This is an optimization exercise on Yosys and OpenROAD, whose aim is small area, a short achievable clock period and few clock cycles per item, not a production implementation. In this exercise RTL edits were held to simulation tests only and were not proved equivalent to the original. Not every run is shown, and edits may drop behaviour that the tests do not exercise.

[flow/config.mk]
export PLATFORM = sky130hd
export DESIGN_NAME = fft
export DESIGN_NICKNAME = fft
export VERILOG_FILES = /design/flow/design.v
export SDC_FILE = /design/flow/constraint.sdc
export NUM_CORES = 8
export LEC_CHECK = 0
export CAP_MARGIN = 20
export CORE_AREA = 10 10 990 990
export DIE_AREA = 0 0 1000 1000
export PLACE_DENSITY = 0.35
export SLEW_MARGIN = 20
[flow/constraint.sdc]
create_clock -name core_clock -period 22.0 [get_ports {clk}]
set_input_delay 4.4000 -clock core_clock [delete_from_list [all_inputs] [get_ports {clk}]]
set_output_delay 4.4000 -clock core_clock [all_outputs]
set_load 0.01 [all_outputs]
[flow/design.v]
module fft(clk, rst, data_in, wr_en, data_out, next_data_rd, busy, start);
/*verilator lint_off WIDTH*/
/*verilator lint_off BLKSEQ*/
parameter INT_WIDTH = 8;
parameter FRAC_WIDTH = 12;
parameter FFT_WIDTH = 6;
parameter BIT_WIDTH = (INT_WIDTH+FRAC_WIDTH);
parameter FFT_SIZE = (2**FFT_WIDTH);
parameter MEM_SIZE = FFT_SIZE-1;
input wire clk;
input wire rst;  
input wire [BIT_WIDTH-1:0] data_in;
input wire wr_en;
output reg [BIT_WIDTH-1:0] data_out;
input wire next_data_rd;
input wire start;
output reg busy;
reg [FFT_WIDTH-1:0] cur_wr_addr;
reg [FFT_WIDTH-1:0] cur_wr_addr_calc;
reg [FFT_WIDTH:0] cur_rd_addr;  
reg [FFT_WIDTH:0] cur_rd_addr_calc;
reg running;
reg [7:0] fft_cur_stage;
reg [FFT_WIDTH-1:0] mem_addr_calc_first;
reg [FFT_WIDTH-1:0] mem_addr_calc_second;
reg [FFT_WIDTH-1:0] w_addr_calc;
reg [BIT_WIDTH*2:0] mult_calc;
reg [BIT_WIDTH*2:0] bit_ext_mem_re;
reg [BIT_WIDTH*2:0] bit_ext_mem_imag;
reg [BIT_WIDTH*2:0] bit_ext_cos;
reg [BIT_WIDTH*2:0] bit_ext_sin;
reg [BIT_WIDTH-1:0] mem_real [0:MEM_SIZE];
reg [BIT_WIDTH-1:0] mem_real_sec [0:MEM_SIZE];
reg [BIT_WIDTH-1:0] mem_imag [0:MEM_SIZE];
reg [BIT_WIDTH-1:0] mem_imag_sec [0:MEM_SIZE];
reg [FFT_WIDTH-1:0] mem_idx_counter;
wire [BIT_WIDTH-1:0] W_weights_cos [0:MEM_SIZE];
wire [BIT_WIDTH-1:0] W_weights_sin [0:MEM_SIZE];
assign W_weights_cos[0] = 20'h01000; assign W_weights_sin[0] = 20'h00000;
assign W_weights_cos[1] = 20'h00fec; assign W_weights_sin[1] = 20'h00191;
assign W_weights_cos[2] = 20'h00fb1; assign W_weights_sin[2] = 20'h0031f;
assign W_weights_cos[3] = 20'h00f50; assign W_weights_sin[3] = 20'h004a5;
assign W_weights_cos[4] = 20'h00ec8; assign W_weights_sin[4] = 20'h0061f;
assign W_weights_cos[5] = 20'h00e1c; assign W_weights_sin[5] = 20'h0078b;
assign W_weights_cos[6] = 20'h00d4e; assign W_weights_sin[6] = 20'h008e4;
assign W_weights_cos[7] = 20'h00c5e; assign W_weights_sin[7] = 20'h00a26;
assign W_weights_cos[8] = 20'h00b50; assign W_weights_sin[8] = 20'h00b50;
assign W_weights_cos[9] = 20'h00a26; assign W_weights_sin[9] = 20'h00c5e;
assign W_weights_cos[10] = 20'h008e4; assign W_weights_sin[10] = 20'h00d4e;
assign W_weights_cos[11] = 20'h0078b; assign W_weights_sin[11] = 20'h00e1c;
assign W_weights_cos[12] = 20'h0061f; assign W_weights_sin[12] = 20'h00ec8;
assign W_weights_cos[13] = 20'h004a5; assign W_weights_sin[13] = 20'h00f50;
assign W_weights_cos[14] = 20'h0031f; assign W_weights_sin[14] = 20'h00fb1;
assign W_weights_cos[15] = 20'h00191; assign W_weights_sin[15] = 20'h00fec;
assign W_weights_cos[16] = 20'h00000; assign W_weights_sin[16] = 20'h01000;
assign W_weights_cos[17] = 20'hffe6f; assign W_weights_sin[17] = 20'h00fec;
assign W_weights_cos[18] = 20'hffce1; assign W_weights_sin[18] = 20'h00fb1;
assign W_weights_cos[19] = 20'hffb5b; assign W_weights_sin[19] = 20'h00f50;
assign W_weights_cos[20] = 20'hff9e1; assign W_weights_sin[20] = 20'h00ec8;
assign W_weights_cos[21] = 20'hff875; assign W_weights_sin[21] = 20'h00e1c;
assign W_weights_cos[22] = 20'hff71c; assign W_weights_sin[22] = 20'h00d4e;
assign W_weights_cos[23] = 20'hff5da; assign W_weights_sin[23] = 20'h00c5e;
assign W_weights_cos[24] = 20'hff4b0; assign W_weights_sin[24] = 20'h00b50;
assign W_weights_cos[25] = 20'hff3a2; assign W_weights_sin[25] = 20'h00a26;
assign W_weights_cos[26] = 20'hff2b2; assign W_weights_sin[26] = 20'h008e4;
assign W_weights_cos[27] = 20'hff1e4; assign W_weights_sin[27] = 20'h0078b;
assign W_weights_cos[28] = 20'hff138; assign W_weights_sin[28] = 20'h0061f;
assign W_weights_cos[29] = 20'hff0b0; assign W_weights_sin[29] = 20'h004a5;
assign W_weights_cos[30] = 20'hff04f; assign W_weights_sin[30] = 20'h0031f;
assign W_weights_cos[31] = 20'hff014; assign W_weights_sin[31] = 20'h00191;
assign W_weights_cos[32] = 20'hff000; assign W_weights_sin[32] = 20'h00000;
assign W_weights_cos[33] = 20'hff014; assign W_weights_sin[33] = 20'hffe6f;
assign W_weights_cos[34] = 20'hff04f; assign W_weights_sin[34] = 20'hffce1;
assign W_weights_cos[35] = 20'hff0b0; assign W_weights_sin[35] = 20'hffb5b;
assign W_weights_cos[36] = 20'hff138; assign W_weights_sin[36] = 20'hff9e1;
assign W_weights_cos[37] = 20'hff1e4; assign W_weights_sin[37] = 20'hff875;
assign W_weights_cos[38] = 20'hff2b2; assign W_weights_sin[38] = 20'hff71c;
assign W_weights_cos[39] = 20'hff3a2; assign W_weights_sin[39] = 20'hff5da;
assign W_weights_cos[40] = 20'hff4b0; assign W_weights_sin[40] = 20'hff4b0;
assign W_weights_cos[41] = 20'hff5da; assign W_weights_sin[41] = 20'hff3a2;
assign W_weights_cos[42] = 20'hff71c; assign W_weights_sin[42] = 20'hff2b2;
assign W_weights_cos[43] = 20'hff875; assign W_weights_sin[43] = 20'hff1e4;
assign W_weights_cos[44] = 20'hff9e1; assign W_weights_sin[44] = 20'hff138;
assign W_weights_cos[45] = 20'hffb5b; assign W_weights_sin[45] = 20'hff0b0;
assign W_weights_cos[46] = 20'hffce1; assign W_weights_sin[46] = 20'hff04f;
assign W_weights_cos[47] = 20'hffe6f; assign W_weights_sin[47] = 20'hff014;
assign W_weights_cos[48] = 20'h00000; assign W_weights_sin[48] = 20'hff000;
assign W_weights_cos[49] = 20'h00191; assign W_weights_sin[49] = 20'hff014;
assign W_weights_cos[50] = 20'h0031f; assign W_weights_sin[50] = 20'hff04f;
assign W_weights_cos[51] = 20'h004a5; assign W_weights_sin[51] = 20'hff0b0;
assign W_weights_cos[52] = 20'h0061f; assign W_weights_sin[52] = 20'hff138;
assign W_weights_cos[53] = 20'h0078b; assign W_weights_sin[53] = 20'hff1e4;
assign W_weights_cos[54] = 20'h008e4; assign W_weights_sin[54] = 20'hff2b2;
assign W_weights_cos[55] = 20'h00a26; assign W_weights_sin[55] = 20'hff3a2;
assign W_weights_cos[56] = 20'h00b50; assign W_weights_sin[56] = 20'hff4b0;
assign W_weights_cos[57] = 20'h00c5e; assign W_weights_sin[57] = 20'hff5da;
assign W_weights_cos[58] = 20'h00d4e; assign W_weights_sin[58] = 20'hff71c;
assign W_weights_cos[59] = 20'h00e1c; assign W_weights_sin[59] = 20'hff875;
assign W_weights_cos[60] = 20'h00ec8; assign W_weights_sin[60] = 20'hff9e1;
assign W_weights_cos[61] = 20'h00f50; assign W_weights_sin[61] = 20'hffb5b;
assign W_weights_cos[62] = 20'h00fb1; assign W_weights_sin[62] = 20'hffce1;
assign W_weights_cos[63] = 20'h00fec; assign W_weights_sin[63] = 20'hffe6f;
always @(posedge clk)
begin
    busy <= 0;
    if(FFT_WIDTH[0] == 0) begin
        data_out <= cur_rd_addr[FFT_WIDTH]? mem_imag[cur_rd_addr[FFT_WIDTH-1:0]] : mem_real[cur_rd_addr[FFT_WIDTH-1:0]];
    end else begin
        data_out <= cur_rd_addr[FFT_WIDTH]? mem_imag_sec[cur_rd_addr[FFT_WIDTH-1:0]] : mem_real_sec[cur_rd_addr[FFT_WIDTH-1:0]];
    end
    if(wr_en == 1) begin
        for(int i = 0; i < FFT_WIDTH; i++) begin
            cur_wr_addr_calc[FFT_WIDTH-1-i] = cur_wr_addr[i];
        end
        mem_real[cur_wr_addr_calc] <= data_in;
        mem_imag[cur_wr_addr_calc] <= 0;
        cur_wr_addr <= cur_wr_addr+1;
    end
    if(next_data_rd == 1) begin
        cur_rd_addr_calc = cur_rd_addr+1;
        if(FFT_WIDTH[0] == 0) begin
            data_out <= cur_rd_addr_calc[FFT_WIDTH]? mem_imag[cur_rd_addr_calc[FFT_WIDTH-1:0]] : mem_real[cur_rd_addr_calc[FFT_WIDTH-1:0]];
        end else begin
            data_out <= cur_rd_addr_calc[FFT_WIDTH]? mem_imag_sec[cur_rd_addr_calc[FFT_WIDTH-1:0]] : mem_real_sec[cur_rd_addr_calc[FFT_WIDTH-1:0]];
        end
        cur_rd_addr <= cur_rd_addr+1;
    end
    if(start == 1) begin
        running <= 1;
        fft_cur_stage <= 0;
        busy <= 1;
        mem_idx_counter <= 0;
    end
    if(running == 1) begin
        busy <= 1;
        mem_addr_calc_first = mem_idx_counter;
        mem_addr_calc_first[fft_cur_stage] = 0;
        mem_addr_calc_second = mem_idx_counter;
        mem_addr_calc_second[fft_cur_stage] = 1;
        w_addr_calc = 0;
        for(int i = 0; i < FFT_WIDTH; i++) begin
            if(i <= fft_cur_stage) begin
                w_addr_calc[FFT_WIDTH-1-fft_cur_stage+i] = mem_idx_counter[i];
            end
        end
        if(fft_cur_stage[0] == 0) begin
            bit_ext_mem_re = { {BIT_WIDTH{mem_real[ mem_addr_calc_second ][BIT_WIDTH-1]}}, mem_real[ mem_addr_calc_second ]};
            bit_ext_mem_imag = { {BIT_WIDTH{mem_imag[ mem_addr_calc_second ][BIT_WIDTH-1]}}, mem_imag[ mem_addr_calc_second ]};
            bit_ext_cos = { {BIT_WIDTH{W_weights_cos[w_addr_calc][BIT_WIDTH-1]}}, W_weights_cos[w_addr_calc]};
            bit_ext_sin = { {BIT_WIDTH{W_weights_sin[w_addr_calc][BIT_WIDTH-1]}}, W_weights_sin[w_addr_calc]};
            mult_calc = (bit_ext_cos*bit_ext_mem_re)>>FRAC_WIDTH;
            mult_calc = mult_calc+((bit_ext_sin*bit_ext_mem_imag)>>FRAC_WIDTH);
            mem_real_sec[mem_idx_counter] <= mem_real[mem_addr_calc_first]+mult_calc;
            mult_calc = (bit_ext_cos*bit_ext_mem_imag)>>FRAC_WIDTH;
            mult_calc = mult_calc-((bit_ext_sin*bit_ext_mem_re)>>FRAC_WIDTH);
            mem_imag_sec[mem_idx_counter] <= mem_imag[mem_addr_calc_first]+mult_calc;
        end else begin
            bit_ext_mem_re = { {BIT_WIDTH{mem_real_sec[ mem_addr_calc_second ][BIT_WIDTH-1]}}, mem_real_sec[ mem_addr_calc_second ]};
            bit_ext_mem_imag = { {BIT_WIDTH{mem_imag_sec[ mem_addr_calc_second ][BIT_WIDTH-1]}}, mem_imag_sec[ mem_addr_calc_second ]};
            bit_ext_cos = { {BIT_WIDTH{W_weights_cos[w_addr_calc][BIT_WIDTH-1]}}, W_weights_cos[w_addr_calc]};
            bit_ext_sin = { {BIT_WIDTH{W_weights_sin[w_addr_calc][BIT_WIDTH-1]}}, W_weights_sin[w_addr_calc]};
            mult_calc = (bit_ext_cos*bit_ext_mem_re)>>FRAC_WIDTH;
            mult_calc = mult_calc+((bit_ext_sin*bit_ext_mem_imag)>>FRAC_WIDTH);
            mem_real[mem_idx_counter] <= mem_real_sec[mem_addr_calc_first]+mult_calc;
            mult_calc = (bit_ext_cos*bit_ext_mem_imag)>>FRAC_WIDTH;
            mult_calc = mult_calc-((bit_ext_sin*bit_ext_mem_re)>>FRAC_WIDTH);
            mem_imag[mem_idx_counter] <= mem_imag_sec[mem_addr_calc_first]+mult_calc;
        end
        mem_idx_counter <= mem_idx_counter+1;
        if(mem_idx_counter == MEM_SIZE) begin
            mem_idx_counter <= 0;
            fft_cur_stage <= fft_cur_stage+1;
            if(fft_cur_stage+1 == FFT_WIDTH) begin
                fft_cur_stage <= 0;
                running <= 0;
            end
        end
    end
    if(rst == 1) begin
        cur_wr_addr <= 0;
        cur_rd_addr <= 0;
        running <= 0;
        fft_cur_stage <= 0;
        busy <= 0;
    end
end
endmodule
[flow/run.sh]
#!/bin/bash
# synth_recipe.tcl (not shown) runs the flow's synth.tcl, then flattens the netlist and writes it again
# the make line also repeats each setting of config.mk as NAME=value (left out here)
make -C /OpenROAD-flow-scripts/flow DESIGN_CONFIG=/design/flow/config.mk WORK_HOME=/design/flow/orfs CLKGATE_MAP_FILE= SYNTH_SCRIPT=/design/flow/synth_recipe.tcl finish
==> results.cfg, run 1 <==
[run_status]
status = finished clean

[clock_network]
postCtsSetupRepairBufs = 0
cts_tree = yes
cts_buffers = 632
h-tree-depth = 6
insertion_delay_ps = 1150
cts_resized = 7

[global_route]
grt_pass1_wl_um = 2690000
use_met3_pct = 15.8
grt_pass1_vias = 306000
grt_usage_pct = 39.4
overflow = 0

[logic_synthesis]
synth_area_leaders = edfxtp_1, mux4_2, fa_1
synth_cells = 32600
synth_compound_area_share_pct = 5.63
synth.largest_area_cell = edfxtp_1
yosys-mux-area-fraction_pct = 24.0
synth_cell_type_count = 120
yosys.area.top_type_share_pct = 37.5
syn_nets = 36400
ys_seq_area_share_pct = 37.7
synthSimpleGateAreaFrac_pct = 9.39
yosys_warnings = 1

[setup_path]
cp_common_cell = nor2_1
critPathRequiredTime_ps = 22830
rrSetupSlack_ps = 890
cp_slowest_cell = o31ai_4
cp.arrival_ps = 21940
startpoint = fft_cur_stage[1]
crit_buf_inv = 9
crit_end = mem_imag[40][19]
critical_path_depth = 75
r2r-end = mem_imag[40][19]
worst-path-max-fanout = 64
end_kind = flop
cp_top_family = compound AO/OA/AOI/OAI gates
ff2ff_path_depth = 75

[layout]
seq_cell_count = 5175
multi_input_area_share_pct = 52.5
seq_share_pct = 34.2
fin_nets = 35600
diodes = 238
multi_input_area_mm2 = 0.238
multi_input_gates = 21400
syn2layout_area_growth_pct = 10.3
fin_util_pct = 47.4
inv_count = 3054
instances_no_fill = 45100
buffers_excl_clock = 1471
largest_cell_class = multi-input gates
fin_area_mm2 = 0.453
layout.area.seq_mm2 = 0.155
buffer_area_share_pct = 2.84

[timing]
finalSetupTns_ps = 0
fin_crit_sh_pct = 96.0
hold_violations = 0
max_slew.worst_pin.slew_ps = 1310
postLayoutSetupSlackWorst_ps = 890
fin_crit_ps = 21110
finalSetupViolCount = 0
clock_skew_ps = 124

[route]
antenna_left = 0
wl_per_cell_um = 44.3
drt-met1-wl_um = 736000
drc_errors = 0
num_vias = 311000
wl_met2_um = 856000
drt_iter0_drc = 47000
viasPerCell = 6.89
drt_wl_total_um = 2000000

[floorplan]
rows = 359
tap_cells = 12600
die_y_um = 1000
num_io_pins = 46
die_w_um = 1000
die_area_mm2 = 1.00
start_util_pct = 42.9

[placement]
place_inst = 43800
placed_area_mm2 = 0.432
hpwl_um = 1310000

[hold_path]
hp-class = flop to flop
hold_start = cur_rd_addr[1]
Testbench counts for the RTL of run 1, summed over its fixed seeds: cycles 36,992, frames 64.
==> run 1: cells in the mapped netlist, types with 273 or more instances <==
master and number:
fa_1 2702, nand2b_1 273, o21ai_0 1451, nand2_1 3594, inv_1 3045, and2_1 359, a311oi_1 361, a21oi_1 470
a31oi_1 282, ha_1 1084, edfxtp_1 5126, a211oi_1 468, or2_2 312, mux4_2 4222, nor2_1 3013, xnor2_1 433
clkbuf_1 2204, buf_1 467, nand3_1 565
==> run 1: placed cells by master (no fill, tap or decap), types with 402 or more instances in the layout <==
| master | instances |
|---|---|
| a211oi_1 | 433 |
| a21oi_1 | 402 |
| buf_4 | 1277 |
| clkbuf_16 | 647 |
| edfxtp_1 | 5126 |
| fa_1 | 2698 |
| ha_1 | 1080 |
| inv_1 | 3042 |
| mux4_2 | 4222 |
| nand2_1 | 3521 |
| nand3_1 | 561 |
| nor2_1 | 2934 |
| o21ai_0 | 1365 |
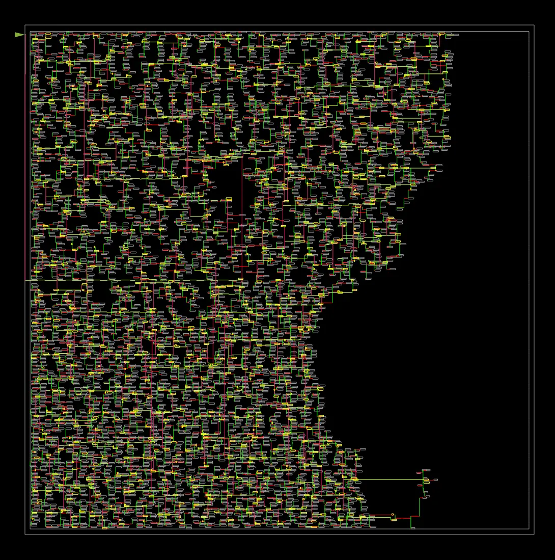
Fig. 1. Clock nets (run 1).
Layout clock buffers: 778
clk sinks: 5175

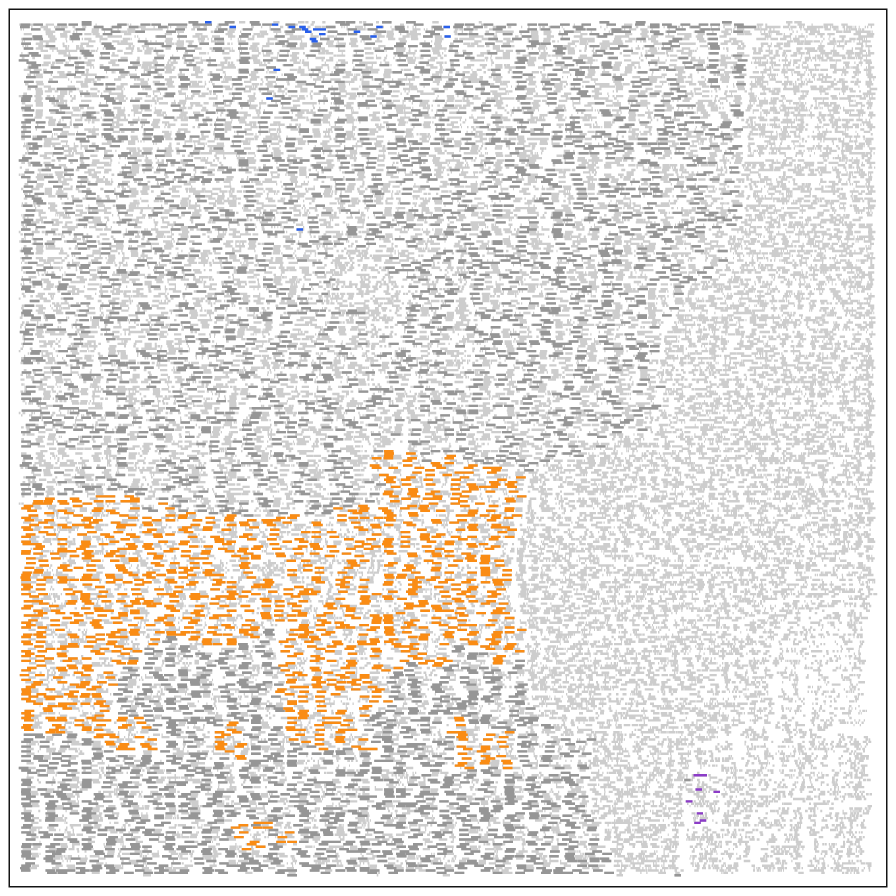
Fig. 2. Register map, names as in the netlist (run 1).
[`fft_cur_stage`] purple | sequential cells: 8 | where: bottom right
[`data_out`] blue | sequential cells: 20
[`mem_imag_sec`] orange | sequential cells: 1280

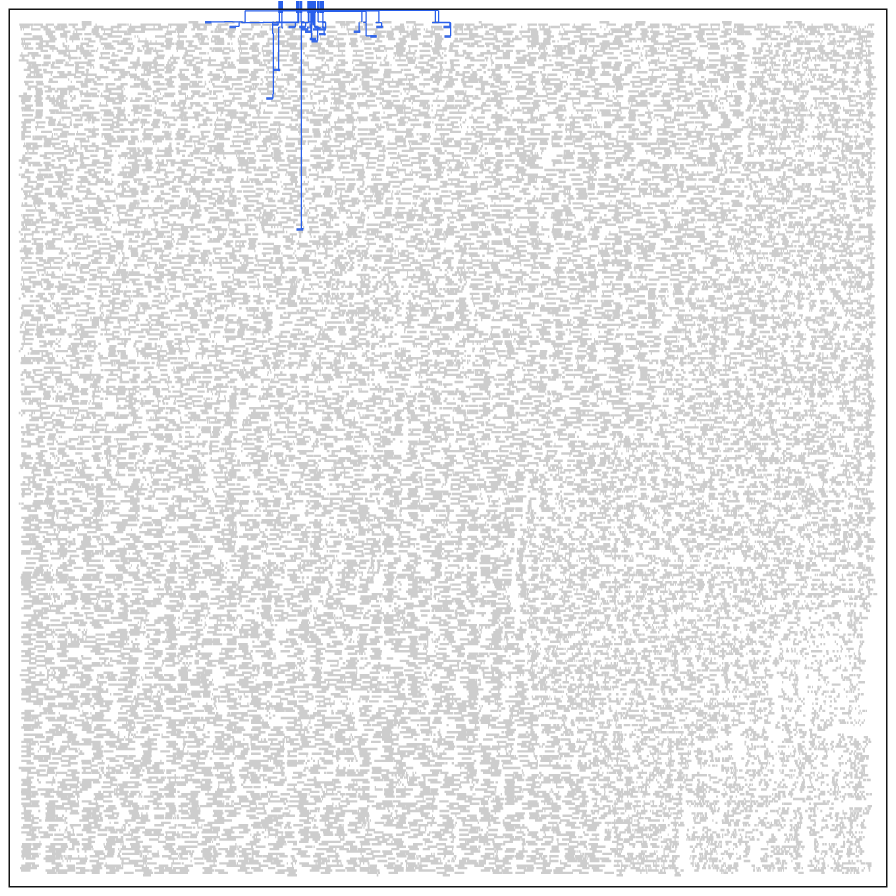
Fig. 3. Nets reached from selected ports (run 1).
[`data_out`] blue | bits: 20 | direction: output | edge: top | end cells: 20 | buffers: 20 | wire: 1660 µm

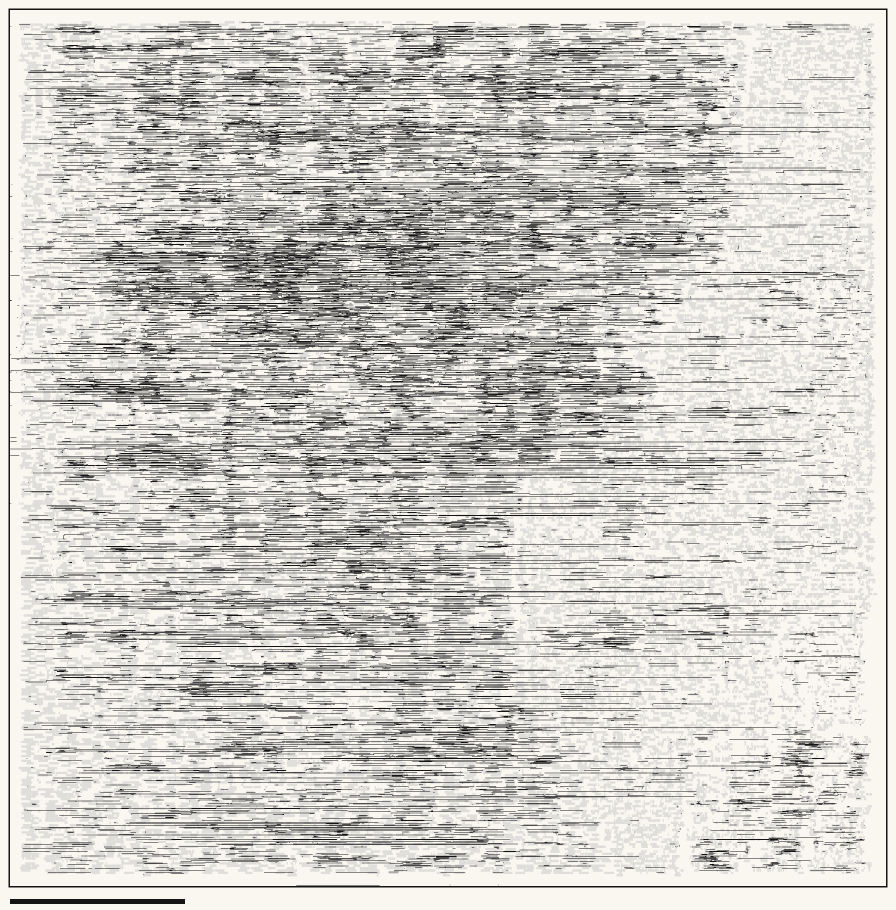
Fig. 4. Met3 routing (run 1).
Scale bar: 200 µm.
longest straight run: 824 µm
main direction: horizontal
nets with wire on the layer: 3925
wire length on this layer: 275 mm

Fig. 5: run 1, the whole layout, all layers
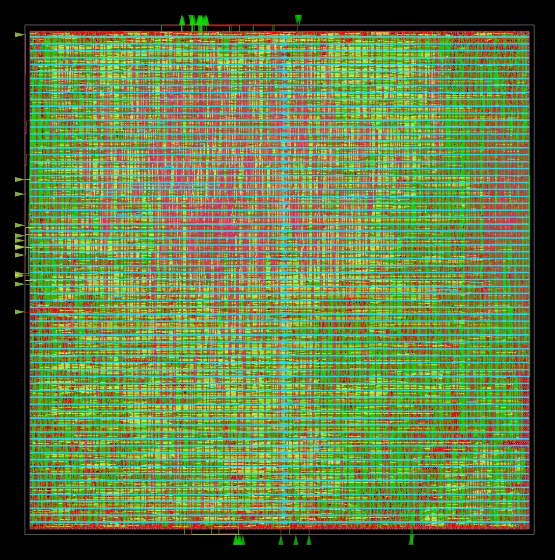

--- run 2 (changed files replaced; the others as in run 1) ---
==> flow/design.v <==
module fft(clk, rst, data_in, wr_en, data_out, next_data_rd, busy, start);
input wire clk;
input wire rst;
input wire [19:0] data_in;
input wire wr_en;
output reg [19:0] data_out;
input wire next_data_rd;
input wire start;
output reg busy;
localparam ST_WR = 2'd0, ST_BUSY = 2'd1, ST_RD = 2'd2;
reg [1:0] state;
reg [5:0] wcnt;
reg wfull;
reg [6:0] bc;
reg [6:0] ir;
reg [6:0] rdc;
reg [19:0] xq;
reg weq;
function [2:0] rev3;
    input [2:0] v;
    rev3 = {v[0], v[1], v[2]};
endfunction
function [27:0] tw;
    input [5:0] w;
    case (w)
      6'd0: tw = {14'h1000, 14'h0000};
      6'd1: tw = {14'h0fec, 14'h0191};
      6'd2: tw = {14'h0fb1, 14'h031f};
      6'd3: tw = {14'h0f50, 14'h04a5};
      6'd4: tw = {14'h0ec8, 14'h061f};
      6'd5: tw = {14'h0e1c, 14'h078b};
      6'd6: tw = {14'h0d4e, 14'h08e4};
      6'd7: tw = {14'h0c5e, 14'h0a26};
      6'd8: tw = {14'h0b50, 14'h0b50};
      6'd9: tw = {14'h0a26, 14'h0c5e};
      6'd10: tw = {14'h08e4, 14'h0d4e};
      6'd11: tw = {14'h078b, 14'h0e1c};
      6'd12: tw = {14'h061f, 14'h0ec8};
      6'd13: tw = {14'h04a5, 14'h0f50};
      6'd14: tw = {14'h031f, 14'h0fb1};
      6'd15: tw = {14'h0191, 14'h0fec};
      6'd16: tw = {14'h0000, 14'h1000};
      6'd17: tw = {14'h3e6f, 14'h0fec};
      6'd18: tw = {14'h3ce1, 14'h0fb1};
      6'd19: tw = {14'h3b5b, 14'h0f50};
      6'd20: tw = {14'h39e1, 14'h0ec8};
      6'd21: tw = {14'h3875, 14'h0e1c};
      6'd22: tw = {14'h371c, 14'h0d4e};
      6'd23: tw = {14'h35da, 14'h0c5e};
      6'd24: tw = {14'h34b0, 14'h0b50};
      6'd25: tw = {14'h33a2, 14'h0a26};
      6'd26: tw = {14'h32b2, 14'h08e4};
      6'd27: tw = {14'h31e4, 14'h078b};
      6'd28: tw = {14'h3138, 14'h061f};
      6'd29: tw = {14'h30b0, 14'h04a5};
      6'd30: tw = {14'h304f, 14'h031f};
      6'd31: tw = {14'h3014, 14'h0191};
      6'd32: tw = {14'h3000, 14'h0000};
      6'd33: tw = {14'h3014, 14'h3e6f};
      6'd34: tw = {14'h304f, 14'h3ce1};
      6'd35: tw = {14'h30b0, 14'h3b5b};
      6'd36: tw = {14'h3138, 14'h39e1};
      6'd37: tw = {14'h31e4, 14'h3875};
      6'd38: tw = {14'h32b2, 14'h371c};
      6'd39: tw = {14'h33a2, 14'h35da};
      6'd40: tw = {14'h34b0, 14'h34b0};
      6'd41: tw = {14'h35da, 14'h33a2};
      6'd42: tw = {14'h371c, 14'h32b2};
      6'd43: tw = {14'h3875, 14'h31e4};
      6'd44: tw = {14'h39e1, 14'h3138};
      6'd45: tw = {14'h3b5b, 14'h30b0};
      6'd46: tw = {14'h3ce1, 14'h304f};
      6'd47: tw = {14'h3e6f, 14'h3014};
      6'd48: tw = {14'h0000, 14'h3000};
      6'd49: tw = {14'h0191, 14'h3014};
      6'd50: tw = {14'h031f, 14'h304f};
      6'd51: tw = {14'h04a5, 14'h30b0};
      6'd52: tw = {14'h061f, 14'h3138};
      6'd53: tw = {14'h078b, 14'h31e4};
      6'd54: tw = {14'h08e4, 14'h32b2};
      6'd55: tw = {14'h0a26, 14'h33a2};
      6'd56: tw = {14'h0b50, 14'h34b0};
      6'd57: tw = {14'h0c5e, 14'h35da};
      6'd58: tw = {14'h0d4e, 14'h371c};
      6'd59: tw = {14'h0e1c, 14'h3875};
      6'd60: tw = {14'h0ec8, 14'h39e1};
      6'd61: tw = {14'h0f50, 14'h3b5b};
      6'd62: tw = {14'h0fb1, 14'h3ce1};
      6'd63: tw = {14'h0fec, 14'h3e6f};
    endcase
endfunction
wire [39:0] Q [0:63];
wire [39:0] Dn [0:63];
wire [39:0] tin [0:7];
wire [7:0] en;
genvar gb, gp;
generate
    for (gb = 0; gb < 8; gb = gb + 1) begin : lane
        for (gp = 0; gp < 8; gp = gp + 1) begin : pos
            reg [39:0] r;
            assign Q[gb*8+gp] = r;
            always @(posedge clk)
                if (en[gb]) r <= Dn[gb*8+gp];
        end
    end
endgenerate
function [19:0] RE;
    input [39:0] v;
    RE = v[39:20];
endfunction
function [19:0] IM;
    input [39:0] v;
    IM = v[19:0];
endfunction
wire wr_go = (state == ST_WR) & weq & ~wfull;
wire [2:0] wb = wcnt[5:3];
wire [19:0] hH = (wb[1:0] == 2'd0) ? RE(Q[0]) : (wb[1:0] == 2'd1) ? RE(Q[8]) :
                 (wb[1:0] == 2'd2) ? RE(Q[16]) : RE(Q[24]);
wire [19:0] wp = hH + xq;
wire [19:0] wq = hH - xq;
wire [19:0] hG = wb[0] ? RE(Q[8]) : RE(Q[0]);
wire [19:0] hE = wb[0] ? RE(Q[40]) : RE(Q[32]);
wire [19:0] wGp = hG + wp;
wire [19:0] wGm = hG - wp;
wire [19:0] wnq = -wq;
wire [7:0] wsel;
wire [39:0] wval [0:7];
assign wsel[0] = (wb == 3'd0) | (wb == 3'd4) | (wb == 3'd6);
assign wsel[1] = (wb == 3'd1) | (wb == 3'd5) | (wb == 3'd7);
assign wsel[2] = (wb == 3'd2) | (wb == 3'd6);
assign wsel[3] = (wb == 3'd3) | (wb == 3'd7);
assign wsel[4] = (wb == 3'd4) | (wb == 3'd6);
assign wsel[5] = (wb == 3'd5) | (wb == 3'd7);
assign wsel[6] = (wb == 3'd6);
assign wsel[7] = (wb == 3'd7);
assign wval[0] = {(wb[2] ? (wb[1] ? wGp : wp) : xq), 20'd0};
assign wval[1] = {(wb[2] ? (wb[1] ? wGp : wp) : xq), 20'd0};
assign wval[2] = {(wb[2] ? wGm : xq), 20'd0};
assign wval[3] = {(wb[2] ? wGm : xq), 20'd0};
assign wval[4] = wb[1] ? {hE, wnq} : {wq, 20'd0};
assign wval[5] = wb[1] ? {hE, wnq} : {wq, 20'd0};
assign wval[6] = {hE, wq};
assign wval[7] = {hE, wq};
function [22:0] sched;
    input [6:0] c;
    reg inX, pX, pY;
    reg [1:0] sX, sY;
    reg [4:0] tX, tY;
    reg [6:0] cm4, cm6;
    reg [2:0] rX, rY;
    reg [5:0] wX, wY;
    begin
        inX = (c < 7'd96);
        sX = c[6:5];
        tX = c[4:0];
        pX = inX & ((sX == 2'd0) ? ~tX[3] : (sX == 2'd1) ? ~tX[2] : ~tX[1]);
        cm4 = c - 7'd4;
        cm6 = c - 7'd6;
        if (c >= 7'd4 && c < 7'd36) begin
            sY = 2'd0; tY = cm4[4:0]; pY = ~tY[3];
        end else if (c >= 7'd36 && c < 7'd64) begin
            sY = 2'd1; tY = cm4[4:0]; pY = ~tY[2];
        end else if (c >= 7'd70 && c < 7'd102) begin
            sY = 2'd2; tY = cm6[4:0]; pY = ~tY[1];
        end else begin
            sY = 2'd3; tY = 5'd0; pY = 1'b0;
        end
        rX = rev3({1'b0, tX[4:3]});
        rY = rev3({1'b1, tY[4:3]});
        wX = (sX == 2'd1) ? {1'b0, rX, 2'b00} : {2'b00, rX, 1'b0} + {1'b0, tX[2], 4'b0000};
        wY = (sY == 2'd0) ? {rY, 3'b000} : (sY == 2'd1) ? {1'b0, rY, 2'b00} :
             {2'b00, rY, 1'b0} + {1'b0, tY[2], 4'b0000};
        sched = {pX, pY, sX, sY, tX, wX, wY};
    end
endfunction
wire [22:0] sc0 = sched(bc);
wire [22:0] sc1 = sched(bc + 7'd1);
wire busy_st = (state == ST_BUSY);
wire pX0 = busy_st & sc0[22];
wire pY0 = busy_st & sc0[21];
wire [1:0] sX0 = sc0[20:19];
wire [1:0] sY0 = sc0[18:17];
wire [4:0] tX0 = sc0[16:12];
wire pX1 = sc1[22];
wire pY1 = sc1[21];
wire [1:0] sX1 = sc1[20:19];
wire [1:0] sY1 = sc1[18:17];
wire [5:0] wX1 = sc1[11:6];
wire [5:0] wY1 = sc1[5:0];
wire lkY = pY1;
wire lkX = pX1 & (sX1 != 2'd0);
wire Xflat = busy_st & (bc < 7'd96);
wire Yflat = busy_st & (bc < 7'd102);
wire Yrot = busy_st & (((bc >= 7'd4) && (bc < 7'd64)) || ((bc >= 7'd66) && (bc < 7'd102)));
wire prefill = busy_st & ((bc == 7'd101) | (bc == 7'd102));
wire iss = prefill | ((state == ST_RD) & next_data_rd);
wire [2:0] ib = rev3(ir[2:0]);
wire [39:0] iss_f = Q[{ib, 3'd0}];
wire [39:0] iss_g = Q[{ib, 3'd1}];
reg [39:0] gop;
reg [5:0] wop;
always @(*) begin
    gop = iss_g;
    wop = ir[5:0];
    if (busy_st & ~prefill) begin
        if (lkY) begin
            wop = wY1;
            case (sY1)
            2'd0: gop = (bc == 7'd3) ? Q[40] : Q[41];
            2'd1: gop = Q[37];
            default: gop = Q[35];
            endcase
        end else begin
            wop = wX1;
            gop = (sX1 == 2'd1) ? Q[5] : Q[3];
        end
    end
end
wire [27:0] twv = tw(wop);
wire signed [13:0] tC = twv[27:14];
wire signed [13:0] tS = twv[13:0];
wire signed [19:0] gre = gop[39:20];
wire signed [19:0] gim = gop[19:0];
wire signed [33:0] P1 = gre * tC;
wire signed [33:0] P2 = gim * tS;
wire signed [33:0] P3 = gim * tC;
wire signed [33:0] P4 = gre * tS;
reg [19:0] fl1, fl2, fl3, fl4;
reg z1, z2, z3, z4;
reg [19:0] FR;
reg PART;
wire mb_en = (busy_st & ~prefill) | iss;
always @(posedge clk) begin
    if (mb_en) begin
        fl1 <= P1[31:12]; z1 <= (P1[11:0] == 12'd0);
        fl2 <= P2[31:12]; z2 <= (P2[11:0] == 12'd0);
        fl3 <= P3[31:12]; z3 <= (P3[11:0] == 12'd0);
        fl4 <= P4[31:12]; z4 <= (P4[11:0] == 12'd0);
        FR <= ir[6] ? IM(iss_f) : RE(iss_f);
        PART <= ir[6];
    end
end
wire bX0 = pX0 & (sX0 != 2'd0);
wire [19:0] fre = bX0 ? RE(Q[0]) : pY0 ? RE(Q[32]) : FR;
wire [19:0] fim = bX0 ? IM(Q[0]) : pY0 ? IM(Q[32]) : FR;
wire [19:0] bf_re = fre + fl1 + fl2;
wire [19:0] bf_im = fim + fl3 + ~fl4 + 20'd1;
wire [19:0] bg_re = fre + ~fl1 + ~fl2 + {19'd0, z1} + {19'd0, z2};
wire [19:0] bg_im = fim + ~fl3 + fl4 + {19'd0, z3} + {19'd0, ~z4};
wire [39:0] bf = {bf_re, bf_im};
wire [39:0] bg = {bg_re, bg_im};
wire [19:0] tf = RE(Q[0]);
wire [19:0] tg = RE(Q[8]);
wire tw0 = ~tX0[4];
wire [19:0] tsum = tf + tg;
wire [19:0] tdif = tf - tg;
wire [19:0] tneg = -tg;
wire [39:0] trf = tw0 ? {tsum, 20'd0} : {tf, tneg};
wire [39:0] trg = tw0 ? {tdif, 20'd0} : {tf, tg};
wire xtriv = pX0 & (sX0 == 2'd0);
wire [39:0] Xout = pX0 ? (xtriv ? trf : bf) : Q[0];
wire [39:0] Yout = pY0 ? bf : Q[32];
wire [2:0] istep = (ir[4:3] == 2'd1) ? 3'd6 : (ir[4:3] == 2'd3) ? 3'd2 : 3'd4;
genvar gl;
generate
    for (gl = 0; gl < 8; gl = gl + 1) begin : lctl
        reg [2:0] rot;
        wire flat = (gl < 4) ? Xflat : Yflat;
        wire frot = (gl < 4) ? Xflat : Yrot;
        assign en[gl] = wr_go | frot | ((state != ST_WR) & (rot != 3'd0));
        wire [39:0] own = Q[gl*8];
        wire [39:0] nxt = (gl == 3) ? Xout : (gl == 7) ? Yout : Q[gl*8+8];
        assign tin[gl] = (state == ST_WR) ? (wsel[gl] ? wval[gl] : own) :
                         flat ? ((gl == 0 && xtriv) ? trg : (gl == 4 && pY0 && sY0 == 2'd0) ? bg : nxt) :
                         own;
        always @(posedge clk) begin
            if (state == ST_WR)
                rot <= 3'd0;
            else if (iss && ib == gl)
                rot <= istep;
            else if (rot != 3'd0)
                rot <= rot - 3'd1;
        end
        for (gp = 0; gp < 8; gp = gp + 1) begin : dn
            if (gp == 7) begin : t
                assign Dn[gl*8+gp] = tin[gl];
            end else if (gl == 0 && gp == 3) begin : w3x
                assign Dn[gl*8+gp] = (pX0 && sX0 == 2'd1) ? bg : Q[gl*8+gp+1];
            end else if (gl == 0 && gp == 1) begin : w1x
                assign Dn[gl*8+gp] = (pX0 && sX0 == 2'd2) ? bg : Q[gl*8+gp+1];
            end else if (gl == 4 && gp == 3) begin : w3y
                assign Dn[gl*8+gp] = (pY0 && sY0 == 2'd1) ? bg : Q[gl*8+gp+1];
            end else if (gl == 4 && gp == 1) begin : w1y
                assign Dn[gl*8+gp] = (pY0 && sY0 == 2'd2) ? bg : Q[gl*8+gp+1];
            end else begin : sh
                assign Dn[gl*8+gp] = Q[gl*8+gp+1];
            end
        end
    end
endgenerate
always @(posedge clk) begin
    xq <= data_in;
    weq <= wr_en & ~rst;
    if ((state == ST_BUSY && bc == 7'd102) || (state == ST_RD && next_data_rd))
        data_out <= PART ? bf_im : bf_re;
    if (iss)
        ir <= ir + 7'd1;
    if (rst) begin
        state <= ST_WR;
        wcnt <= 6'd0;
        wfull <= 1'b0;
        busy <= 1'b0;
        bc <= 7'd0;
    end else begin
        case (state)
        ST_WR: begin
            if (wr_go) begin
                wcnt <= wcnt + 6'd1;
                if (wcnt == 6'd63)
                    wfull <= 1'b1;
            end
            if (start) begin
                state <= ST_BUSY;
                busy <= 1'b1;
                bc <= 7'd0;
                ir <= 7'd0;
            end
        end
        ST_BUSY: begin
            bc <= bc + 7'd1;
            if (bc == 7'd102) begin
                state <= ST_RD;
                busy <= 1'b0;
                rdc <= 7'd0;
            end
        end
        default: begin
            if (next_data_rd) begin
                rdc <= rdc + 7'd1;
                if (rdc == 7'd127) begin
                    state <= ST_WR;
                    wcnt <= 6'd0;
                    wfull <= 1'b0;
                end
            end
        end
        endcase
    end
end
endmodule
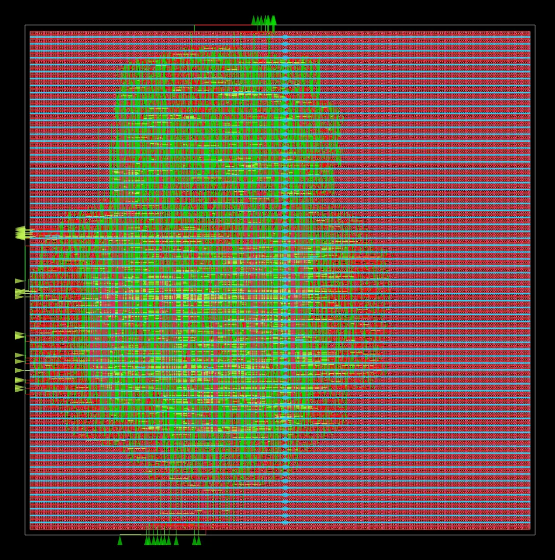
Fig. 6. The whole layout, all layers (run 2).
Die Y: 1000 µm
die area: 1.00 mm²
fin cells: 25700
final instance area: 0.183 mm²

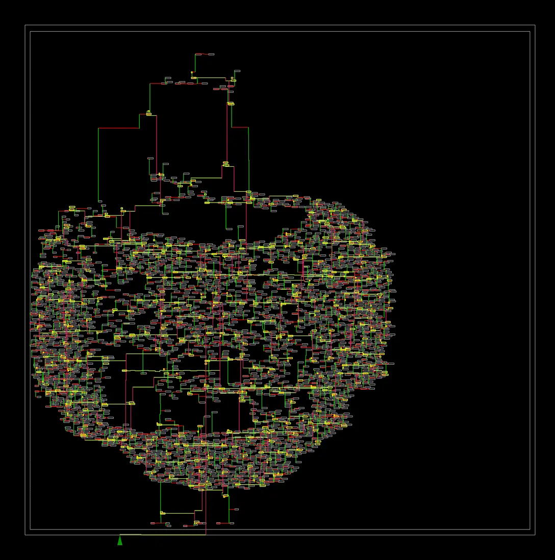
Fig. 7. Clock nets (run 2).
TritonCTS Buffers: 311
clock skew: 104 ps

==> results.cfg, run 2 <==
[clock_network]
cts_sinks = 2761
postCtsSetupRepairBufs = 0
cts_tree = yes
cts_resized = 0
insertion_delay_ps = 1020
h-tree-depth = 5

[logic_synthesis]
synth_common_cells = edfxtp_1, inv_1, nand2_1, fa_1, nor2_1
synth_compound_area_share_pct = 9.30
synth_area_leaders = edfxtp_1, fa_1, ha_1
yosys-mux-area-fraction_pct = 2.88
synth_cell_type_count = 100
ys_seq_area_share_pct = 53.2
yosys.area.top_type_share_pct = 52.3
synth.largest_area_cell = edfxtp_1
syn_avg_cell_area_um2 = 12.3
syn_nets = 14200
synthMostInstantiatedCell = edfxtp_1
synthSimpleGateAreaFrac_pct = 8.60
synth_cells = 12600
yosys_warnings = 1

[route]
drc_errors = 0
drt_wl_total_um = 678000
drt_iter0_drc = 11500
antenna_left = 0
route.met3.wl_um = 41100
num_vias = 104000
wl_met2_um = 308000
drt-met1-wl_um = 292000
wl_per_cell_um = 26.4

[placement]
place_inst = 25100
hpwl_um = 489000
placed_area_mm2 = 0.173

[timing]
fin_crit_sh_pct = 59.0
hold_violations = 0
finalSetupTns_ps = 0
max_slew.worst_pin.slew_ps = 1240
fin_crit_ps = 12980
finalSetupViolCount = 0
postLayoutSetupSlackWorst_ps = 9020

[setup_path]
critical_path_depth = 43
crit_end = fl1[19]
startpoint = bc[6]
r2r-end = fl1[19]
cp_top_family = adder cells
cp_common_cell = inv_1
crit_buf_inv = 14
rrSetupSlack_ps = 9020
critPathRequiredTime_ps = 22720
end_kind = flop
cp_slowest_cell = nor4_1
ff2ff_path_depth = 43
worst-path-max-fanout = 30
cp.arrival_ps = 13710

[hold_path]
hp-class = flop to flop
hold_start = lane[5].pos[4].r[8]

[layout]
syn2layout_area_growth_pct = 18.6
fin_nets = 14400
largestRegisters = lane.pos.r (2560), lctl.rot (24)
mostFrequentLayoutCell = edfxtp_1
fin_util_pct = 19.2
final_cell_mix = edfxtp_1, inv_1, nand2_1, fa_1, nor2_1

[global_route]
grt_pass1_vias = 103000
overflow = 0
grt_usage_pct = 13.1
use_met3_pct = 1.89
grt_pass1_wl_um = 916000

[floorplan]
fp.coreArea_mm2 = 0.957
rows = 359
start_util_pct = 16.2
num_io_pins = 46
die_w_um = 1000

[run_status]
status = finished clean
Testbench counts for the RTL of run 2, summed over its fixed seeds: cycles 18,944, frames 64.
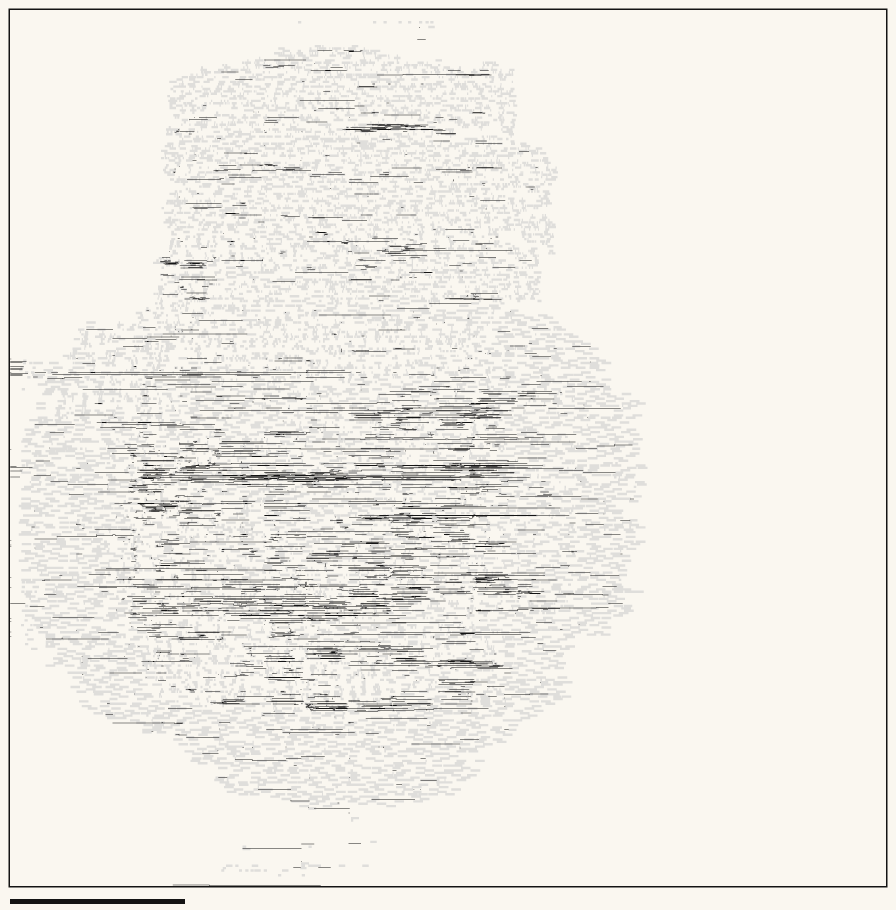
Fig. 8. Met3 routing (run 2).
Scale bar: 200 µm.
main direction: horizontal
share of all routed wire: 6.1%
longest straight run: 322 µm
nets with wire on the layer: 1032
wire length on this layer: 41.1 mm

run 2: cell count changes after synthesis, moves of 276 or more:
cell      delta
inv_1     -1564
a211oi_1   -402
fa_1      -1577
nand3_1    -453
ha_1       -552
or2_2      -276
nand2_1   -2255
o21ai_0    -975
nor2_1    -1925
a311oi_1   -350
clkbuf_1  -1723
buf_1      -398
mux4_2    -4186
edfxtp_1  -2434
run 2: final cells by class:
| type | instances | area, µm² |
|---|---|---|
| clock inverter | 190 | 2030 |
| inverter | 1486 | 5580 |
| multi-input combinational | 7688 | 65500 |
| sequential | 2761 | 82200 |
| antenna | 30 | 75.1 |
| fill | 104000 | 773000 |
| tap | 12600 | 15800 |
| clock buffer | 368 | 8110 |
| timing repair buffer | 498 | 4000 |
run 2: worst register-to-register path: cells and delay by family, from the launching register on:
kind	cells	cell delay (ps)
buffers and inverters	14	2990
flip-flops	1	300
adder cells (fa/ha/maj)	8	3850
XOR/XNOR	1	80
AO/OA/AOI/OAI	10	3220
AND/OR/NAND/NOR	10	2300
Fig. 9: run 2, signal wires by layer
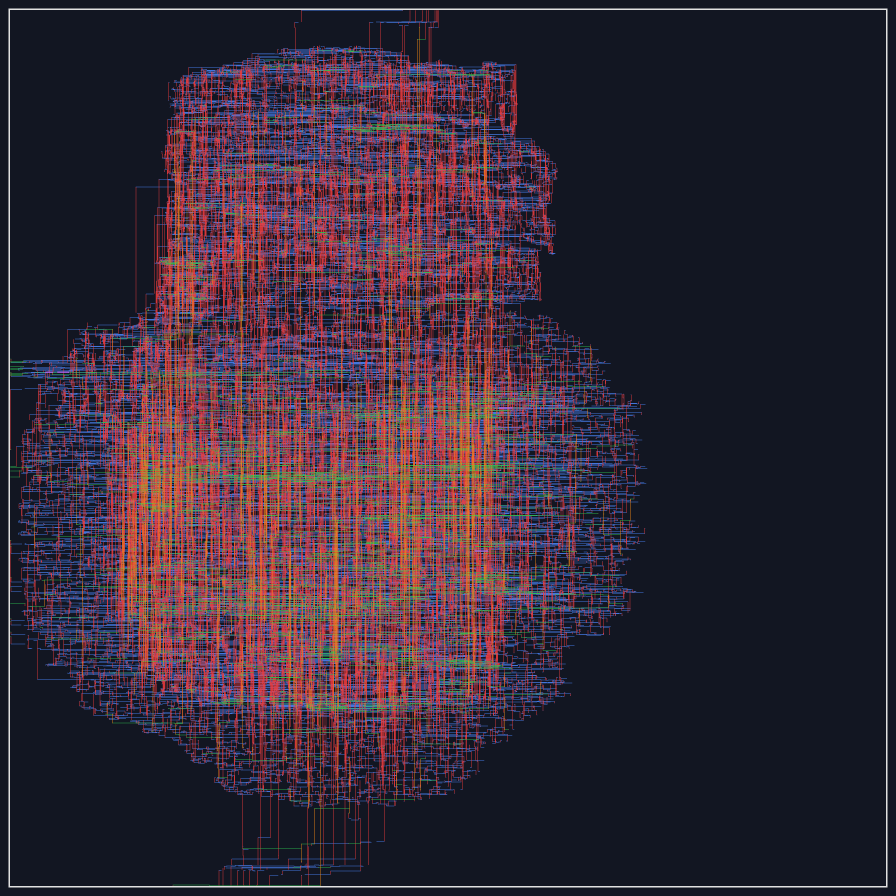

## Run 3: files that changed since run 2, shown whole
==> flow/design.v <==
module fft(clk, rst, data_in, wr_en, data_out, next_data_rd, busy, start);
input wire clk;
input wire rst;
input wire [19:0] data_in;
input wire wr_en;
output reg [19:0] data_out;
input wire next_data_rd;
input wire start;
output reg busy;
localparam ST_WR = 2'd0, ST_BUSY = 2'd1, ST_RD = 2'd2;
localparam BC_DONE = 7'd105;
reg [1:0] state;
reg [5:0] wcnt;
reg wfull;
reg [6:0] bc;
reg [6:0] ir;
reg [6:0] rdc;
reg [19:0] xq;
reg weq;
function [2:0] rev3;
    input [2:0] v;
    rev3 = {v[0], v[1], v[2]};
endfunction
function [41:0] twb;
    input [5:0] w;
    case (w)
      6'd0: twb = {21'h040000, 21'h000000};
      6'd1: twb = {21'h040168, 21'h002c41};
      6'd2: twb = {21'h040b41, 21'h00d085};
      6'd3: twb = {21'h045240, 21'h009b89};
      6'd4: twb = {21'h045a70, 21'h016085};
      6'd5: twb = {21'h0460a8, 21'h010c6d};
      6'd6: twb = {21'h069246, 21'h071188};
      6'd7: twb = {21'h068286, 21'h06e396};
      6'd8: twb = {21'h06d240, 21'h06d240};
      6'd9: twb = {21'h06e396, 21'h068286};
      6'd10: twb = {21'h071188, 21'h069246};
      6'd11: twb = {21'h010c6d, 21'h0460a8};
      6'd12: twb = {21'h016085, 21'h045a70};
      6'd13: twb = {21'h009b89, 21'h045240};
      6'd14: twb = {21'h00d085, 21'h040b41};
      6'd15: twb = {21'h002c41, 21'h040168};
      6'd16: twb = {21'h000000, 21'h040000};
      6'd17: twb = {21'h006545, 21'h040168};
      6'd18: twb = {21'h029181, 21'h040b41};
      6'd19: twb = {21'h02d2ad, 21'h045240};
      6'd20: twb = {21'h032181, 21'h045a70};
      6'd21: twb = {21'h030549, 21'h0460a8};
      6'd22: twb = {21'h1550a8, 21'h069246};
      6'd23: twb = {21'h14aaae, 21'h068286};
      6'd24: twb = {21'h149b40, 21'h06d240};
      6'd25: twb = {21'h148b8e, 21'h06e396};
      6'd26: twb = {21'h14db4e, 21'h071188};
      6'd27: twb = {21'h142188, 21'h010c6d};
      6'd28: twb = {21'h141230, 21'h016085};
      6'd29: twb = {21'h141b40, 21'h009b89};
      6'd30: twb = {21'h140245, 21'h00d085};
      6'd31: twb = {21'h140048, 21'h002c41};
      6'd32: twb = {21'h140000, 21'h000000};
      6'd33: twb = {21'h140048, 21'h006545};
      6'd34: twb = {21'h140245, 21'h029181};
      6'd35: twb = {21'h141b40, 21'h02d2ad};
      6'd36: twb = {21'h141230, 21'h032181};
      6'd37: twb = {21'h142188, 21'h030549};
      6'd38: twb = {21'h14db4e, 21'h1550a8};
      6'd39: twb = {21'h148b8e, 21'h14aaae};
      6'd40: twb = {21'h149b40, 21'h149b40};
      6'd41: twb = {21'h14aaae, 21'h148b8e};
      6'd42: twb = {21'h1550a8, 21'h14db4e};
      6'd43: twb = {21'h030549, 21'h142188};
      6'd44: twb = {21'h032181, 21'h141230};
      6'd45: twb = {21'h02d2ad, 21'h141b40};
      6'd46: twb = {21'h029181, 21'h140245};
      6'd47: twb = {21'h006545, 21'h140048};
      6'd48: twb = {21'h000000, 21'h140000};
      6'd49: twb = {21'h002c41, 21'h140048};
      6'd50: twb = {21'h00d085, 21'h140245};
      6'd51: twb = {21'h009b89, 21'h141b40};
      6'd52: twb = {21'h016085, 21'h141230};
      6'd53: twb = {21'h010c6d, 21'h142188};
      6'd54: twb = {21'h071188, 21'h14db4e};
      6'd55: twb = {21'h06e396, 21'h148b8e};
      6'd56: twb = {21'h06d240, 21'h149b40};
      6'd57: twb = {21'h068286, 21'h14aaae};
      6'd58: twb = {21'h069246, 21'h1550a8};
      6'd59: twb = {21'h0460a8, 21'h030549};
      6'd60: twb = {21'h045a70, 21'h032181};
      6'd61: twb = {21'h045240, 21'h02d2ad};
      6'd62: twb = {21'h040b41, 21'h029181};
      6'd63: twb = {21'h040168, 21'h006545};
    endcase
endfunction
function [19:0] RE;
    input [39:0] v;
    RE = v[39:20];
endfunction
function [19:0] IM;
    input [39:0] v;
    IM = v[19:0];
endfunction
function [17:0] proc;
    input [6:0] e;
    reg pX, pY;
    reg [1:0] sX, sY;
    reg [4:0] tX, tY;
    reg [6:0] em4, em6;
    reg [2:0] rX, rY;
    reg [5:0] wX, wY;
    begin
        sX = e[6:5];
        tX = e[4:0];
        pX = (e < 7'd96) & ((sX == 2'd0) ? ~tX[3] : (sX == 2'd1) ? ~tX[2] : ~tX[1]);
        em4 = e - 7'd4;
        em6 = e - 7'd6;
        if (e >= 7'd4 && e < 7'd36) begin
            sY = 2'd0; tY = em4[4:0]; pY = ~tY[3];
        end else if (e >= 7'd36 && e < 7'd64) begin
            sY = 2'd1; tY = em4[4:0]; pY = ~tY[2];
        end else if (e >= 7'd70 && e < 7'd102) begin
            sY = 2'd2; tY = em6[4:0]; pY = ~tY[1];
        end else begin
            sY = 2'd3; tY = 5'd0; pY = 1'b0;
        end
        rX = rev3({1'b0, tX[4:3]});
        rY = rev3({1'b1, tY[4:3]});
        wX = (sX == 2'd1) ? {1'b0, rX, 2'b00} : {2'b00, rX, 1'b0} + {1'b0, tX[2], 4'b0000};
        wY = (sY == 2'd0) ? {rY, 3'b000} : (sY == 2'd1) ? {1'b0, rY, 2'b00} :
             {2'b00, rY, 1'b0} + {1'b0, tY[2], 4'b0000};
        proc = {pX, sX, wX, pY, sY, wY};
    end
endfunction
localparam CW_XROT = 0, CW_YROT = 1, CW_YFLAT = 2, CW_PXT = 3, CW_TW0 = 4, CW_PXB = 5,
           CW_WBX3 = 6, CW_WBX1 = 7, CW_PY = 8, CW_WBY7 = 9, CW_WBY3 = 10, CW_WBY1 = 11,
           CW_TX6 = 12, CW_TX4 = 13, CW_TY0 = 14, CW_TY1 = 15, CW_TY2 = 16, CW_TY6 = 17,
           CW_TY4 = 18, CW_W = 19, CW_PRE = 25, CW_DONE = 26, CW_PB1 = 27, CW_PB2 = 28,
           CW_FX = 29, CW_FY0 = 30, CW_FY1 = 31, CW_N = 32;
function [CW_N-1:0] dec;
    input [6:0] c;
    reg [17:0] p0, p1, p2;
    reg pX0, pY0, pX1, pY1, pX2, pY2;
    reg [1:0] sX0, sY0, sX1, sX2, sY2;
    reg [CW_N-1:0] d;
    begin
        p0 = proc(c);
        p1 = proc(c + 7'd1);
        p2 = proc(c + 7'd2);
        pX1 = p1[17]; sX1 = p1[16:15]; pY1 = p1[8];
        pX0 = p0[17]; sX0 = p0[16:15]; pY0 = p0[8]; sY0 = p0[7:6];
        pX2 = p2[17]; sX2 = p2[16:15]; pY2 = p2[8]; sY2 = p2[7:6];
        d = {CW_N{1'b0}};
        d[CW_XROT] = (c < 7'd96);
        d[CW_YROT] = ((c >= 7'd4) && (c < 7'd64)) || ((c >= 7'd66) && (c < 7'd102));
        d[CW_YFLAT] = (c < 7'd102);
        d[CW_PXT] = pX0 & (sX0 == 2'd0);
        d[CW_TW0] = ~c[4];
        d[CW_PXB] = pX0 & (sX0 != 2'd0);
        d[CW_WBX3] = pX0 & (sX0 == 2'd1);
        d[CW_WBX1] = pX0 & (sX0 == 2'd2);
        d[CW_PY] = pY0;
        d[CW_WBY7] = pY0 & (sY0 == 2'd0);
        d[CW_WBY3] = pY0 & (sY0 == 2'd1);
        d[CW_WBY1] = pY0 & (sY0 == 2'd2);
        if (pY2) begin
            d[CW_TY0] = (sY2 == 2'd0) & (c == 7'd2);
            d[CW_TY1] = (sY2 == 2'd0) & (c == 7'd3);
            d[CW_TY2] = (sY2 == 2'd0) & (c != 7'd2) & (c != 7'd3);
            d[CW_TY6] = (sY2 == 2'd1);
            d[CW_TY4] = (sY2 == 2'd2);
            d[CW_W+5:CW_W] = p2[5:0];
        end else if (pX2 & (sX2 != 2'd0)) begin
            d[CW_TX6] = (sX2 == 2'd1);
            d[CW_TX4] = (sX2 == 2'd2);
            d[CW_W+5:CW_W] = p2[14:9];
        end
        d[CW_FX] = pX1 & (sX1 != 2'd0);
        d[CW_FY0] = pY1 & (c == 7'd3);
        d[CW_FY1] = pY1 & (c != 7'd3);
        d[CW_PRE] = (c >= 7'd101) && (c <= BC_DONE);
        d[CW_DONE] = (c == BC_DONE);
        d[CW_PB1] = (c == BC_DONE - 7'd1);
        d[CW_PB2] = (c == BC_DONE - 7'd2);
        dec = d;
    end
endfunction
wire busy_st = (state == ST_BUSY);
reg [CW_N-1:0] cw;
always @(posedge clk)
    cw <= (state == ST_WR) ? dec(7'd0) : (busy_st & ~cw[CW_DONE]) ? dec(bc + 7'd1) : {CW_N{1'b0}};
wire [CW_N-1:0] cwb = cw;
wire [39:0] Q [0:63];
wire [39:0] Dn [0:63];
wire [39:0] tin [0:7];
wire [7:0] en;
genvar gb, gp;
generate
    for (gb = 0; gb < 8; gb = gb + 1) begin : lane
        for (gp = 0; gp < 8; gp = gp + 1) begin : pos
            reg [39:0] r;
            assign Q[gb*8+gp] = r;
            always @(posedge clk)
                if (en[gb]) r <= Dn[gb*8+gp];
        end
    end
endgenerate
wire wr_go = (state == ST_WR) & weq & ~wfull;
wire [2:0] wb = wcnt[5:3];
wire [19:0] hH = (wb[1:0] == 2'd0) ? RE(Q[0]) : (wb[1:0] == 2'd1) ? RE(Q[8]) :
                 (wb[1:0] == 2'd2) ? RE(Q[16]) : RE(Q[24]);
wire [19:0] wp = hH + xq;
wire [19:0] wq = hH - xq;
wire [19:0] hG = wb[0] ? RE(Q[8]) : RE(Q[0]);
wire [19:0] hE = wb[0] ? RE(Q[40]) : RE(Q[32]);
wire [19:0] wGp = hG + wp;
wire [19:0] wGm = hG - wp;
wire [19:0] wnq = -wq;
wire [7:0] wsel;
wire [39:0] wval [0:7];
assign wsel[0] = (wb == 3'd0) | (wb == 3'd4) | (wb == 3'd6);
assign wsel[1] = (wb == 3'd1) | (wb == 3'd5) | (wb == 3'd7);
assign wsel[2] = (wb == 3'd2) | (wb == 3'd6);
assign wsel[3] = (wb == 3'd3) | (wb == 3'd7);
assign wsel[4] = (wb == 3'd4) | (wb == 3'd6);
assign wsel[5] = (wb == 3'd5) | (wb == 3'd7);
assign wsel[6] = (wb == 3'd6);
assign wsel[7] = (wb == 3'd7);
assign wval[0] = {(wb[2] ? (wb[1] ? wGp : wp) : xq), 20'd0};
assign wval[1] = {(wb[2] ? (wb[1] ? wGp : wp) : xq), 20'd0};
assign wval[2] = {(wb[2] ? wGm : xq), 20'd0};
assign wval[3] = {(wb[2] ? wGm : xq), 20'd0};
assign wval[4] = wb[1] ? {hE, wnq} : {wq, 20'd0};
assign wval[5] = wb[1] ? {hE, wnq} : {wq, 20'd0};
assign wval[6] = {hE, wq};
assign wval[7] = {hE, wq};
reg rdq;
wire rd_st = (state == ST_RD);
wire rd_go = rd_st & next_data_rd;
wire iss = cwb[CW_PRE] | (rd_st & rdq);
wire imode = rd_st | cwb[CW_PRE];
wire adv = busy_st | (rd_st & rdq);
wire [2:0] ib = rev3(ir[2:0]);
wire [39:0] iss_f = Q[{ib, 3'd0}];
wire [39:0] iss_g = Q[{ib, 3'd1}];
wire [39:0] tap = ({40{cwb[CW_TX6]}} & Q[6]) | ({40{cwb[CW_TX4]}} & Q[4]) |
                  ({40{cwb[CW_TY0]}} & Q[40]) | ({40{cwb[CW_TY1]}} & Q[41]) |
                  ({40{cwb[CW_TY2]}} & Q[42]) | ({40{cwb[CW_TY6]}} & Q[38]) |
                  ({40{cwb[CW_TY4]}} & Q[36]);
wire [41:0] twv = twb(imode ? ir[5:0] : cw[CW_W+5:CW_W]);
reg [39:0] ga;
reg [20:0] tca, tsa;
reg [19:0] fa;
reg pa;
always @(posedge clk) begin
    if (adv) begin
        ga <= imode ? iss_g : tap;
        tca <= twv[41:21];
        tsa <= twv[20:0];
        fa <= ir[6] ? IM(iss_f) : RE(iss_f);
        pa <= ir[6];
    end
end
wire [19:0] S1, C1, S2, C2, S3, C3, S4, C4;
wire c1, c2, c3, c4, y1, y2, y3, y4;
bmul m1 (.x(ga[39:20]), .bd(tca), .sh(S1), .ch(C1), .c12(c1), .z(y1));
bmul m2 (.x(ga[19:0]),  .bd(tsa), .sh(S2), .ch(C2), .c12(c2), .z(y2));
bmul m3 (.x(ga[19:0]),  .bd(tca), .sh(S3), .ch(C3), .c12(c3), .z(y3));
bmul m4 (.x(ga[39:20]), .bd(tsa), .sh(S4), .ch(C4), .c12(c4), .z(y4));
function [39:0] csa20;
    input [19:0] a, b, c;
    input cin;
    reg [19:0] x, y;
    begin
        x = a ^ b ^ c;
        y = (a & b) | (a & c) | (b & c);
        csa20 = {x, y[18:0], cin};
    end
endfunction
wire [39:0] ra1 = csa20(S1, C1, S2, c1);
wire [39:0] ra2 = csa20(ra1[39:20], ra1[19:0], C2, c2);
wire [39:0] ri1 = csa20(S3, C3, ~S4, c3);
wire [39:0] ri2 = csa20(ri1[39:20], ri1[19:0], ~C4, ~c4);
reg [19:0] rA, rB, rD, rE;
reg z1, z2, z3, z4;
reg [39:0] F;
reg pb;
always @(posedge clk) begin
    if (adv) begin
        rA <= ra2[39:20]; rB <= ra2[19:0];
        rD <= ri2[39:20]; rE <= ri2[19:0];
        z1 <= y1; z2 <= y2; z3 <= y3; z4 <= y4;
        F <= cwb[CW_FX] ? Q[1] : cwb[CW_FY0] ? Q[32] : cwb[CW_FY1] ? Q[33] : {fa, fa};
        pb <= pa;
    end
end
wire [19:0] fre = F[39:20];
wire [19:0] fim = F[19:0];
wire [19:0] bf_re = fre + rA + rB;
wire [19:0] bf_im = fim + rD + rE + 20'd1;
wire [19:0] bg_re = fre + ~rA + ~rB + {19'd0, z1} + {19'd0, z2};
wire [19:0] bg_im = fim + ~rD + ~rE + {19'd0, z3} + {19'd0, ~z4};
wire [39:0] bf = {bf_re, bf_im};
wire [39:0] bg = {bg_re, bg_im};
wire [19:0] tf = RE(Q[0]);
wire [19:0] tg = RE(Q[8]);
wire [19:0] tsum = tf + tg;
wire [19:0] tdif = tf - tg;
wire [19:0] tneg = -tg;
wire [39:0] trf = cw[CW_TW0] ? {tsum, 20'd0} : {tf, tneg};
wire [39:0] trg = cw[CW_TW0] ? {tdif, 20'd0} : {tf, tg};
wire [19:0] ow = pb ? bf_im : bf_re;
reg [19:0] ob1, ob2;
wire [39:0] Xout = cwb[CW_PXT] ? trf : cwb[CW_PXB] ? bf : Q[0];
wire [39:0] Yout = cwb[CW_PY] ? bf : Q[32];
wire [2:0] istep = (ir[4:3] == 2'd1) ? 3'd6 : (ir[4:3] == 2'd3) ? 3'd2 : 3'd4;
genvar gl;
generate
    for (gl = 0; gl < 8; gl = gl + 1) begin : lctl
        reg [2:0] rot;
        wire flat = busy_st & ((gl < 4) ? cw[CW_XROT] : cw[CW_YFLAT]);
        wire frot = busy_st & ((gl < 4) ? cw[CW_XROT] : cw[CW_YROT]);
        assign en[gl] = wr_go | frot | ((state != ST_WR) & (rot != 3'd0));
        wire [39:0] own = Q[gl*8];
        wire [39:0] nxt = (gl == 3) ? Xout : (gl == 7) ? Yout :
                          (gl == 0 && 1) ? (cwb[CW_PXT] ? trg : Q[8]) :
                          (gl == 4 && 1) ? (cwb[CW_WBY7] ? bg : Q[40]) : Q[gl*8+8];
        assign tin[gl] = (state == ST_WR) ? (wsel[gl] ? wval[gl] : own) :
                         flat ? nxt : own;
        always @(posedge clk) begin
            if (state == ST_WR)
                rot <= 3'd0;
            else if (iss && ib == gl)
                rot <= istep;
            else if (rot != 3'd0)
                rot <= rot - 3'd1;
        end
        for (gp = 0; gp < 8; gp = gp + 1) begin : dn
            if (gp == 7) begin : t
                assign Dn[gl*8+gp] = tin[gl];
            end else if (gl == 0 && gp == 3) begin : w3x
                assign Dn[gl*8+gp] = cwb[CW_WBX3] ? bg : Q[gl*8+gp+1];
            end else if (gl == 0 && gp == 1) begin : w1x
                assign Dn[gl*8+gp] = cwb[CW_WBX1] ? bg : Q[gl*8+gp+1];
            end else if (gl == 4 && gp == 3) begin : w3y
                assign Dn[gl*8+gp] = cwb[CW_WBY3] ? bg : Q[gl*8+gp+1];
            end else if (gl == 4 && gp == 1) begin : w1y
                assign Dn[gl*8+gp] = cwb[CW_WBY1] ? bg : Q[gl*8+gp+1];
            end else begin : sh
                assign Dn[gl*8+gp] = Q[gl*8+gp+1];
            end
        end
    end
endgenerate
always @(posedge clk) begin
    xq <= data_in;
    weq <= wr_en & ~rst;
    rdq <= rd_go;
    if (cwb[CW_PB2] | rd_go)
        data_out <= cwb[CW_PB2] ? ow : ob1;
    if (cwb[CW_PB1] | rd_go)
        ob1 <= (cwb[CW_PB1] | rdq) ? ow : ob2;
    if (cwb[CW_DONE] | (rd_st & rdq))
        ob2 <= ow;
    if (iss)
        ir <= ir + 7'd1;
    if (rst) begin
        state <= ST_WR;
        wcnt <= 6'd0;
        wfull <= 1'b0;
        busy <= 1'b0;
        bc <= 7'd0;
    end else begin
        case (state)
        ST_WR: begin
            if (wr_go) begin
                wcnt <= wcnt + 6'd1;
                if (wcnt == 6'd63)
                    wfull <= 1'b1;
            end
            if (start) begin
                state <= ST_BUSY;
                busy <= 1'b1;
                bc <= 7'd0;
                ir <= 7'd0;
            end
        end
        ST_BUSY: begin
            bc <= bc + 7'd1;
            if (cw[CW_DONE]) begin
                state <= ST_RD;
                busy <= 1'b0;
                rdc <= 7'd0;
            end
        end
        default: begin
            if (next_data_rd) begin
                rdc <= rdc + 7'd1;
                if (rdc == 7'd127) begin
                    state <= ST_WR;
                    wcnt <= 6'd0;
                    wfull <= 1'b0;
                end
            end
        end
        endcase
    end
end
endmodule
module bmul(x, bd, sh, ch, c12, z);
input wire [19:0] x;
input wire [20:0] bd;
output wire [19:0] sh;
output wire [19:0] ch;
output wire c12;
output wire z;
wire [20:0] xe = {x[19], x};
wire [20:0] xt = {x, 1'b0};
wire [31:0] row [0:6];
wire [6:0] ng;
genvar i;
generate
    for (i = 0; i < 7; i = i + 1) begin : pp
        wire one = bd[3*i];
        wire two = bd[3*i+1];
        assign ng[i] = bd[3*i+2];
        wire [20:0] r = (({21{one}} & xe) | ({21{two}} & xt)) ^ {21{ng[i]}};
        wire [31:0] u = {11'd0, ~r[20], r[19:0]};
        assign row[i] = u << (2*i);
    end
endgenerate
wire [31:0] nv = 32'haab00000 | {19'd0, ng[6], 1'b0, ng[5], 1'b0, ng[4], 1'b0, ng[3], 1'b0,
                                  ng[2], 1'b0, ng[1], 1'b0, ng[0]};
function [63:0] csa;
    input [31:0] a, b, c;
    reg [31:0] s, k;
    begin
        s = a ^ b ^ c;
        k = (a & b) | (a & c) | (b & c);
        csa = {s, k[30:0], 1'b0};
    end
endfunction
wire [63:0] l1a = csa(row[0], row[1], row[2]);
wire [63:0] l1b = csa(row[3], row[4], row[5]);
wire [63:0] l2a = csa(l1a[63:32], l1a[31:0], l1b[63:32]);
wire [63:0] l2b = csa(l1b[31:0], row[6], nv);
wire [63:0] l3 = csa(l2a[63:32], l2a[31:0], l2b[63:32]);
wire [63:0] l4 = csa(l3[63:32], l3[31:0], l2b[31:0]);
wire [31:0] S = l4[63:32];
wire [31:0] C = l4[31:0];
wire [12:0] lo = {1'b0, S[11:0]} + {1'b0, C[11:0]};
assign sh = S[31:12];
assign ch = C[31:12];
assign c12 = lo[12];
assign z = (lo[11:0] == 12'd0);
endmodule
==> flow/config.mk <==
export PLATFORM = sky130hd
export DESIGN_NAME = fft
export DESIGN_NICKNAME = fft
export VERILOG_FILES = /design/flow/design.v
export SDC_FILE = /design/flow/constraint.sdc
export NUM_CORES = 8
export LEC_CHECK = 0
export CAP_MARGIN = 70
export CORE_AREA = 5 5 555 555
export DIE_AREA = 0 0 560 560
export PLACE_DENSITY = 0.65
export SETUP_SLACK_MARGIN = 5
export SLEW_MARGIN = 70
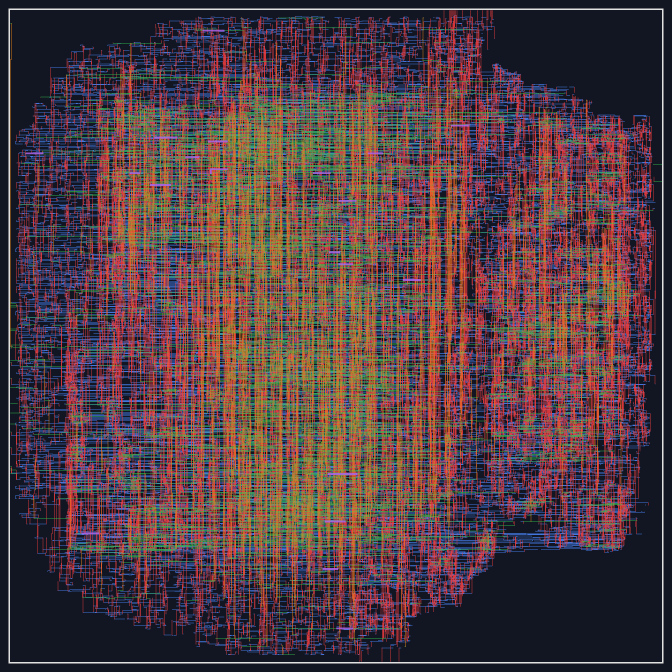
Fig. 10. Signal wires by layer (run 3).
[met5] purple | wire length: 282 µm
[met1] blue | wire length: 192 mm
[met3] green | wire length: 75.1 mm
[met4] orange | wire length: 42.5 mm
[met2] red | wire length: 228 mm

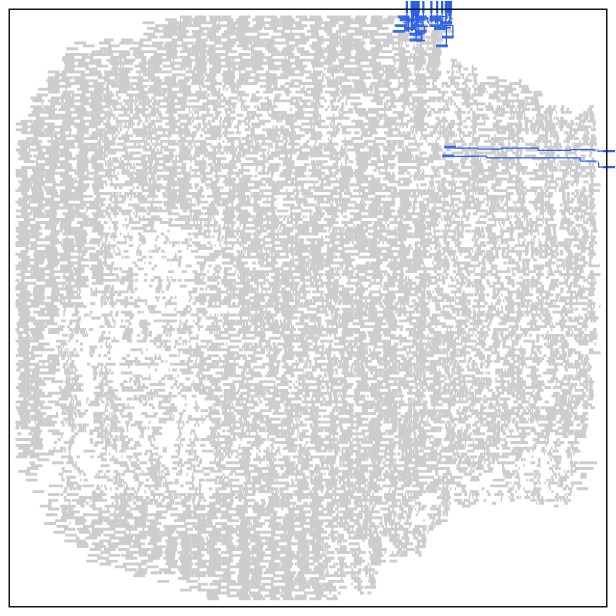
Fig. 11. Nets reached from selected ports (run 3).
[`data_out`] blue | bits: 20 | direction: output | edge: 18 top, 2 right | end cells: 20 | buffers: 20 | wire: 725 µm

==> results.cfg, run 3 <==
[setup_path]
worst-path-max-fanout = 1
crit_buf_inv = 1
end_kind = primary output
r2r-end = lane[0].pos[7].r[39]
startpoint = data_out[18]

[logic_synthesis]
synthMostInstantiatedCell = edfxtp_1
syn_avg_cell_area_um2 = 13.4
synth_common_cells = edfxtp_1, inv_1, nand2_1, clkbuf_1, xnor2_1
yosys.area.top_type_share_pct = 58.4
yosys_warnings = 2

[global_route]
use_met3_pct = 12.0
grt_usage_pct = 33.6
grt_pass1_wl_um = 753000
overflow = 0

[timing]
finalSetupViolCount = 0
fin_crit_ps = 6460
max_slew.worst_pin.slew_ps = 525
clock_skew_ps = 106
hold_violations = 0

[route]
route.met3.wl_um = 75100
num_vias = 101000
wl_met2_um = 228000
wl_per_cell_um = 34.9
antenna_left = 0

[layout]
multi_input_gates = 6474
fin_nets = 12200
clock_buffers = 369
multi_input_area_mm2 = 0.0566
instances_no_fill = 15400
mostFrequentLayoutCell = edfxtp_1
syn2layout_area_growth_pct = 15.9
final_cell_mix = edfxtp_1, inv_1, nand2_1, a22oi_1, xnor2_1
layout.area.seq_mm2 = 0.0878
multi_input_area_share_pct = 33.3
largestRegisters = lane.pos.r (2560), F (40), ga (40)
fin_util_pct = 56.3

[placement]
placed_area_mm2 = 0.159
hpwl_um = 378000

[run_status]
status = finished clean

[hold_path]
hp-class = flop to flop

[clock_network]
postCtsSetupRepairBufs = 0
cts_resized = 0
insertion_delay_ps = 980

[floorplan]
die_w_um = 560
num_io_pins = 46
die_y_um = 560

[power]
Testbench counts for the RTL of run 3, summed over its fixed seeds: cycles 19,136, frames 64.
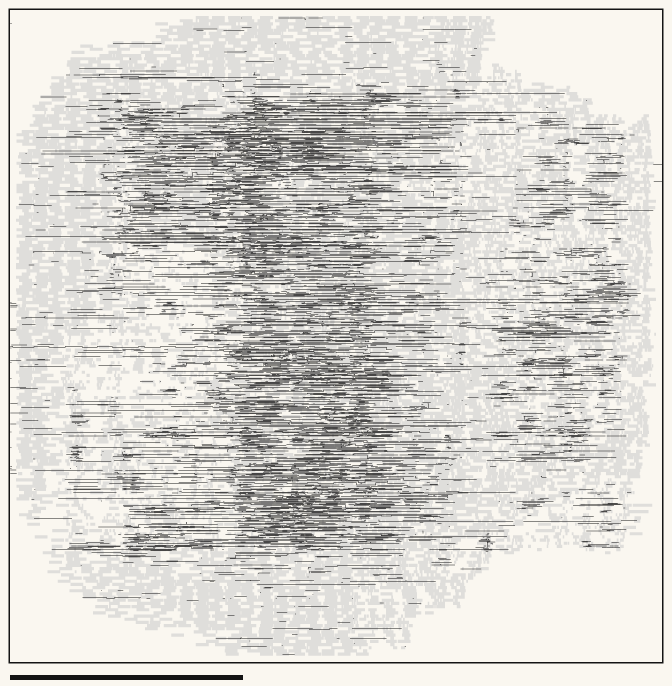
Fig. 12. Met3 routing (run 3).
Scale bar: 200 µm.
nets with wire on the layer: 1609
share of all routed wire: 14%
longest straight run: 277 µm
main direction: horizontal
wire length on this layer: 75.1 mm

-- run 3: cell types whose count changed after synthesis, moves of 94 or more --
cell	change
edfxtp_1	+161
inv_1	-692
clkbuf_1	+131
a22oi_1	+396
xnor2_1	+336
fa_1	-598
xor2_1	+169
nand2_1	-720
and2_1	-94
nor2_1	-536
-- run 3: logic make-up (layout without fill, tap and decap cells) --
kind of cell / Yosys count / in the layout / synth area share [%]
buffers and inverters: 1517 / 1983 / 3.92
adder cells (fa/ha/maj): 1001 / 1001 / 11.2
AND/OR/NAND/NOR: 1720 / 1720 / 5.21
multiplexers: 424 / 424 / 3.43
flip-flops: 2954 / 2954 / 59.7
other: 1 / 25 / 0.00255
AO/OA/AOI/OAI: 2477 / 2477 / 11.4
XOR/XNOR: 851 / 851 / 5.08
Fig. 13: run 3, the whole layout, all layers
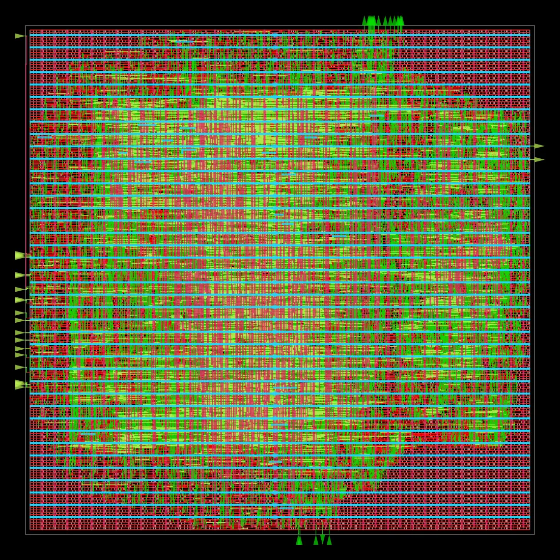

==> run 4, diff against run 3 <==
--- a/flow/design.v
+++ b/flow/design.v
@@ -9,5 +9,5 @@
 output reg busy;
 localparam ST_WR = 2'd0, ST_BUSY = 2'd1, ST_RD = 2'd2;
-localparam BC_DONE = 7'd105;
+localparam BC_DONE = 7'd103;
 reg [1:0] state;
 reg [5:0] wcnt;
@@ -104,21 +104,24 @@
     reg [1:0] sX, sY;
     reg [4:0] tX, tY;
-    reg [6:0] em4, em6;
+    reg [6:0] em2, em4;
     reg [2:0] rX, rY;
     reg [5:0] wX, wY;
     begin
-        sX = e[6:5];
-        tX = e[4:0];
-        pX = (e < 7'd96) & ((sX == 2'd0) ? ~tX[3] : (sX == 2'd1) ? ~tX[2] : ~tX[1]);
+        em2 = e - 7'd2;
         em4 = e - 7'd4;
-        em6 = e - 7'd6;
-        if (e >= 7'd4 && e < 7'd36) begin
-            sY = 2'd0; tY = em4[4:0]; pY = ~tY[3];
-        end else if (e >= 7'd36 && e < 7'd64) begin
-            sY = 2'd1; tY = em4[4:0]; pY = ~tY[2];
-        end else if (e >= 7'd70 && e < 7'd102) begin
-            sY = 2'd2; tY = em6[4:0]; pY = ~tY[1];
+        if (e < 7'd32) begin
+            sX = 2'd0; tX = e[4:0]; pX = ~tX[3];
+        end else if (e < 7'd60) begin
+            sX = 2'd1; tX = e[4:0]; pX = ~tX[2];
+        end else if (e >= 7'd66 && e < 7'd98) begin
+            sX = 2'd2; tX = em2[4:0]; pX = ~tX[1];
         end else begin
-            sY = 2'd3; tY = 5'd0; pY = 1'b0;
+            sX = 2'd3; tX = 5'd0; pX = 1'b0;
+        end
+        tY = em4[4:0];
+        if (e >= 7'd4 && e < 7'd100) begin
+            sY = em4[6:5]; pY = (sY == 2'd0) ? ~tY[3] : (sY == 2'd1) ? ~tY[2] : ~tY[1];
+        end else begin
+            sY = 2'd3; pY = 1'b0;
         end
         rX = rev3({1'b0, tX[4:3]});
@@ -134,5 +137,5 @@
            CW_TX6 = 12, CW_TX4 = 13, CW_TY0 = 14, CW_TY1 = 15, CW_TY2 = 16, CW_TY6 = 17,
            CW_TY4 = 18, CW_W = 19, CW_PRE = 25, CW_DONE = 26, CW_PB1 = 27, CW_PB2 = 28,
-           CW_FX = 29, CW_FY0 = 30, CW_FY1 = 31, CW_N = 32;
+           CW_FX = 29, CW_FY0 = 30, CW_FY1 = 31, CW_XFLAT = 32, CW_N = 33;
 function [CW_N-1:0] dec;
     input [6:0] c;
@@ -149,7 +152,8 @@
         pX2 = p2[17]; sX2 = p2[16:15]; pY2 = p2[8]; sY2 = p2[7:6];
         d = {CW_N{1'b0}};
-        d[CW_XROT] = (c < 7'd96);
-        d[CW_YROT] = ((c >= 7'd4) && (c < 7'd64)) || ((c >= 7'd66) && (c < 7'd102));
-        d[CW_YFLAT] = (c < 7'd102);
+        d[CW_XROT] = (c < 7'd60) || ((c >= 7'd62) && (c < 7'd98));
+        d[CW_XFLAT] = (c < 7'd98);
+        d[CW_YROT] = (c >= 7'd4) && (c < 7'd100);
+        d[CW_YFLAT] = (c < 7'd100);
         d[CW_PXT] = pX0 & (sX0 == 2'd0);
         d[CW_TW0] = ~c[4];
@@ -176,5 +180,5 @@
         d[CW_FY0] = pY1 & (c == 7'd3);
         d[CW_FY1] = pY1 & (c != 7'd3);
-        d[CW_PRE] = (c >= 7'd101) && (c <= BC_DONE);
+        d[CW_PRE] = (c >= BC_DONE - 7'd4) && (c <= BC_DONE);
         d[CW_DONE] = (c == BC_DONE);
         d[CW_PB1] = (c == BC_DONE - 7'd1);
@@ -309,4 +313,5 @@
 wire [19:0] ow = pb ? bf_im : bf_re;
 reg [19:0] ob1, ob2;
+reg [19:0] dq;        
 wire [39:0] Xout = cwb[CW_PXT] ? trf : cwb[CW_PXB] ? bf : Q[0];
 wire [39:0] Yout = cwb[CW_PY] ? bf : Q[32];
@@ -316,5 +321,5 @@
     for (gl = 0; gl < 8; gl = gl + 1) begin : lctl
         reg [2:0] rot;
-        wire flat = busy_st & ((gl < 4) ? cw[CW_XROT] : cw[CW_YFLAT]);
+        wire flat = busy_st & ((gl < 4) ? cw[CW_XFLAT] : cw[CW_YFLAT]);
         wire frot = busy_st & ((gl < 4) ? cw[CW_XROT] : cw[CW_YROT]);
         assign en[gl] = wr_go | frot | ((state != ST_WR) & (rot != 3'd0));
@@ -355,5 +360,7 @@
     rdq <= rd_go;
     if (cwb[CW_PB2] | rd_go)
-        data_out <= cwb[CW_PB2] ? ow : ob1;
+        dq <= cwb[CW_PB2] ? ow : ob1;
+    data_out <= cwb[CW_PB2] ? ow : rd_go ? ob1 : dq;
+    busy <= ~rst & (((state == ST_WR) & start) | (busy_st & ~cw[CW_DONE]));
     if (cwb[CW_PB1] | rd_go)
         ob1 <= (cwb[CW_PB1] | rdq) ? ow : ob2;
@@ -366,5 +373,4 @@
         wcnt <= 6'd0;
         wfull <= 1'b0;
-        busy <= 1'b0;
         bc <= 7'd0;
     end else begin
@@ -378,5 +384,4 @@
             if (start) begin
                 state <= ST_BUSY;
-                busy <= 1'b1;
                 bc <= 7'd0;
                 ir <= 7'd0;
@@ -387,5 +392,4 @@
             if (cw[CW_DONE]) begin
                 state <= ST_RD;
-                busy <= 1'b0;
                 rdc <= 7'd0;
             end
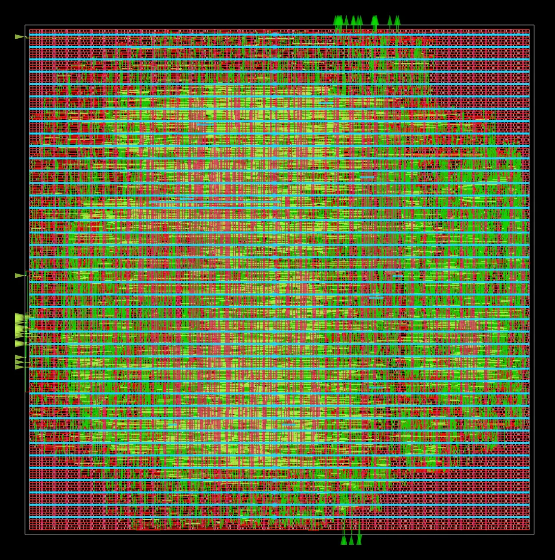
Fig. 14. The whole layout, all layers (run 4).
die width: 560 µm
drt total wl: 518000 µm
fin cells: 15500

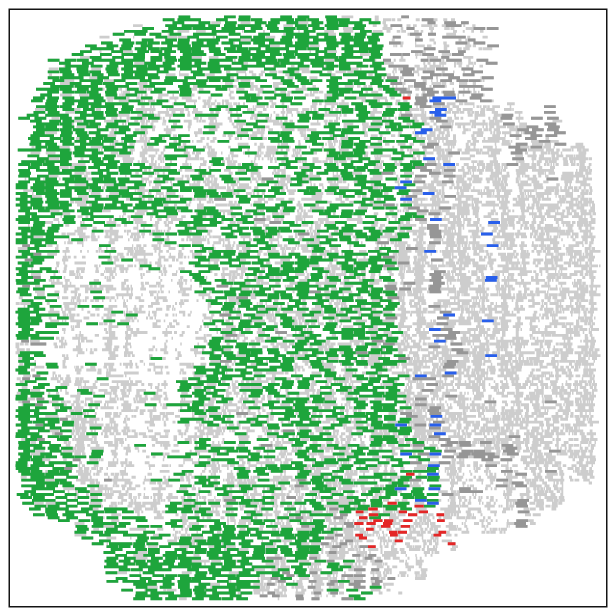
Fig. 15. Register map, names as in the netlist (run 4).
[`lane.pos.r`] green | sequential cells: 2560
[`cw`] red | sequential cells: 32
[`ga`] blue | sequential cells: 40

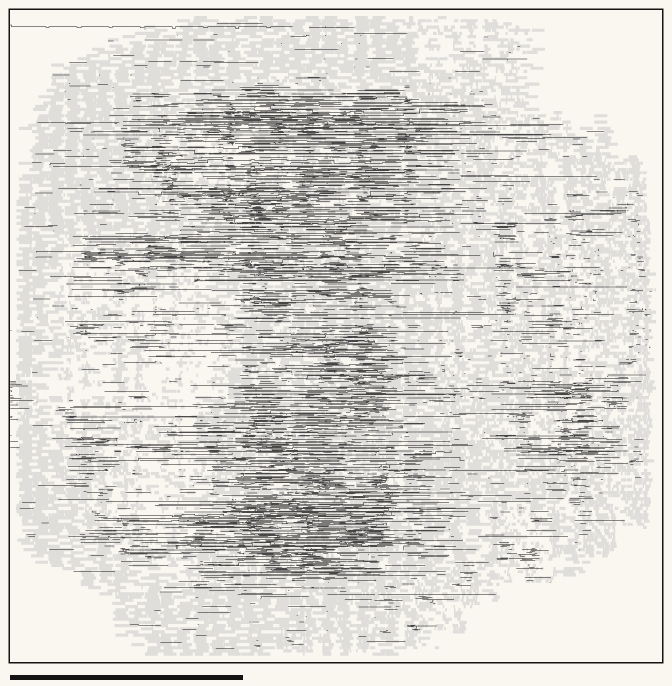
Fig. 16. Met3 routing (run 4).
Scale bar: 200 µm.
main direction: horizontal
nets with wire on the layer: 1584
longest straight run: 254 µm
wire length on this layer: 66.8 mm
share of all routed wire: 13%

==> results.cfg, run 4 <==
[setup_path]
startpoint = data_out[18]
end_kind = primary output
worst-path-max-fanout = 1
rrSetupSlack_ps = 15790
critPathRequiredTime_ps = 17600
r2r-end = lane[0].pos[7].r[39]
cp_top_family = buffers and inverters
ff2ff_path_depth = 22
crit_buf_inv = 1

[global_route]
grt.met1_usage_pct = 42.3
grt_pass1_wl_um = 730000
grt_usage_pct = 32.2
overflow = 0
use_met3_pct = 10.5

[layout]
final_cell_mix = edfxtp_1, inv_1, a21oi_1, xnor2_1, nand2_1
largest_register = lane.pos.r
syn2layout_area_growth_pct = 15.7
drive_gt1_share_pct = 15.6
mostFrequentLayoutCell = edfxtp_1
fin_util_pct = 56.6
fin_nets = 12300
largestRegisters = lane.pos.r (2560), F (40), ga (40)
largest_reg_flops = 2560

[timing]
relSlewSlack_pct = 65.1
max_slew.worst_pin.slew_ps = 524
slew_viol_final = 0
finalSetupViolCount = 0
fin_crit_ps = 6330
clock_skew_ps = 71.0
hold_violations = 0

[clock_network]
cts_sinks = 2975
postCtsSetupRepairBufs = 0
clockBufferDepth = 4
hold_buffers = 0
cts_resized = 0
h-tree-depth = 5
insertion_delay_ps = 960

[logic_synthesis]
ys_seq_area_share_pct = 59.6
syn_avg_cell_area_um2 = 13.4
syn_area_mm2 = 0.148
synthMostInstantiatedCell = edfxtp_1
syn_nets = 12100
yosys.area.top_type_share_pct = 57.9
synth_area_leaders = edfxtp_1, fa_1, ha_1
yosys_warnings = 2
synth_common_cells = edfxtp_1, inv_1, clkbuf_1, xnor2_1, a21oi_1

[placement]
hpwl_um = 365000
placed_area_mm2 = 0.160
port_buffers = 45
place_congestion = 0.977

[floorplan]
start_util_pct = 49.0
rows = 202
num_io_pins = 46

[hold_path]
hp-class = flop to flop

[route]
viasPerCell = 6.45
antenna_left = 0
wl_per_cell_um = 33.3
num_vias = 100000

[run]
maxCapViolCount = 0

[run_status]
status = finished clean
Testbench counts for the RTL of run 4, summed over its fixed seeds: cycles 19,008, frames 64.
==> run 4: final cells by class <==
cell class / instances / area [µm²] / area share (%)
tap: 3978 / 4980 / 2.91
clock buffer: 388 / 8110 / 4.74
sequential: 2975 / 88200 / 51.6
timing repair buffer: 648 / 7700 / 4.50
multi-input combinational: 6543 / 56900 / 33.3
inverter: 798 / 3010 / 1.76
clock inverter: 170 / 2080 / 1.22
antenna: 21 / 52.6 / 0.0307
==> run 4: kinds of logic after synthesis <==
kind of cell,Yosys count,synth area share (%)
simple gates,1726,5.22
buf+inv,1528,3.88
other cells,1,0.00254
xor+xnor,853,5.08
mux,465,3.79
compound gates,2501,11.3
flops,2975,59.6
fa+ha+maj,997,11.1
==> run 4: routing by layer <==
layer  wire (µm)  up-vias
li1            -    41100
met1      192000    50500
met2      226000     6999
met3       66800     1450
met4       32800       20
met5         256        -
==> run 4: worst max-delay path by stage <==
| stage | endpoint | slack [ps] |
|---|---|---|
| after floorplan | lane[4].pos[0].r[0] | -2720 |
| after global placement | dq[17] | 14420 |
| after detailed placement | wcnt[5] | 15680 |
| after CTS | data_out[18] | 15610 |
| after global routing | lane[1].pos[7].r[39] | 15500 |
| final | data_out[18] | 15670 |
Fig. 17: run 4, signal wires by layer
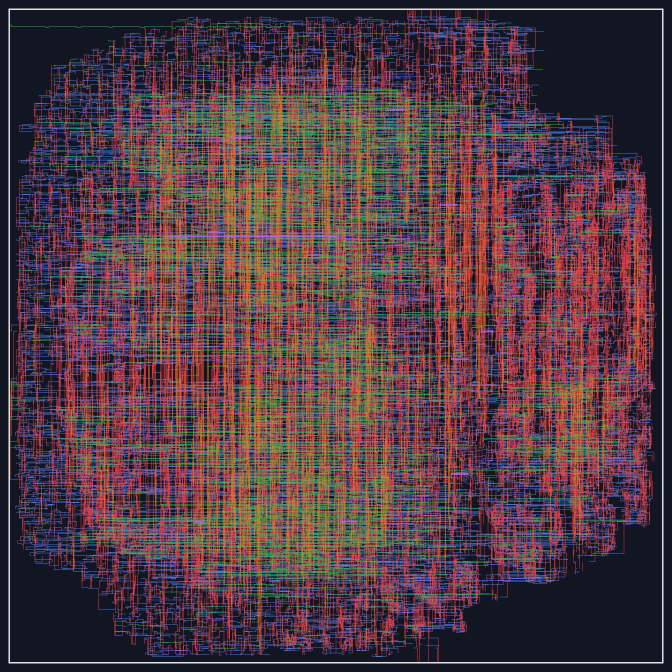

==> run 5, diff against run 4 <==
==> flow/flow/run.sh (new file) <==
#!/bin/bash
# Layout flow: the standard ORFS flow (standard.sh, all steps, with the
# settings of config.mk), except that the timing repairs (after floorplan,
# clock tree synthesis and global routing) aim for 16 ns of setup slack at
# the 22 ns clock instead of 0, so that they also speed up paths that already
# meet it.  The clock, constraints, synthesis and everything else are the
# standard flow's.  The whole output of the flow goes to flow.log; ORFS keeps
# the log of each of its steps under orfs/logs.
set -euo pipefail
export SETUP_SLACK_MARGIN=16
bash standard.sh > flow.log 2>&1
==> flow/standard.sh (new file) <==
#!/bin/bash
# synth_recipe.tcl (not shown) runs the flow's synth.tcl, then flattens the netlist and writes it again
# the make line also repeats each setting of config.mk as NAME=value (left out here)
make -C /OpenROAD-flow-scripts/flow DESIGN_CONFIG=/design/flow/config.mk WORK_HOME=/design/flow/orfs CLKGATE_MAP_FILE= SYNTH_SCRIPT=/design/flow/synth_recipe.tcl "${@:-finish}"
--- a/flow/config.mk
+++ b/flow/config.mk
@@ -10,4 +10,3 @@
 export DIE_AREA = 0 0 560 560
 export PLACE_DENSITY = 0.65
-export SETUP_SLACK_MARGIN = 5
 export SLEW_MARGIN = 70
removed: flow/run.sh
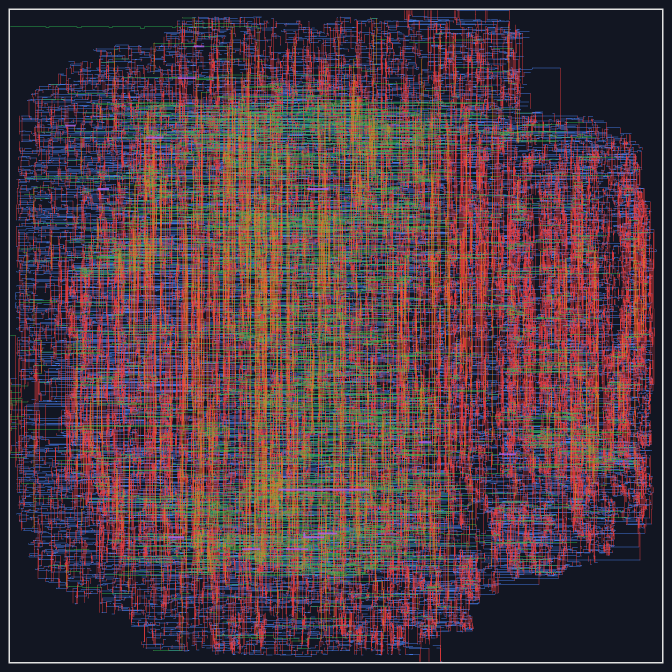
Fig. 18. Signal wires by layer (run 5).
[met1] blue | wire length: 191 mm
[met5] purple | wire length: 243 µm
[met3] green | wire length: 64.7 mm
[met2] red | wire length: 226 mm
[met4] orange | wire length: 31.3 mm

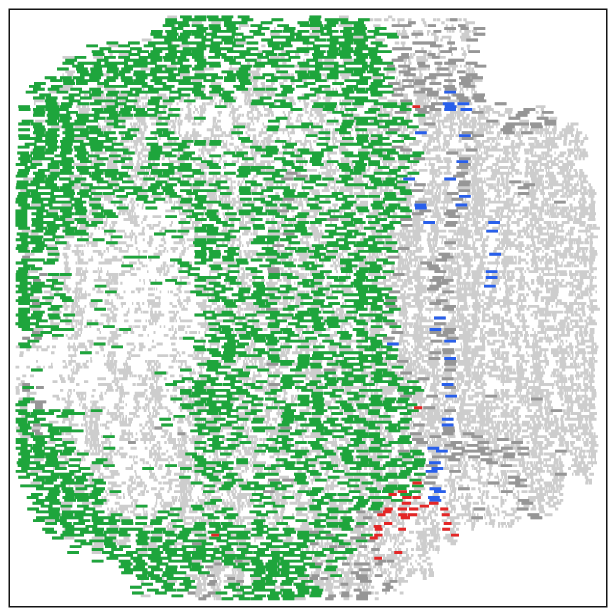
Fig. 19. Register map, names as in the netlist (run 5).
[`ga`] blue | sequential cells: 40 | where: a vertical strip on the right
[`lane.pos.r`] green | sequential cells: 2560
[`cw`] red | sequential cells: 32

==> results.cfg, run 5 <==
[layout]
largestRegisters = lane.pos.r (2560), F (40), ga (40)
syn2layout_area_growth_pct = 15.5
largest_register = lane.pos.r
fin_nets = 12300
mostFrequentLayoutCell = edfxtp_1
instances_no_fill = 15500
largest_reg_flops = 2560

[placement]
place_congestion = 0.966
hpwl_um = 364000

[setup_path]
crit_end = data_out[17]
worst-path-max-fanout = 1
critPathRequiredTime_ps = 17600
cp_top_family = flip-flops
ff2ff_path_depth = 23
end_kind = primary output

[logic_synthesis]
yosys_warnings = 2
synth_common_cells = edfxtp_1, inv_1, clkbuf_1, xnor2_1, a21oi_1
syn_area_mm2 = 0.148
synthXorXnorAreaFrac_pct = 5.08
syn_avg_cell_area_um2 = 13.4
yosys-mux-area-fraction_pct = 3.79
synth_area_leaders = edfxtp_1, fa_1, ha_1
synthAdderAreaFrac_pct = 11.1
synth_compound_area_share_pct = 11.3

[timing]
clock_skew_ps = 58.7
finalSetupViolCount = 0
fin_crit_ps = 5940

[floorplan]
die_w_um = 560
start_util_pct = 49.0
rows = 202

[route]
wl_met2_um = 226000
drt-met1-wl_um = 191000
route.met3.wl_um = 64700
wl_per_cell_um = 33.0
drt_wl_total_um = 513000
num_vias = 100000
viasPerCell = 6.45
antenna_left = 0

[run_status]
status = finished clean

[clock_network]
h-tree-depth = 5
postCtsSetupRepairBufs = 0
insertion_delay_ps = 900
hold_buffers = 0

[run]
maxCapViolCount = 0
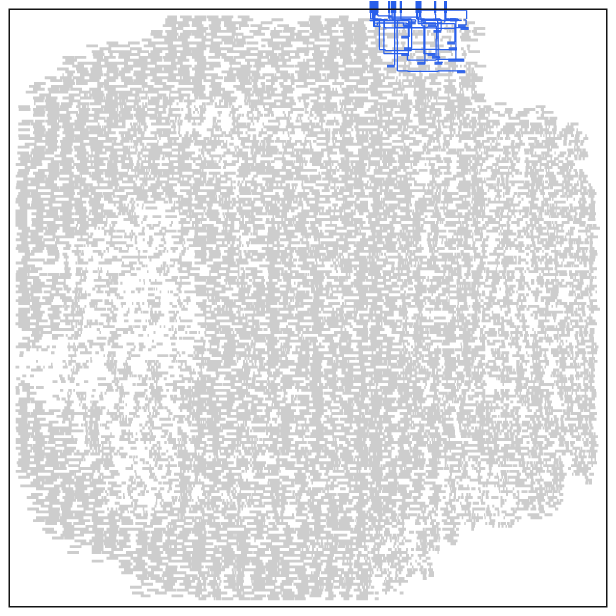
Fig. 20. Nets reached from selected ports (run 5).
[`data_out`] blue | bits: 20 | direction: output | edge: top | end cells: 20 | buffers: 20 | wire: 1450 µm

## run 5: cell counts after synthesis
Identical to the previous run, type by type.
## run 5: layout make-up
cell class	instances	area [µm²]
clock inverter	193	1870
multi-input combinational	6543	57000
timing repair buffer	646	7500
fill	23800	131000
antenna	28	70.1
inverter	798	3010
tap	3978	4980
sequential	2975	88200
clock buffer	366	8160
## run 5: worst reg2reg max path: stages (launching register included)
cell and delay (ps):
edfxtp_1 460, clkbuf_4 230, mux4_2 510, ha_1 240, inv_1 90, fa_1 230, o21bai_1 110, a211oi_1 310
o21bai_2 160, a2111oi_0 390, buf_4 210, o31ai_1 90, xnor2_1 380, inv_1 90, ha_2 410, inv_1 120
a21oi_1 170, o41ai_2 90, buf_1 140, a211oi_2 360, o21bai_1 110, a21oi_1 210, xnor3_1 300, o211ai_1 190
Fig. 21: run 5, the whole layout, all layers
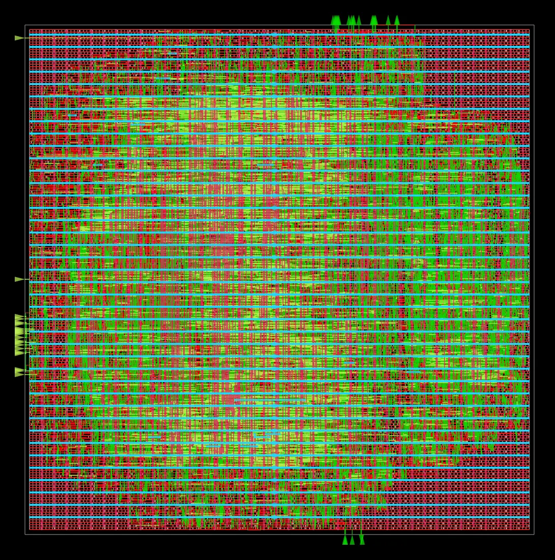

==> run 6: too many edits to list; what changed since run 5 <==
flow/design.v: 457 -> 675 lines; modules unchanged: 0
  fft: edited, 410 -> 410 lines
  bmul: edited, 47 -> 265 lines
--- a/flow/config.mk
+++ b/flow/config.mk
@@ -6,7 +6,7 @@
 export NUM_CORES = 8
 export LEC_CHECK = 0
-export CAP_MARGIN = 70
+export CAP_MARGIN = 20
 export CORE_AREA = 5 5 555 555
 export DIE_AREA = 0 0 560 560
 export PLACE_DENSITY = 0.65
-export SLEW_MARGIN = 70
+export SLEW_MARGIN = 20
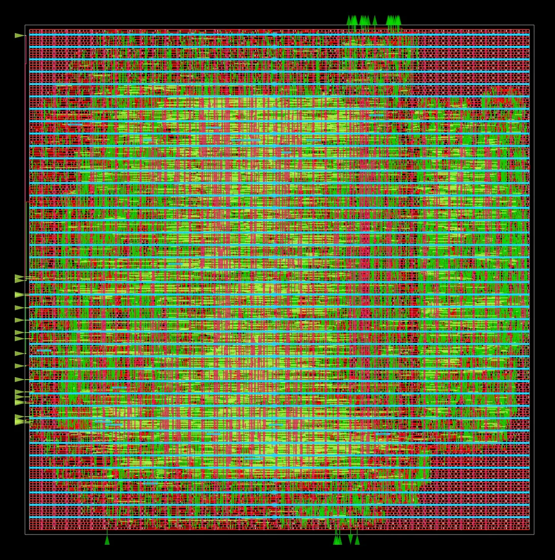
Fig. 22. The whole layout, all layers (run 6).
final instance area: 0.163 mm²
die area: 0.314 mm²
Site Rows: 202

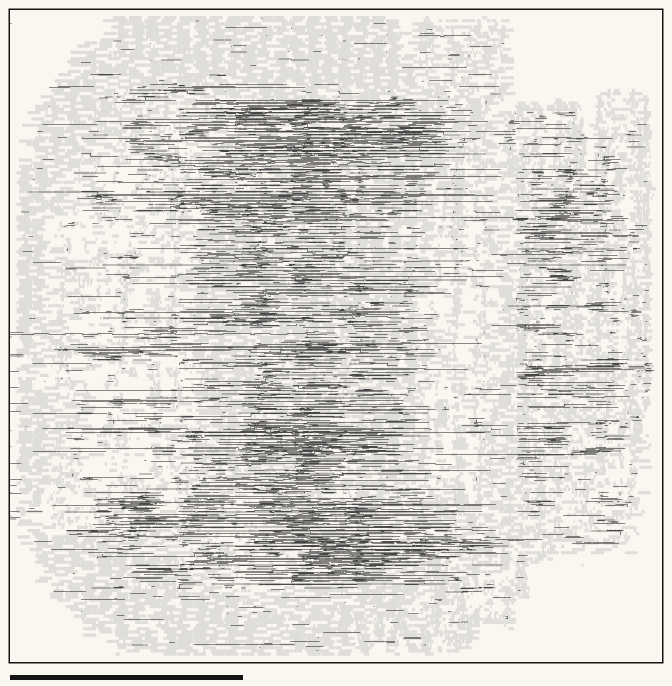
Fig. 23. Met3 routing (run 6).
Scale bar: 200 µm.
longest straight run: 325 µm
nets with wire on the layer: 1463

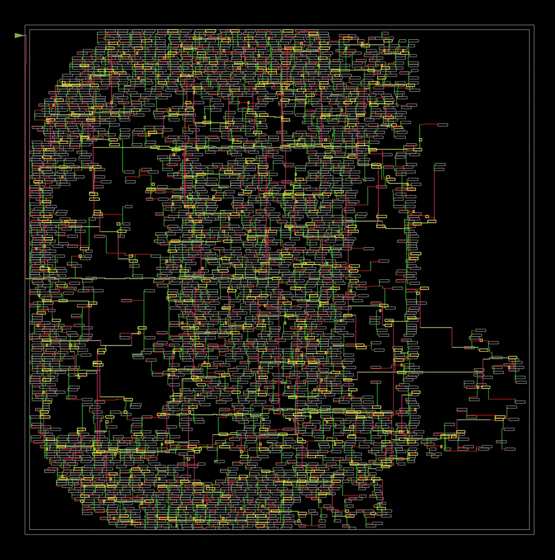
Fig. 24. Clock nets (run 6).
clock latency (worst-skew pair): 940 ps
Layout clock buffers: 382
Seq cells: 2974

==> results.cfg, run 6 <==
[run_status]
status = finished clean

[route]
first_pass_iters = 10
wl_per_cell_um = 33.5
drt_iter0_drc = 14200
antenna_left = 0
num_vias = 98300
drt_wl_total_um = 511000
drc_errors = 0
viasPerCell = 6.45

[logic_synthesis]
syn_avg_cell_area_um2 = 13.3
syn_nets = 12000
synthArstFlopShare_pct = 0
synthAdderAreaFrac_pct = 10.4
synthXorXnorAreaFrac_pct = 5.03
yosys.area.top_type_share_pct = 58.2
synth_common_cells = edfxtp_1, inv_1, nor2_1, a21oi_1, nand2_1
synth-seq-cells = 2974
synthFlopType = edfxtp_1
yosys-mux-area-fraction_pct = 3.91
syn_area_mm2 = 0.147
synth_area_leaders = edfxtp_1, fa_1, ha_1
yosys_warnings = 1
synth_compound_area_share_pct = 11.6
synth_cells = 11000
synth_edf_count = 2853
synthSimpleGateAreaFrac_pct = 5.41
synth_top_family_by_area = compound AO/OA/AOI/OAI gates
ys_seq_area_share_pct = 59.9
synth.largest_area_cell = edfxtp_1
synth_cell_type_count = 106

[layout]
mostFrequentLayoutCell = edfxtp_1
multi_input_area_mm2 = 0.0540
fin_nets = 11900
fill_cells = 24700
layout.area.seq_mm2 = 0.0882
largest_reg_flops = 2560
syn2layout_area_growth_pct = 10.9
largestRegisters = lane.pos.r (2560), F (40), ga (40)
largest_register = lane.pos.r
drive_gt1_share_pct = 10.8
final_cell_mix = edfxtp_1, inv_1, nor2_1, a21oi_1, nand2_1

[floorplan]
die_w_um = 560
num_io_pins = 46
start_util_pct = 48.7
fp.coreArea_mm2 = 0.302

[timing]
rsz0062_at_grt = no
max_slew.worst_pin.slew_ps = 1300
clock_skew_ps = 48.1
fin_crit_sh_pct = 27.1
fin_crit_ps = 5960
finalSetupViolCount = 0
slew_viol_final = 0
finalSetupTns_ps = 0
postLayoutSetupSlackWorst_ps = 16040
hold_violations = 0

[clock_network]
cts_buffers = 313
postCtsSetupRepairBufs = 0
hold_buffers = 0
cts_tree = yes
clockBufferDepth = 4
cts_resized = 48
h-tree-depth = 5
cts-root-buf = clkbuf_16
cts.clk_slew.worst_paths_ps = 60
cts_sinks = 2974

[setup_path]
crit_buf_inv = 2
worst-path-max-fanout = 5
setup.worst_path.start_class = primary input
path_cells = clkdlybuf4s50_1, buf_4, nand4_1, nand2_1, and4_1, xnor2_1, nor2_2
end_kind = flop
critPathRequiredTime_ps = 22750
slowest_delay_ps = 530
cp_top_family = simple AND/OR/NAND/NOR gates
rrSetupSlack_ps = 16160
cp_slowest_cell = nor2_2

[placement]
placed_area_mm2 = 0.153
place_congestion = 0.984
port_buffers = 45
dp_worst_setup_slack_ps = 14910
hpwl_um = 349000

[global_route]
use_met2_pct = 47.0
grt.busiest_layer = met2
antenna_found_initial = 49
grt_pass1_wl_um = 720000
grt_pass1_vias = 94800
grt_usage_pct = 31.8
use_met3_pct = 10.9
overflow = 0

[hold_path]
hp-class = flop to flop

[run]
maxCapViolCount = 0
Testbench counts for the RTL of run 6, summed over its fixed seeds: cycles 18,944, frames 64.
run 6: area by class of cell:
class	count	share of cell area, %
Antenna cell	27	0.0414
Tap cell	3978	3.05
Sequential cell	2974	54.0
Timing Repair Buffer	361	1.82
Inverter	750	1.73
Clock inverter	187	1.19
Clock buffer	382	5.08
Multi-Input combinational cell	6587	33.1
run 6: layer usage:
| metal | up-vias | wire length, µm |
|---|---|---|
| met5 | - | 250 |
| met4 | 34 | 26100 |
| met3 | 1259 | 67300 |
| met2 | 6611 | 222000 |
| met1 | 49800 | 195000 |
| li1 | 40500 | - |
run 6: per-stage QoR:
stage / util [%] / hold slack, ps / std cells
floorplan: - / 400 / 11000
global placement: 50.5 / 400 / 14600
detailed placement: 50.5 / 405 / 14600
CTS: 53.9 / 398 / 15200
global route: 54.0 / 399 / 15200
finish: 54.0 / 391 / 15200
run 6: final timing paths:
check,from,to,cells after the start
setup / recovery,next_data_rd,wcnt[3],7
hold / removal,lane[4].pos[5].r[29],lane[4].pos[4].r[29],0
setup reg to reg,wcnt[4],lane[2].pos[7].r[39],19
hold reg to reg,lane[4].pos[5].r[29],lane[4].pos[4].r[29],0
Fig. 25: run 6, signal wires by layer
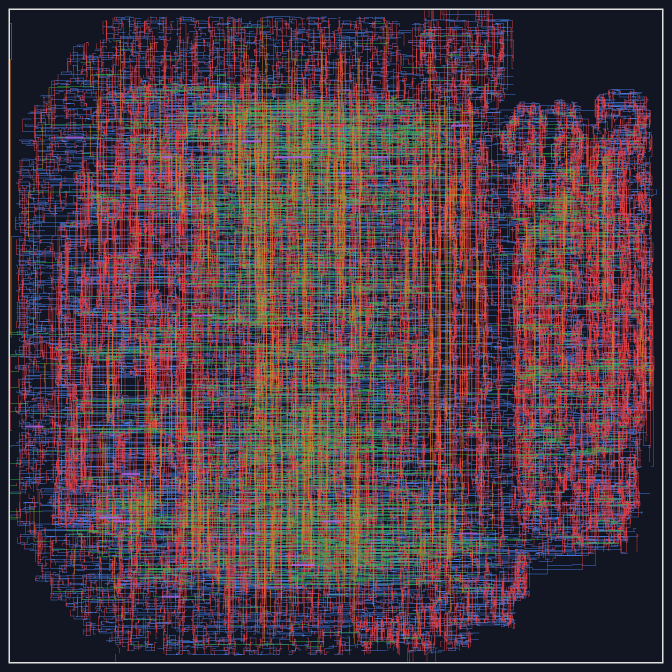

==> run 7, diff against run 6 <==
--- a/flow/config.mk
+++ b/flow/config.mk
@@ -7,6 +7,8 @@
 export LEC_CHECK = 0
 export CAP_MARGIN = 20
-export CORE_AREA = 5 5 555 555
-export DIE_AREA = 0 0 560 560
-export PLACE_DENSITY = 0.65
+export CORE_AREA = 5 5 515 515
+export CTS_CLUSTER_DIAMETER = 90
+export CTS_CLUSTER_SIZE = 24
+export DIE_AREA = 0 0 520 520
+export PLACE_DENSITY = 0.72
 export SLEW_MARGIN = 20
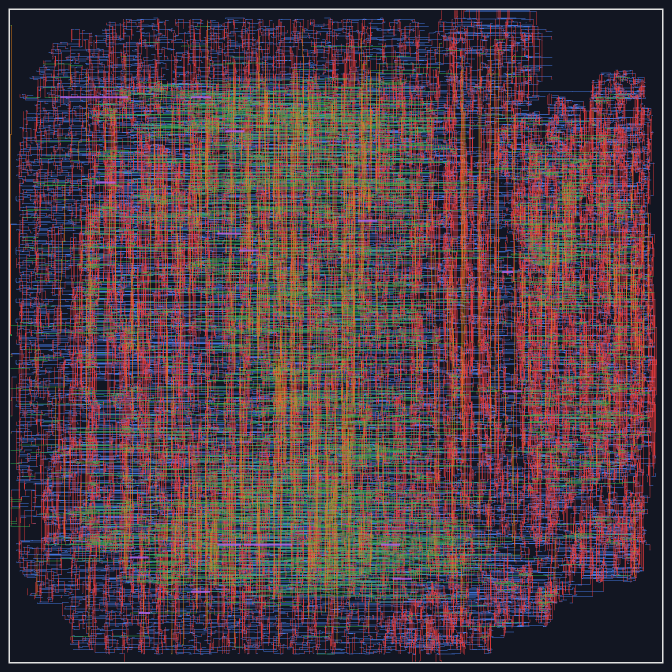
Fig. 26. Signal wires by layer (run 7).
[met5] purple | wire length: 278 µm
[met3] green | wire length: 70.4 mm
[met1] blue | wire length: 181 mm
[met2] red | wire length: 211 mm
[met4] orange | wire length: 24.8 mm

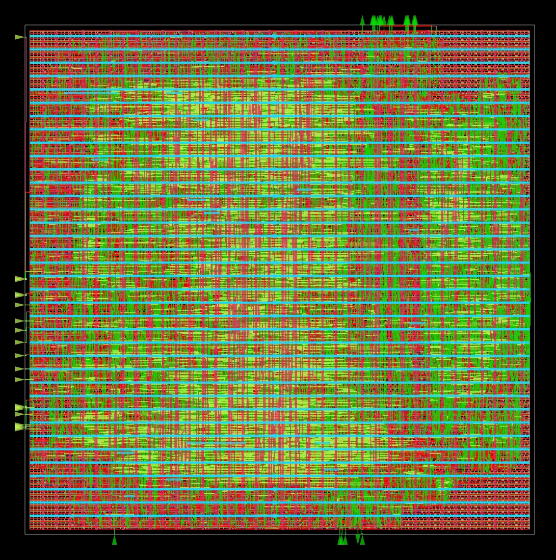
Fig. 27. The whole layout, all layers (run 7).
final core utilization: 60.5%
# IOs: 46
die width: 520 µm
die area: 0.270 mm²

==> results.cfg, run 7 <==
[global_route]
overflow = 0
grt_pass1_vias = 93700
grt_pass1_wl_um = 690000
antenna_found_initial = 39

[floorplan]
start_util_pct = 56.8
rows = 187
fp.coreArea_mm2 = 0.259

[timing]
slew_viol_final = 0
fin_crit_sh_pct = 27.0
postLayoutSetupSlackWorst_ps = 16070
hold_violations = 0
whs_ps = 406
finalSetupTns_ps = 0
clock_skew_ps = 40.4
max_slew.worst_pin.slew_ps = 1350
finalSetupViolCount = 0
fin_crit_ps = 5930

[clock_network]
postCtsSetupRepairBufs = 4
cts_tree = yes
cts_resized = 36
h-tree-depth = 4
cts.clk_slew.worst_paths_ps = 90
cts_sinks = 2974

[layout]
multi_input_gates = 6587
inv_count = 750
drive_gt1_share_pct = 8.56
largest_reg_flops = 2560
seq_share_pct = 56.2
largestRegisters = lane.pos.r (2560), F (40), ga (40)
buffers_excl_clock = 336
largest_register = lane.pos.r
instances_no_fill = 14300
fill_cells = 19700
multi_input_area_share_pct = 34.4
final_cell_mix = edfxtp_1, inv_1, nor2_1, a21oi_1, nand2_1
buffer_area_share_pct = 1.77
syn2layout_area_growth_pct = 6.55

[placement]
placed_area_mm2 = 0.152
place_inst = 14000
dp_worst_setup_slack_ps = 14940
hpwl_um = 335000

[logic_synthesis]
syn_area_mm2 = 0.147
yosys_warnings = 1
synth-seq-cells = 2974
syn_avg_cell_area_um2 = 13.3
synthArstFlopShare_pct = 0
synth_area_leaders = edfxtp_1, fa_1, ha_1
synth_cell_type_count = 106
synth_edf_count = 2853
syn_nets = 12000

[route]
wl_per_cell_um = 34.1
viasPerCell = 6.82
antenna_left = 0
drt_iter0_drc = 15200
num_vias = 97500
drt_wl_total_um = 487000

[setup_path]
worst-path-max-fanout = 1
end_kind = primary output
setup.worst_path.start_class = flop
r2r-end = lane[2].pos[7].r[39]
ff2ff_path_depth = 23
critical_path_depth = 1
startpoint = data_out[14]
cp_top_family = flip-flops
r2r-start = wcnt[3]
slowest_delay_ps = 370
rrSetupSlack_ps = 16080

[hold_path]
hp-class = flop to flop

[run]
maxCapViolCount = 0

[run_status]
status = finished clean
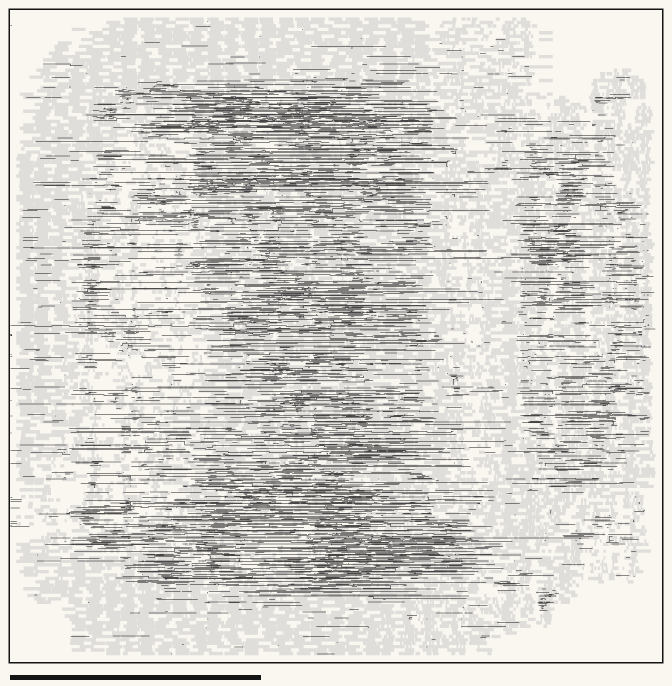
Fig. 28. Met3 routing (run 7).
Scale bar: 200 µm.
main direction: horizontal
share of all routed wire: 14%
wire length on this layer: 70.4 mm

run 7: logic make-up (layout without fill, tap and decap cells):
family	after synthesis	after routing	share of synthesized area (%)
mux	486	486	3.91
buf+inv	1483	1324	3.81
compound gates	2559	2559	11.6
simple gates	1793	1793	5.41
other cells	1	12	0.00255
xor+xnor	836	836	5.03
flops	2974	2974	59.9
fa+ha+maj	912	912	10.4
run 7: worst min-delay path by stage:
stage / from / slack [ps] / cells past startpoint / endpoint
after CTS: lane[7].pos[3].r[22] / 390 / 0 / lane[7].pos[2].r[22]
after global placement: lane[1].pos[3].r[21] / 400 / 0 / lane[1].pos[2].r[21]
after global routing: lane[7].pos[4].r[25] / 400 / 0 / lane[7].pos[3].r[25]
final: lane[7].pos[3].r[22] / 410 / 0 / lane[7].pos[2].r[22]
after detailed placement: lane[0].pos[3].r[35] / 400 / 0 / lane[0].pos[2].r[35]
after floorplan: lane[0].pos[3].r[0] / 400 / 0 / lane[0].pos[2].r[0]
run 7: per-layer routing:
layer  up-vias  track usage [%]  wire length (µm)
li1      39900                -                 -
met1     48900             48.5            181000
met2      7354             52.2            211000
met3      1260             12.7             70400
met4        32             13.8             24800
met5         -                0               277
Fig. 29: run 7, clock nets
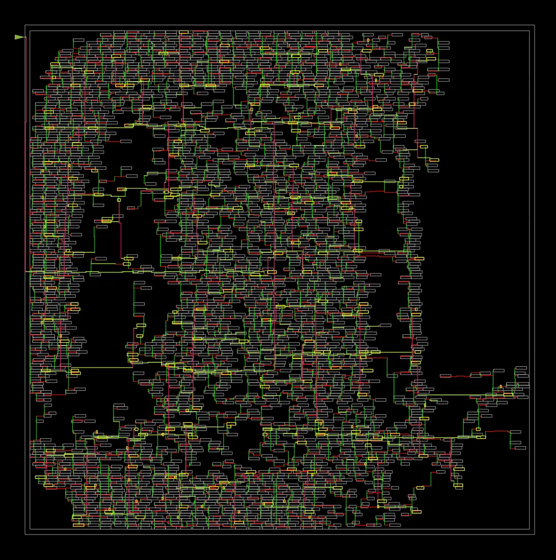

==> run 8, diff against run 7 <==
--- a/flow/design.v
+++ b/flow/design.v
@@ -209,31 +209,17 @@
 wire wr_go = (state == ST_WR) & weq & ~wfull;
 wire [2:0] wb = wcnt[5:3];
-wire [19:0] hH = (wb[1:0] == 2'd0) ? RE(Q[0]) : (wb[1:0] == 2'd1) ? RE(Q[8]) :
-                 (wb[1:0] == 2'd2) ? RE(Q[16]) : RE(Q[24]);
-wire [19:0] wp = hH + xq;
-wire [19:0] wq = hH - xq;
-wire [19:0] hG = wb[0] ? RE(Q[8]) : RE(Q[0]);
-wire [19:0] hE = wb[0] ? RE(Q[40]) : RE(Q[32]);
+wire w67 = wb[2] & wb[1];
+wire [19:0] hX = RE(Q[0]);           
+wire [19:0] hG = RE(Q[16]);          
+wire [19:0] hE = RE(Q[48]);          
+wire [19:0] wp = hX + xq;
+wire [19:0] wq = hX - xq;
 wire [19:0] wGp = hG + wp;
 wire [19:0] wGm = hG - wp;
 wire [19:0] wnq = -wq;
-wire [7:0] wsel;
-wire [39:0] wval [0:7];
-assign wsel[0] = (wb == 3'd0) | (wb == 3'd4) | (wb == 3'd6);
-assign wsel[1] = (wb == 3'd1) | (wb == 3'd5) | (wb == 3'd7);
-assign wsel[2] = (wb == 3'd2) | (wb == 3'd6);
-assign wsel[3] = (wb == 3'd3) | (wb == 3'd7);
-assign wsel[4] = (wb == 3'd4) | (wb == 3'd6);
-assign wsel[5] = (wb == 3'd5) | (wb == 3'd7);
-assign wsel[6] = (wb == 3'd6);
-assign wsel[7] = (wb == 3'd7);
-assign wval[0] = {(wb[2] ? (wb[1] ? wGp : wp) : xq), 20'd0};
-assign wval[1] = {(wb[2] ? (wb[1] ? wGp : wp) : xq), 20'd0};
-assign wval[2] = {(wb[2] ? wGm : xq), 20'd0};
-assign wval[3] = {(wb[2] ? wGm : xq), 20'd0};
-assign wval[4] = wb[1] ? {hE, wnq} : {wq, 20'd0};
-assign wval[5] = wb[1] ? {hE, wnq} : {wq, 20'd0};
-assign wval[6] = {hE, wq};
-assign wval[7] = {hE, wq};
+wire [39:0] Xin = {(wb[2] ? (wb[1] ? wGm : wp) : xq), 20'd0};
+wire [39:0] Yin = wb[1] ? {hE, wq} : {wq, 20'd0};
+wire [39:0] X15 = {wGp, 20'd0};
+wire [39:0] Y15 = {hE, wnq};
 reg rdq;
 wire rd_st = (state == ST_RD);
@@ -321,15 +307,19 @@
     for (gl = 0; gl < 8; gl = gl + 1) begin : lctl
         reg [2:0] rot;
-        wire flat = busy_st & ((gl < 4) ? cw[CW_XFLAT] : cw[CW_YFLAT]);
+        wire wrst = (state == ST_WR);
+        wire flat = wrst | (busy_st & ((gl < 4) ? cw[CW_XFLAT] : cw[CW_YFLAT]));
         wire frot = busy_st & ((gl < 4) ? cw[CW_XROT] : cw[CW_YROT]);
-        assign en[gl] = wr_go | frot | ((state != ST_WR) & (rot != 3'd0));
+        wire wsh = (gl < 4) ? wr_go : (wr_go & wcnt[5]);
+        assign en[gl] = wsh | frot | (~wrst & (rot != 3'd0));
         wire [39:0] own = Q[gl*8];
-        wire [39:0] nxt = (gl == 3) ? Xout : (gl == 7) ? Yout :
-                          (gl == 0 && 1) ? (cwb[CW_PXT] ? trg : Q[8]) :
-                          (gl == 4 && 1) ? (cwb[CW_WBY7] ? bg : Q[40]) : Q[gl*8+8];
-        assign tin[gl] = (state == ST_WR) ? (wsel[gl] ? wval[gl] : own) :
-                         flat ? nxt : own;
+        wire [39:0] nxt = (gl == 3) ? (wrst ? Xin : Xout) :
+                          (gl == 7) ? (wrst ? Yin : Yout) :
+                          (gl == 1) ? ((wrst & w67) ? X15 : Q[16]) :
+                          (gl == 5) ? ((wrst & w67) ? Y15 : Q[48]) :
+                          (gl == 0) ? ((busy_st & cwb[CW_PXT]) ? trg : Q[8]) :
+                          (gl == 4) ? ((busy_st & cwb[CW_WBY7]) ? bg : Q[40]) : Q[gl*8+8];
+        assign tin[gl] = flat ? nxt : own;
         always @(posedge clk) begin
-            if (state == ST_WR)
+            if (wrst)
                 rot <= 3'd0;
             else if (iss && ib == gl)
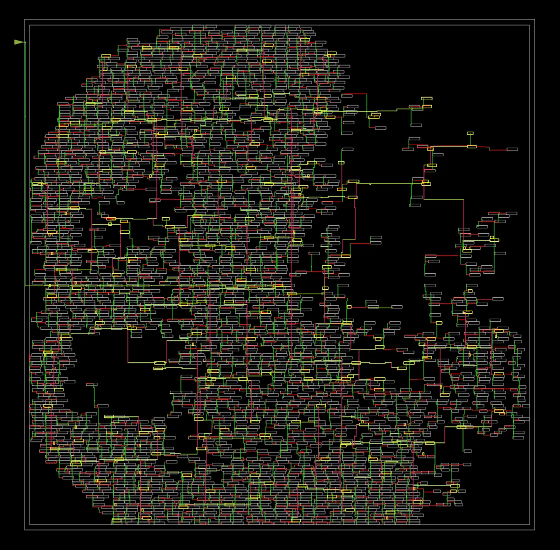
Fig. 30. Clock nets (run 8).
clock skew: 45.4 ps
TritonCTS Buffers: 155

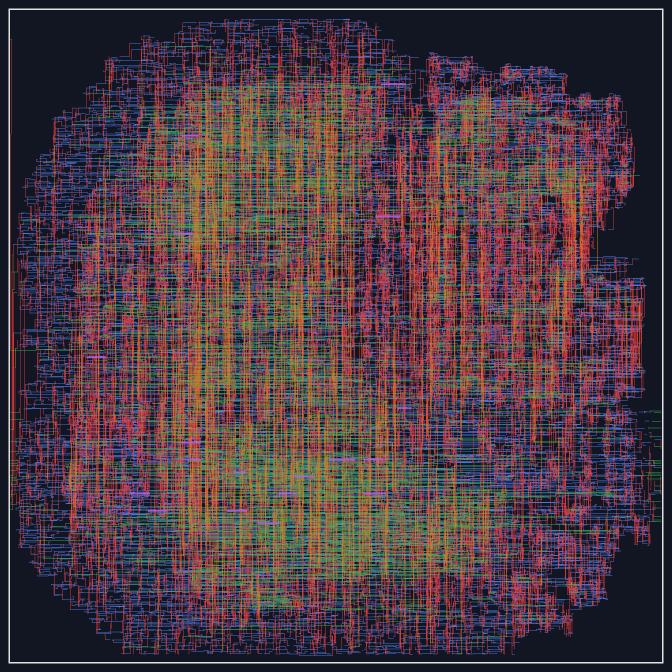
Fig. 31. Signal wires by layer (run 8).
[met1] blue | wire length: 164 mm
[met5] purple | wire length: 257 µm
[met4] orange | wire length: 27.6 mm
[met2] red | wire length: 193 mm
[met3] green | wire length: 67.2 mm

==> results.cfg, run 8 <==
[route]
viasPerCell = 6.70
wl_per_cell_um = 32.1
drt_wl_total_um = 452000
num_vias = 94400
drt_iter0_drc = 15200

[placement]
place_inst = 13800
hpwl_um = 305000
placed_area_mm2 = 0.150
dp_worst_setup_slack_ps = 15570

[floorplan]
fp.coreArea_mm2 = 0.259
die_area_mm2 = 0.270
num_io_pins = 46
start_util_pct = 56.0

[layout]
final_cell_mix = edfxtp_1, nand2_1, inv_1, a22oi_1, xnor2_1
fill_cells = 19700
syn2layout_area_growth_pct = 6.50
fin_nets = 11500
largest_reg_flops = 2560
largestRegisters = lane.pos.r (2560), F (40), ga (40)
instances_no_fill = 14100
drive_gt1_share_pct = 7.81

[logic_synthesis]
ys_seq_area_share_pct = 60.7
synthArstFlopShare_pct = 0
synth-seq-cells = 2974
synth_area_leaders = edfxtp_1, fa_1, ha_1
synth_edf_count = 2853
syn_avg_cell_area_um2 = 13.4
synth_cell_type_count = 86
syn_nets = 11800
yosys_warnings = 1

[hold_path]
hp-class = flop to flop
hold_start = lane[6].pos[2].r[39]
hold_path_depth = 0
hold_end = lane[6].pos[1].r[39]

[setup_path]
rrSetupSlack_ps = 16100
slowest_delay_ps = 360
end_kind = primary output
ff2ff_path_depth = 16
cp_top_family = flip-flops
setup.worst_path.start_class = flop
critical_path_depth = 1

[clock_network]
cts.clk_slew.worst_paths_ps = 100
cts_tree = yes
postCtsSetupRepairBufs = 0
cts_sinks = 2974
h-tree-depth = 4

[timing]
postLayoutSetupSlackWorst_ps = 16080
rsz0062_at_grt = no
slew_viol_final = 3
relSlewSlack_pct = -6.47
max_slew.worst_pin.slew_ps = 1580
finalSetupTns_ps = 0
finalSetupViolCount = 0
fin_crit_sh_pct = 26.9
hold_violations = 0
fin_crit_ps = 5920

[global_route]
overflow = 0
grt.busiest_layer = met2
grt_pass1_vias = 91200
grt_pass1_wl_um = 650000
antenna_found_initial = 39
use_met2_pct = 47.6
use_met3_pct = 12.0

[run]
maxCapViolCount = 1

[run_status]
status = failed layout checks
checkFailReasons = capacitance limit, slew limit
Testbench counts for the RTL of run 8, summed over its fixed seeds: cycles 18,944, frames 64.
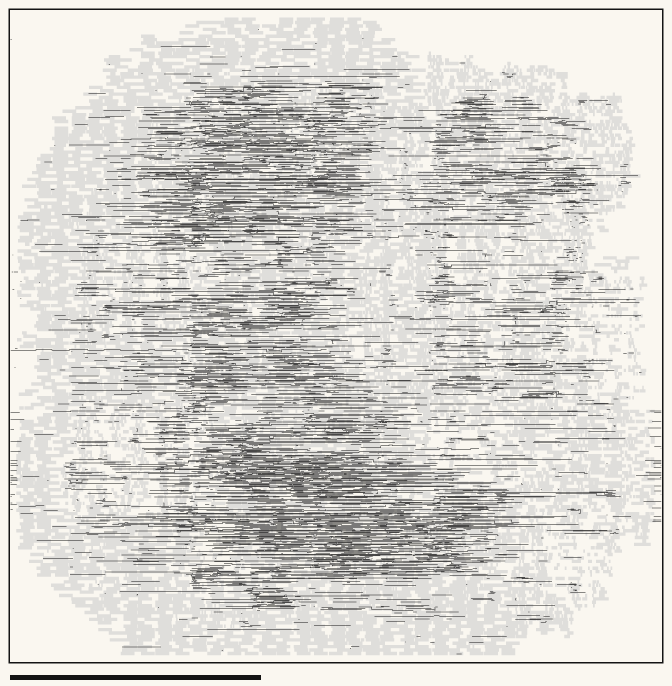
Fig. 32. Met3 routing (run 8).
Scale bar: 200 µm.
share of all routed wire: 15%
wire length on this layer: 67.2 mm
nets with wire on the layer: 1435
longest straight run: 264 µm

==> run 8: final cells by class <==
class / count / share of cell area (%)
Sequential cell: 2974 / 57.1
Clock inverter: 45 / 0.497
Timing Repair Buffer: 297 / 1.58
Tap cell: 3402 / 2.76
Multi-Input combinational cell: 6361 / 33.5
Inverter: 807 / 1.96
Antenna cell: 19 / 0.0308
Clock buffer: 187 / 2.61
==> run 8: logic make-up (layout without fill, tap and decap cells) <==
group	Yosys count	count (layout)	share of synthesized area, %
adders and majority gates	913	913	10.5
DFF	2974	2974	60.7
other	1	20	0.00259
xor gates and xnor gates	851	851	5.15
muxes	403	403	3.29
and+or+nand+nor	1870	1870	5.64
buffers and inverters	1502	1336	3.89
AOI/OAI and AO/OA	2323	2323	10.8
==> run 8: worst max-delay path by stage <==
stage,slack [ps],start,end
2_1_floorplan,15670,state[0],lane[3].pos[0].r[0]
3_3_place_gp,15610,next_data_rd,ob1[2]
3_5_place_dp,15570,next_data_rd,ob1[2]
4_1_cts,16050,busy,busy
5_1_grt,15990,busy,busy
6_report,16080,busy,busy
==> run 8: routing by layer <==
layer  vias up  share of wire, %
met5         -             0.057
met4        36               6.1
met3      1491                15
met2      7068                43
met1     46900                36
li1      38800                 -

## static timing again, ports no longer ideal
No port has a modelled driver above. Below, the same layouts with a new extraction and two added sets of constraints. Step 1 assumes that a clkbuf_16 drives the clock port and a buf_2 every other input. Step 2 moves the port delays by t, midway between the first and last clock arrival at a register: inputs arrive t later, outputs are due t later. That takes back most of the time a late clock gives input paths. Slacks: ideal ports / drivers / drivers and shift; pairs: ideal ports / drivers.
| run | t, ns | setup WS [ns] | hold WS [ns] | pins driven straight from the clock port |
|---|---|---|---|---|
| run 1 | 1.240 | 0.890 / 0.890 / 0.890 | 0.579 / 0.579 / 0.579 | 1 |
| run 2 | 1.093 | 9.015 / 9.015 / 9.015 | 0.329 / 0.329 / 0.329 | 1 |
| run 3 | 1.024 | 15.544 / 15.444 / 15.706 | 0.374 / 0.374 / 0.374 | 1 |
| run 4 | 1.026 | 15.669 / 15.565 / 15.624 | 0.391 / 0.391 / 0.391 | 1 |
| run 5 | 0.971 | 16.058 / 15.958 / 15.667 | 0.390 / 0.390 / 0.390 | 1 |
| run 6 | 1.014 | 16.044 / 15.976 / 15.102 | 0.391 / 0.391 / 0.391 | 1 |
| run 7 | 0.959 | 16.065 / 15.969 / 15.371 | 0.406 / 0.406 / 0.406 | 1 |
| run 8 | 0.986 | 16.079 / 15.992 / 15.530 | 0.377 / 0.377 / 0.377 | 1 |
The setup slack of run 6, which loses most, moves by -0.068 ns with the drivers and by -0.942 ns with both steps.
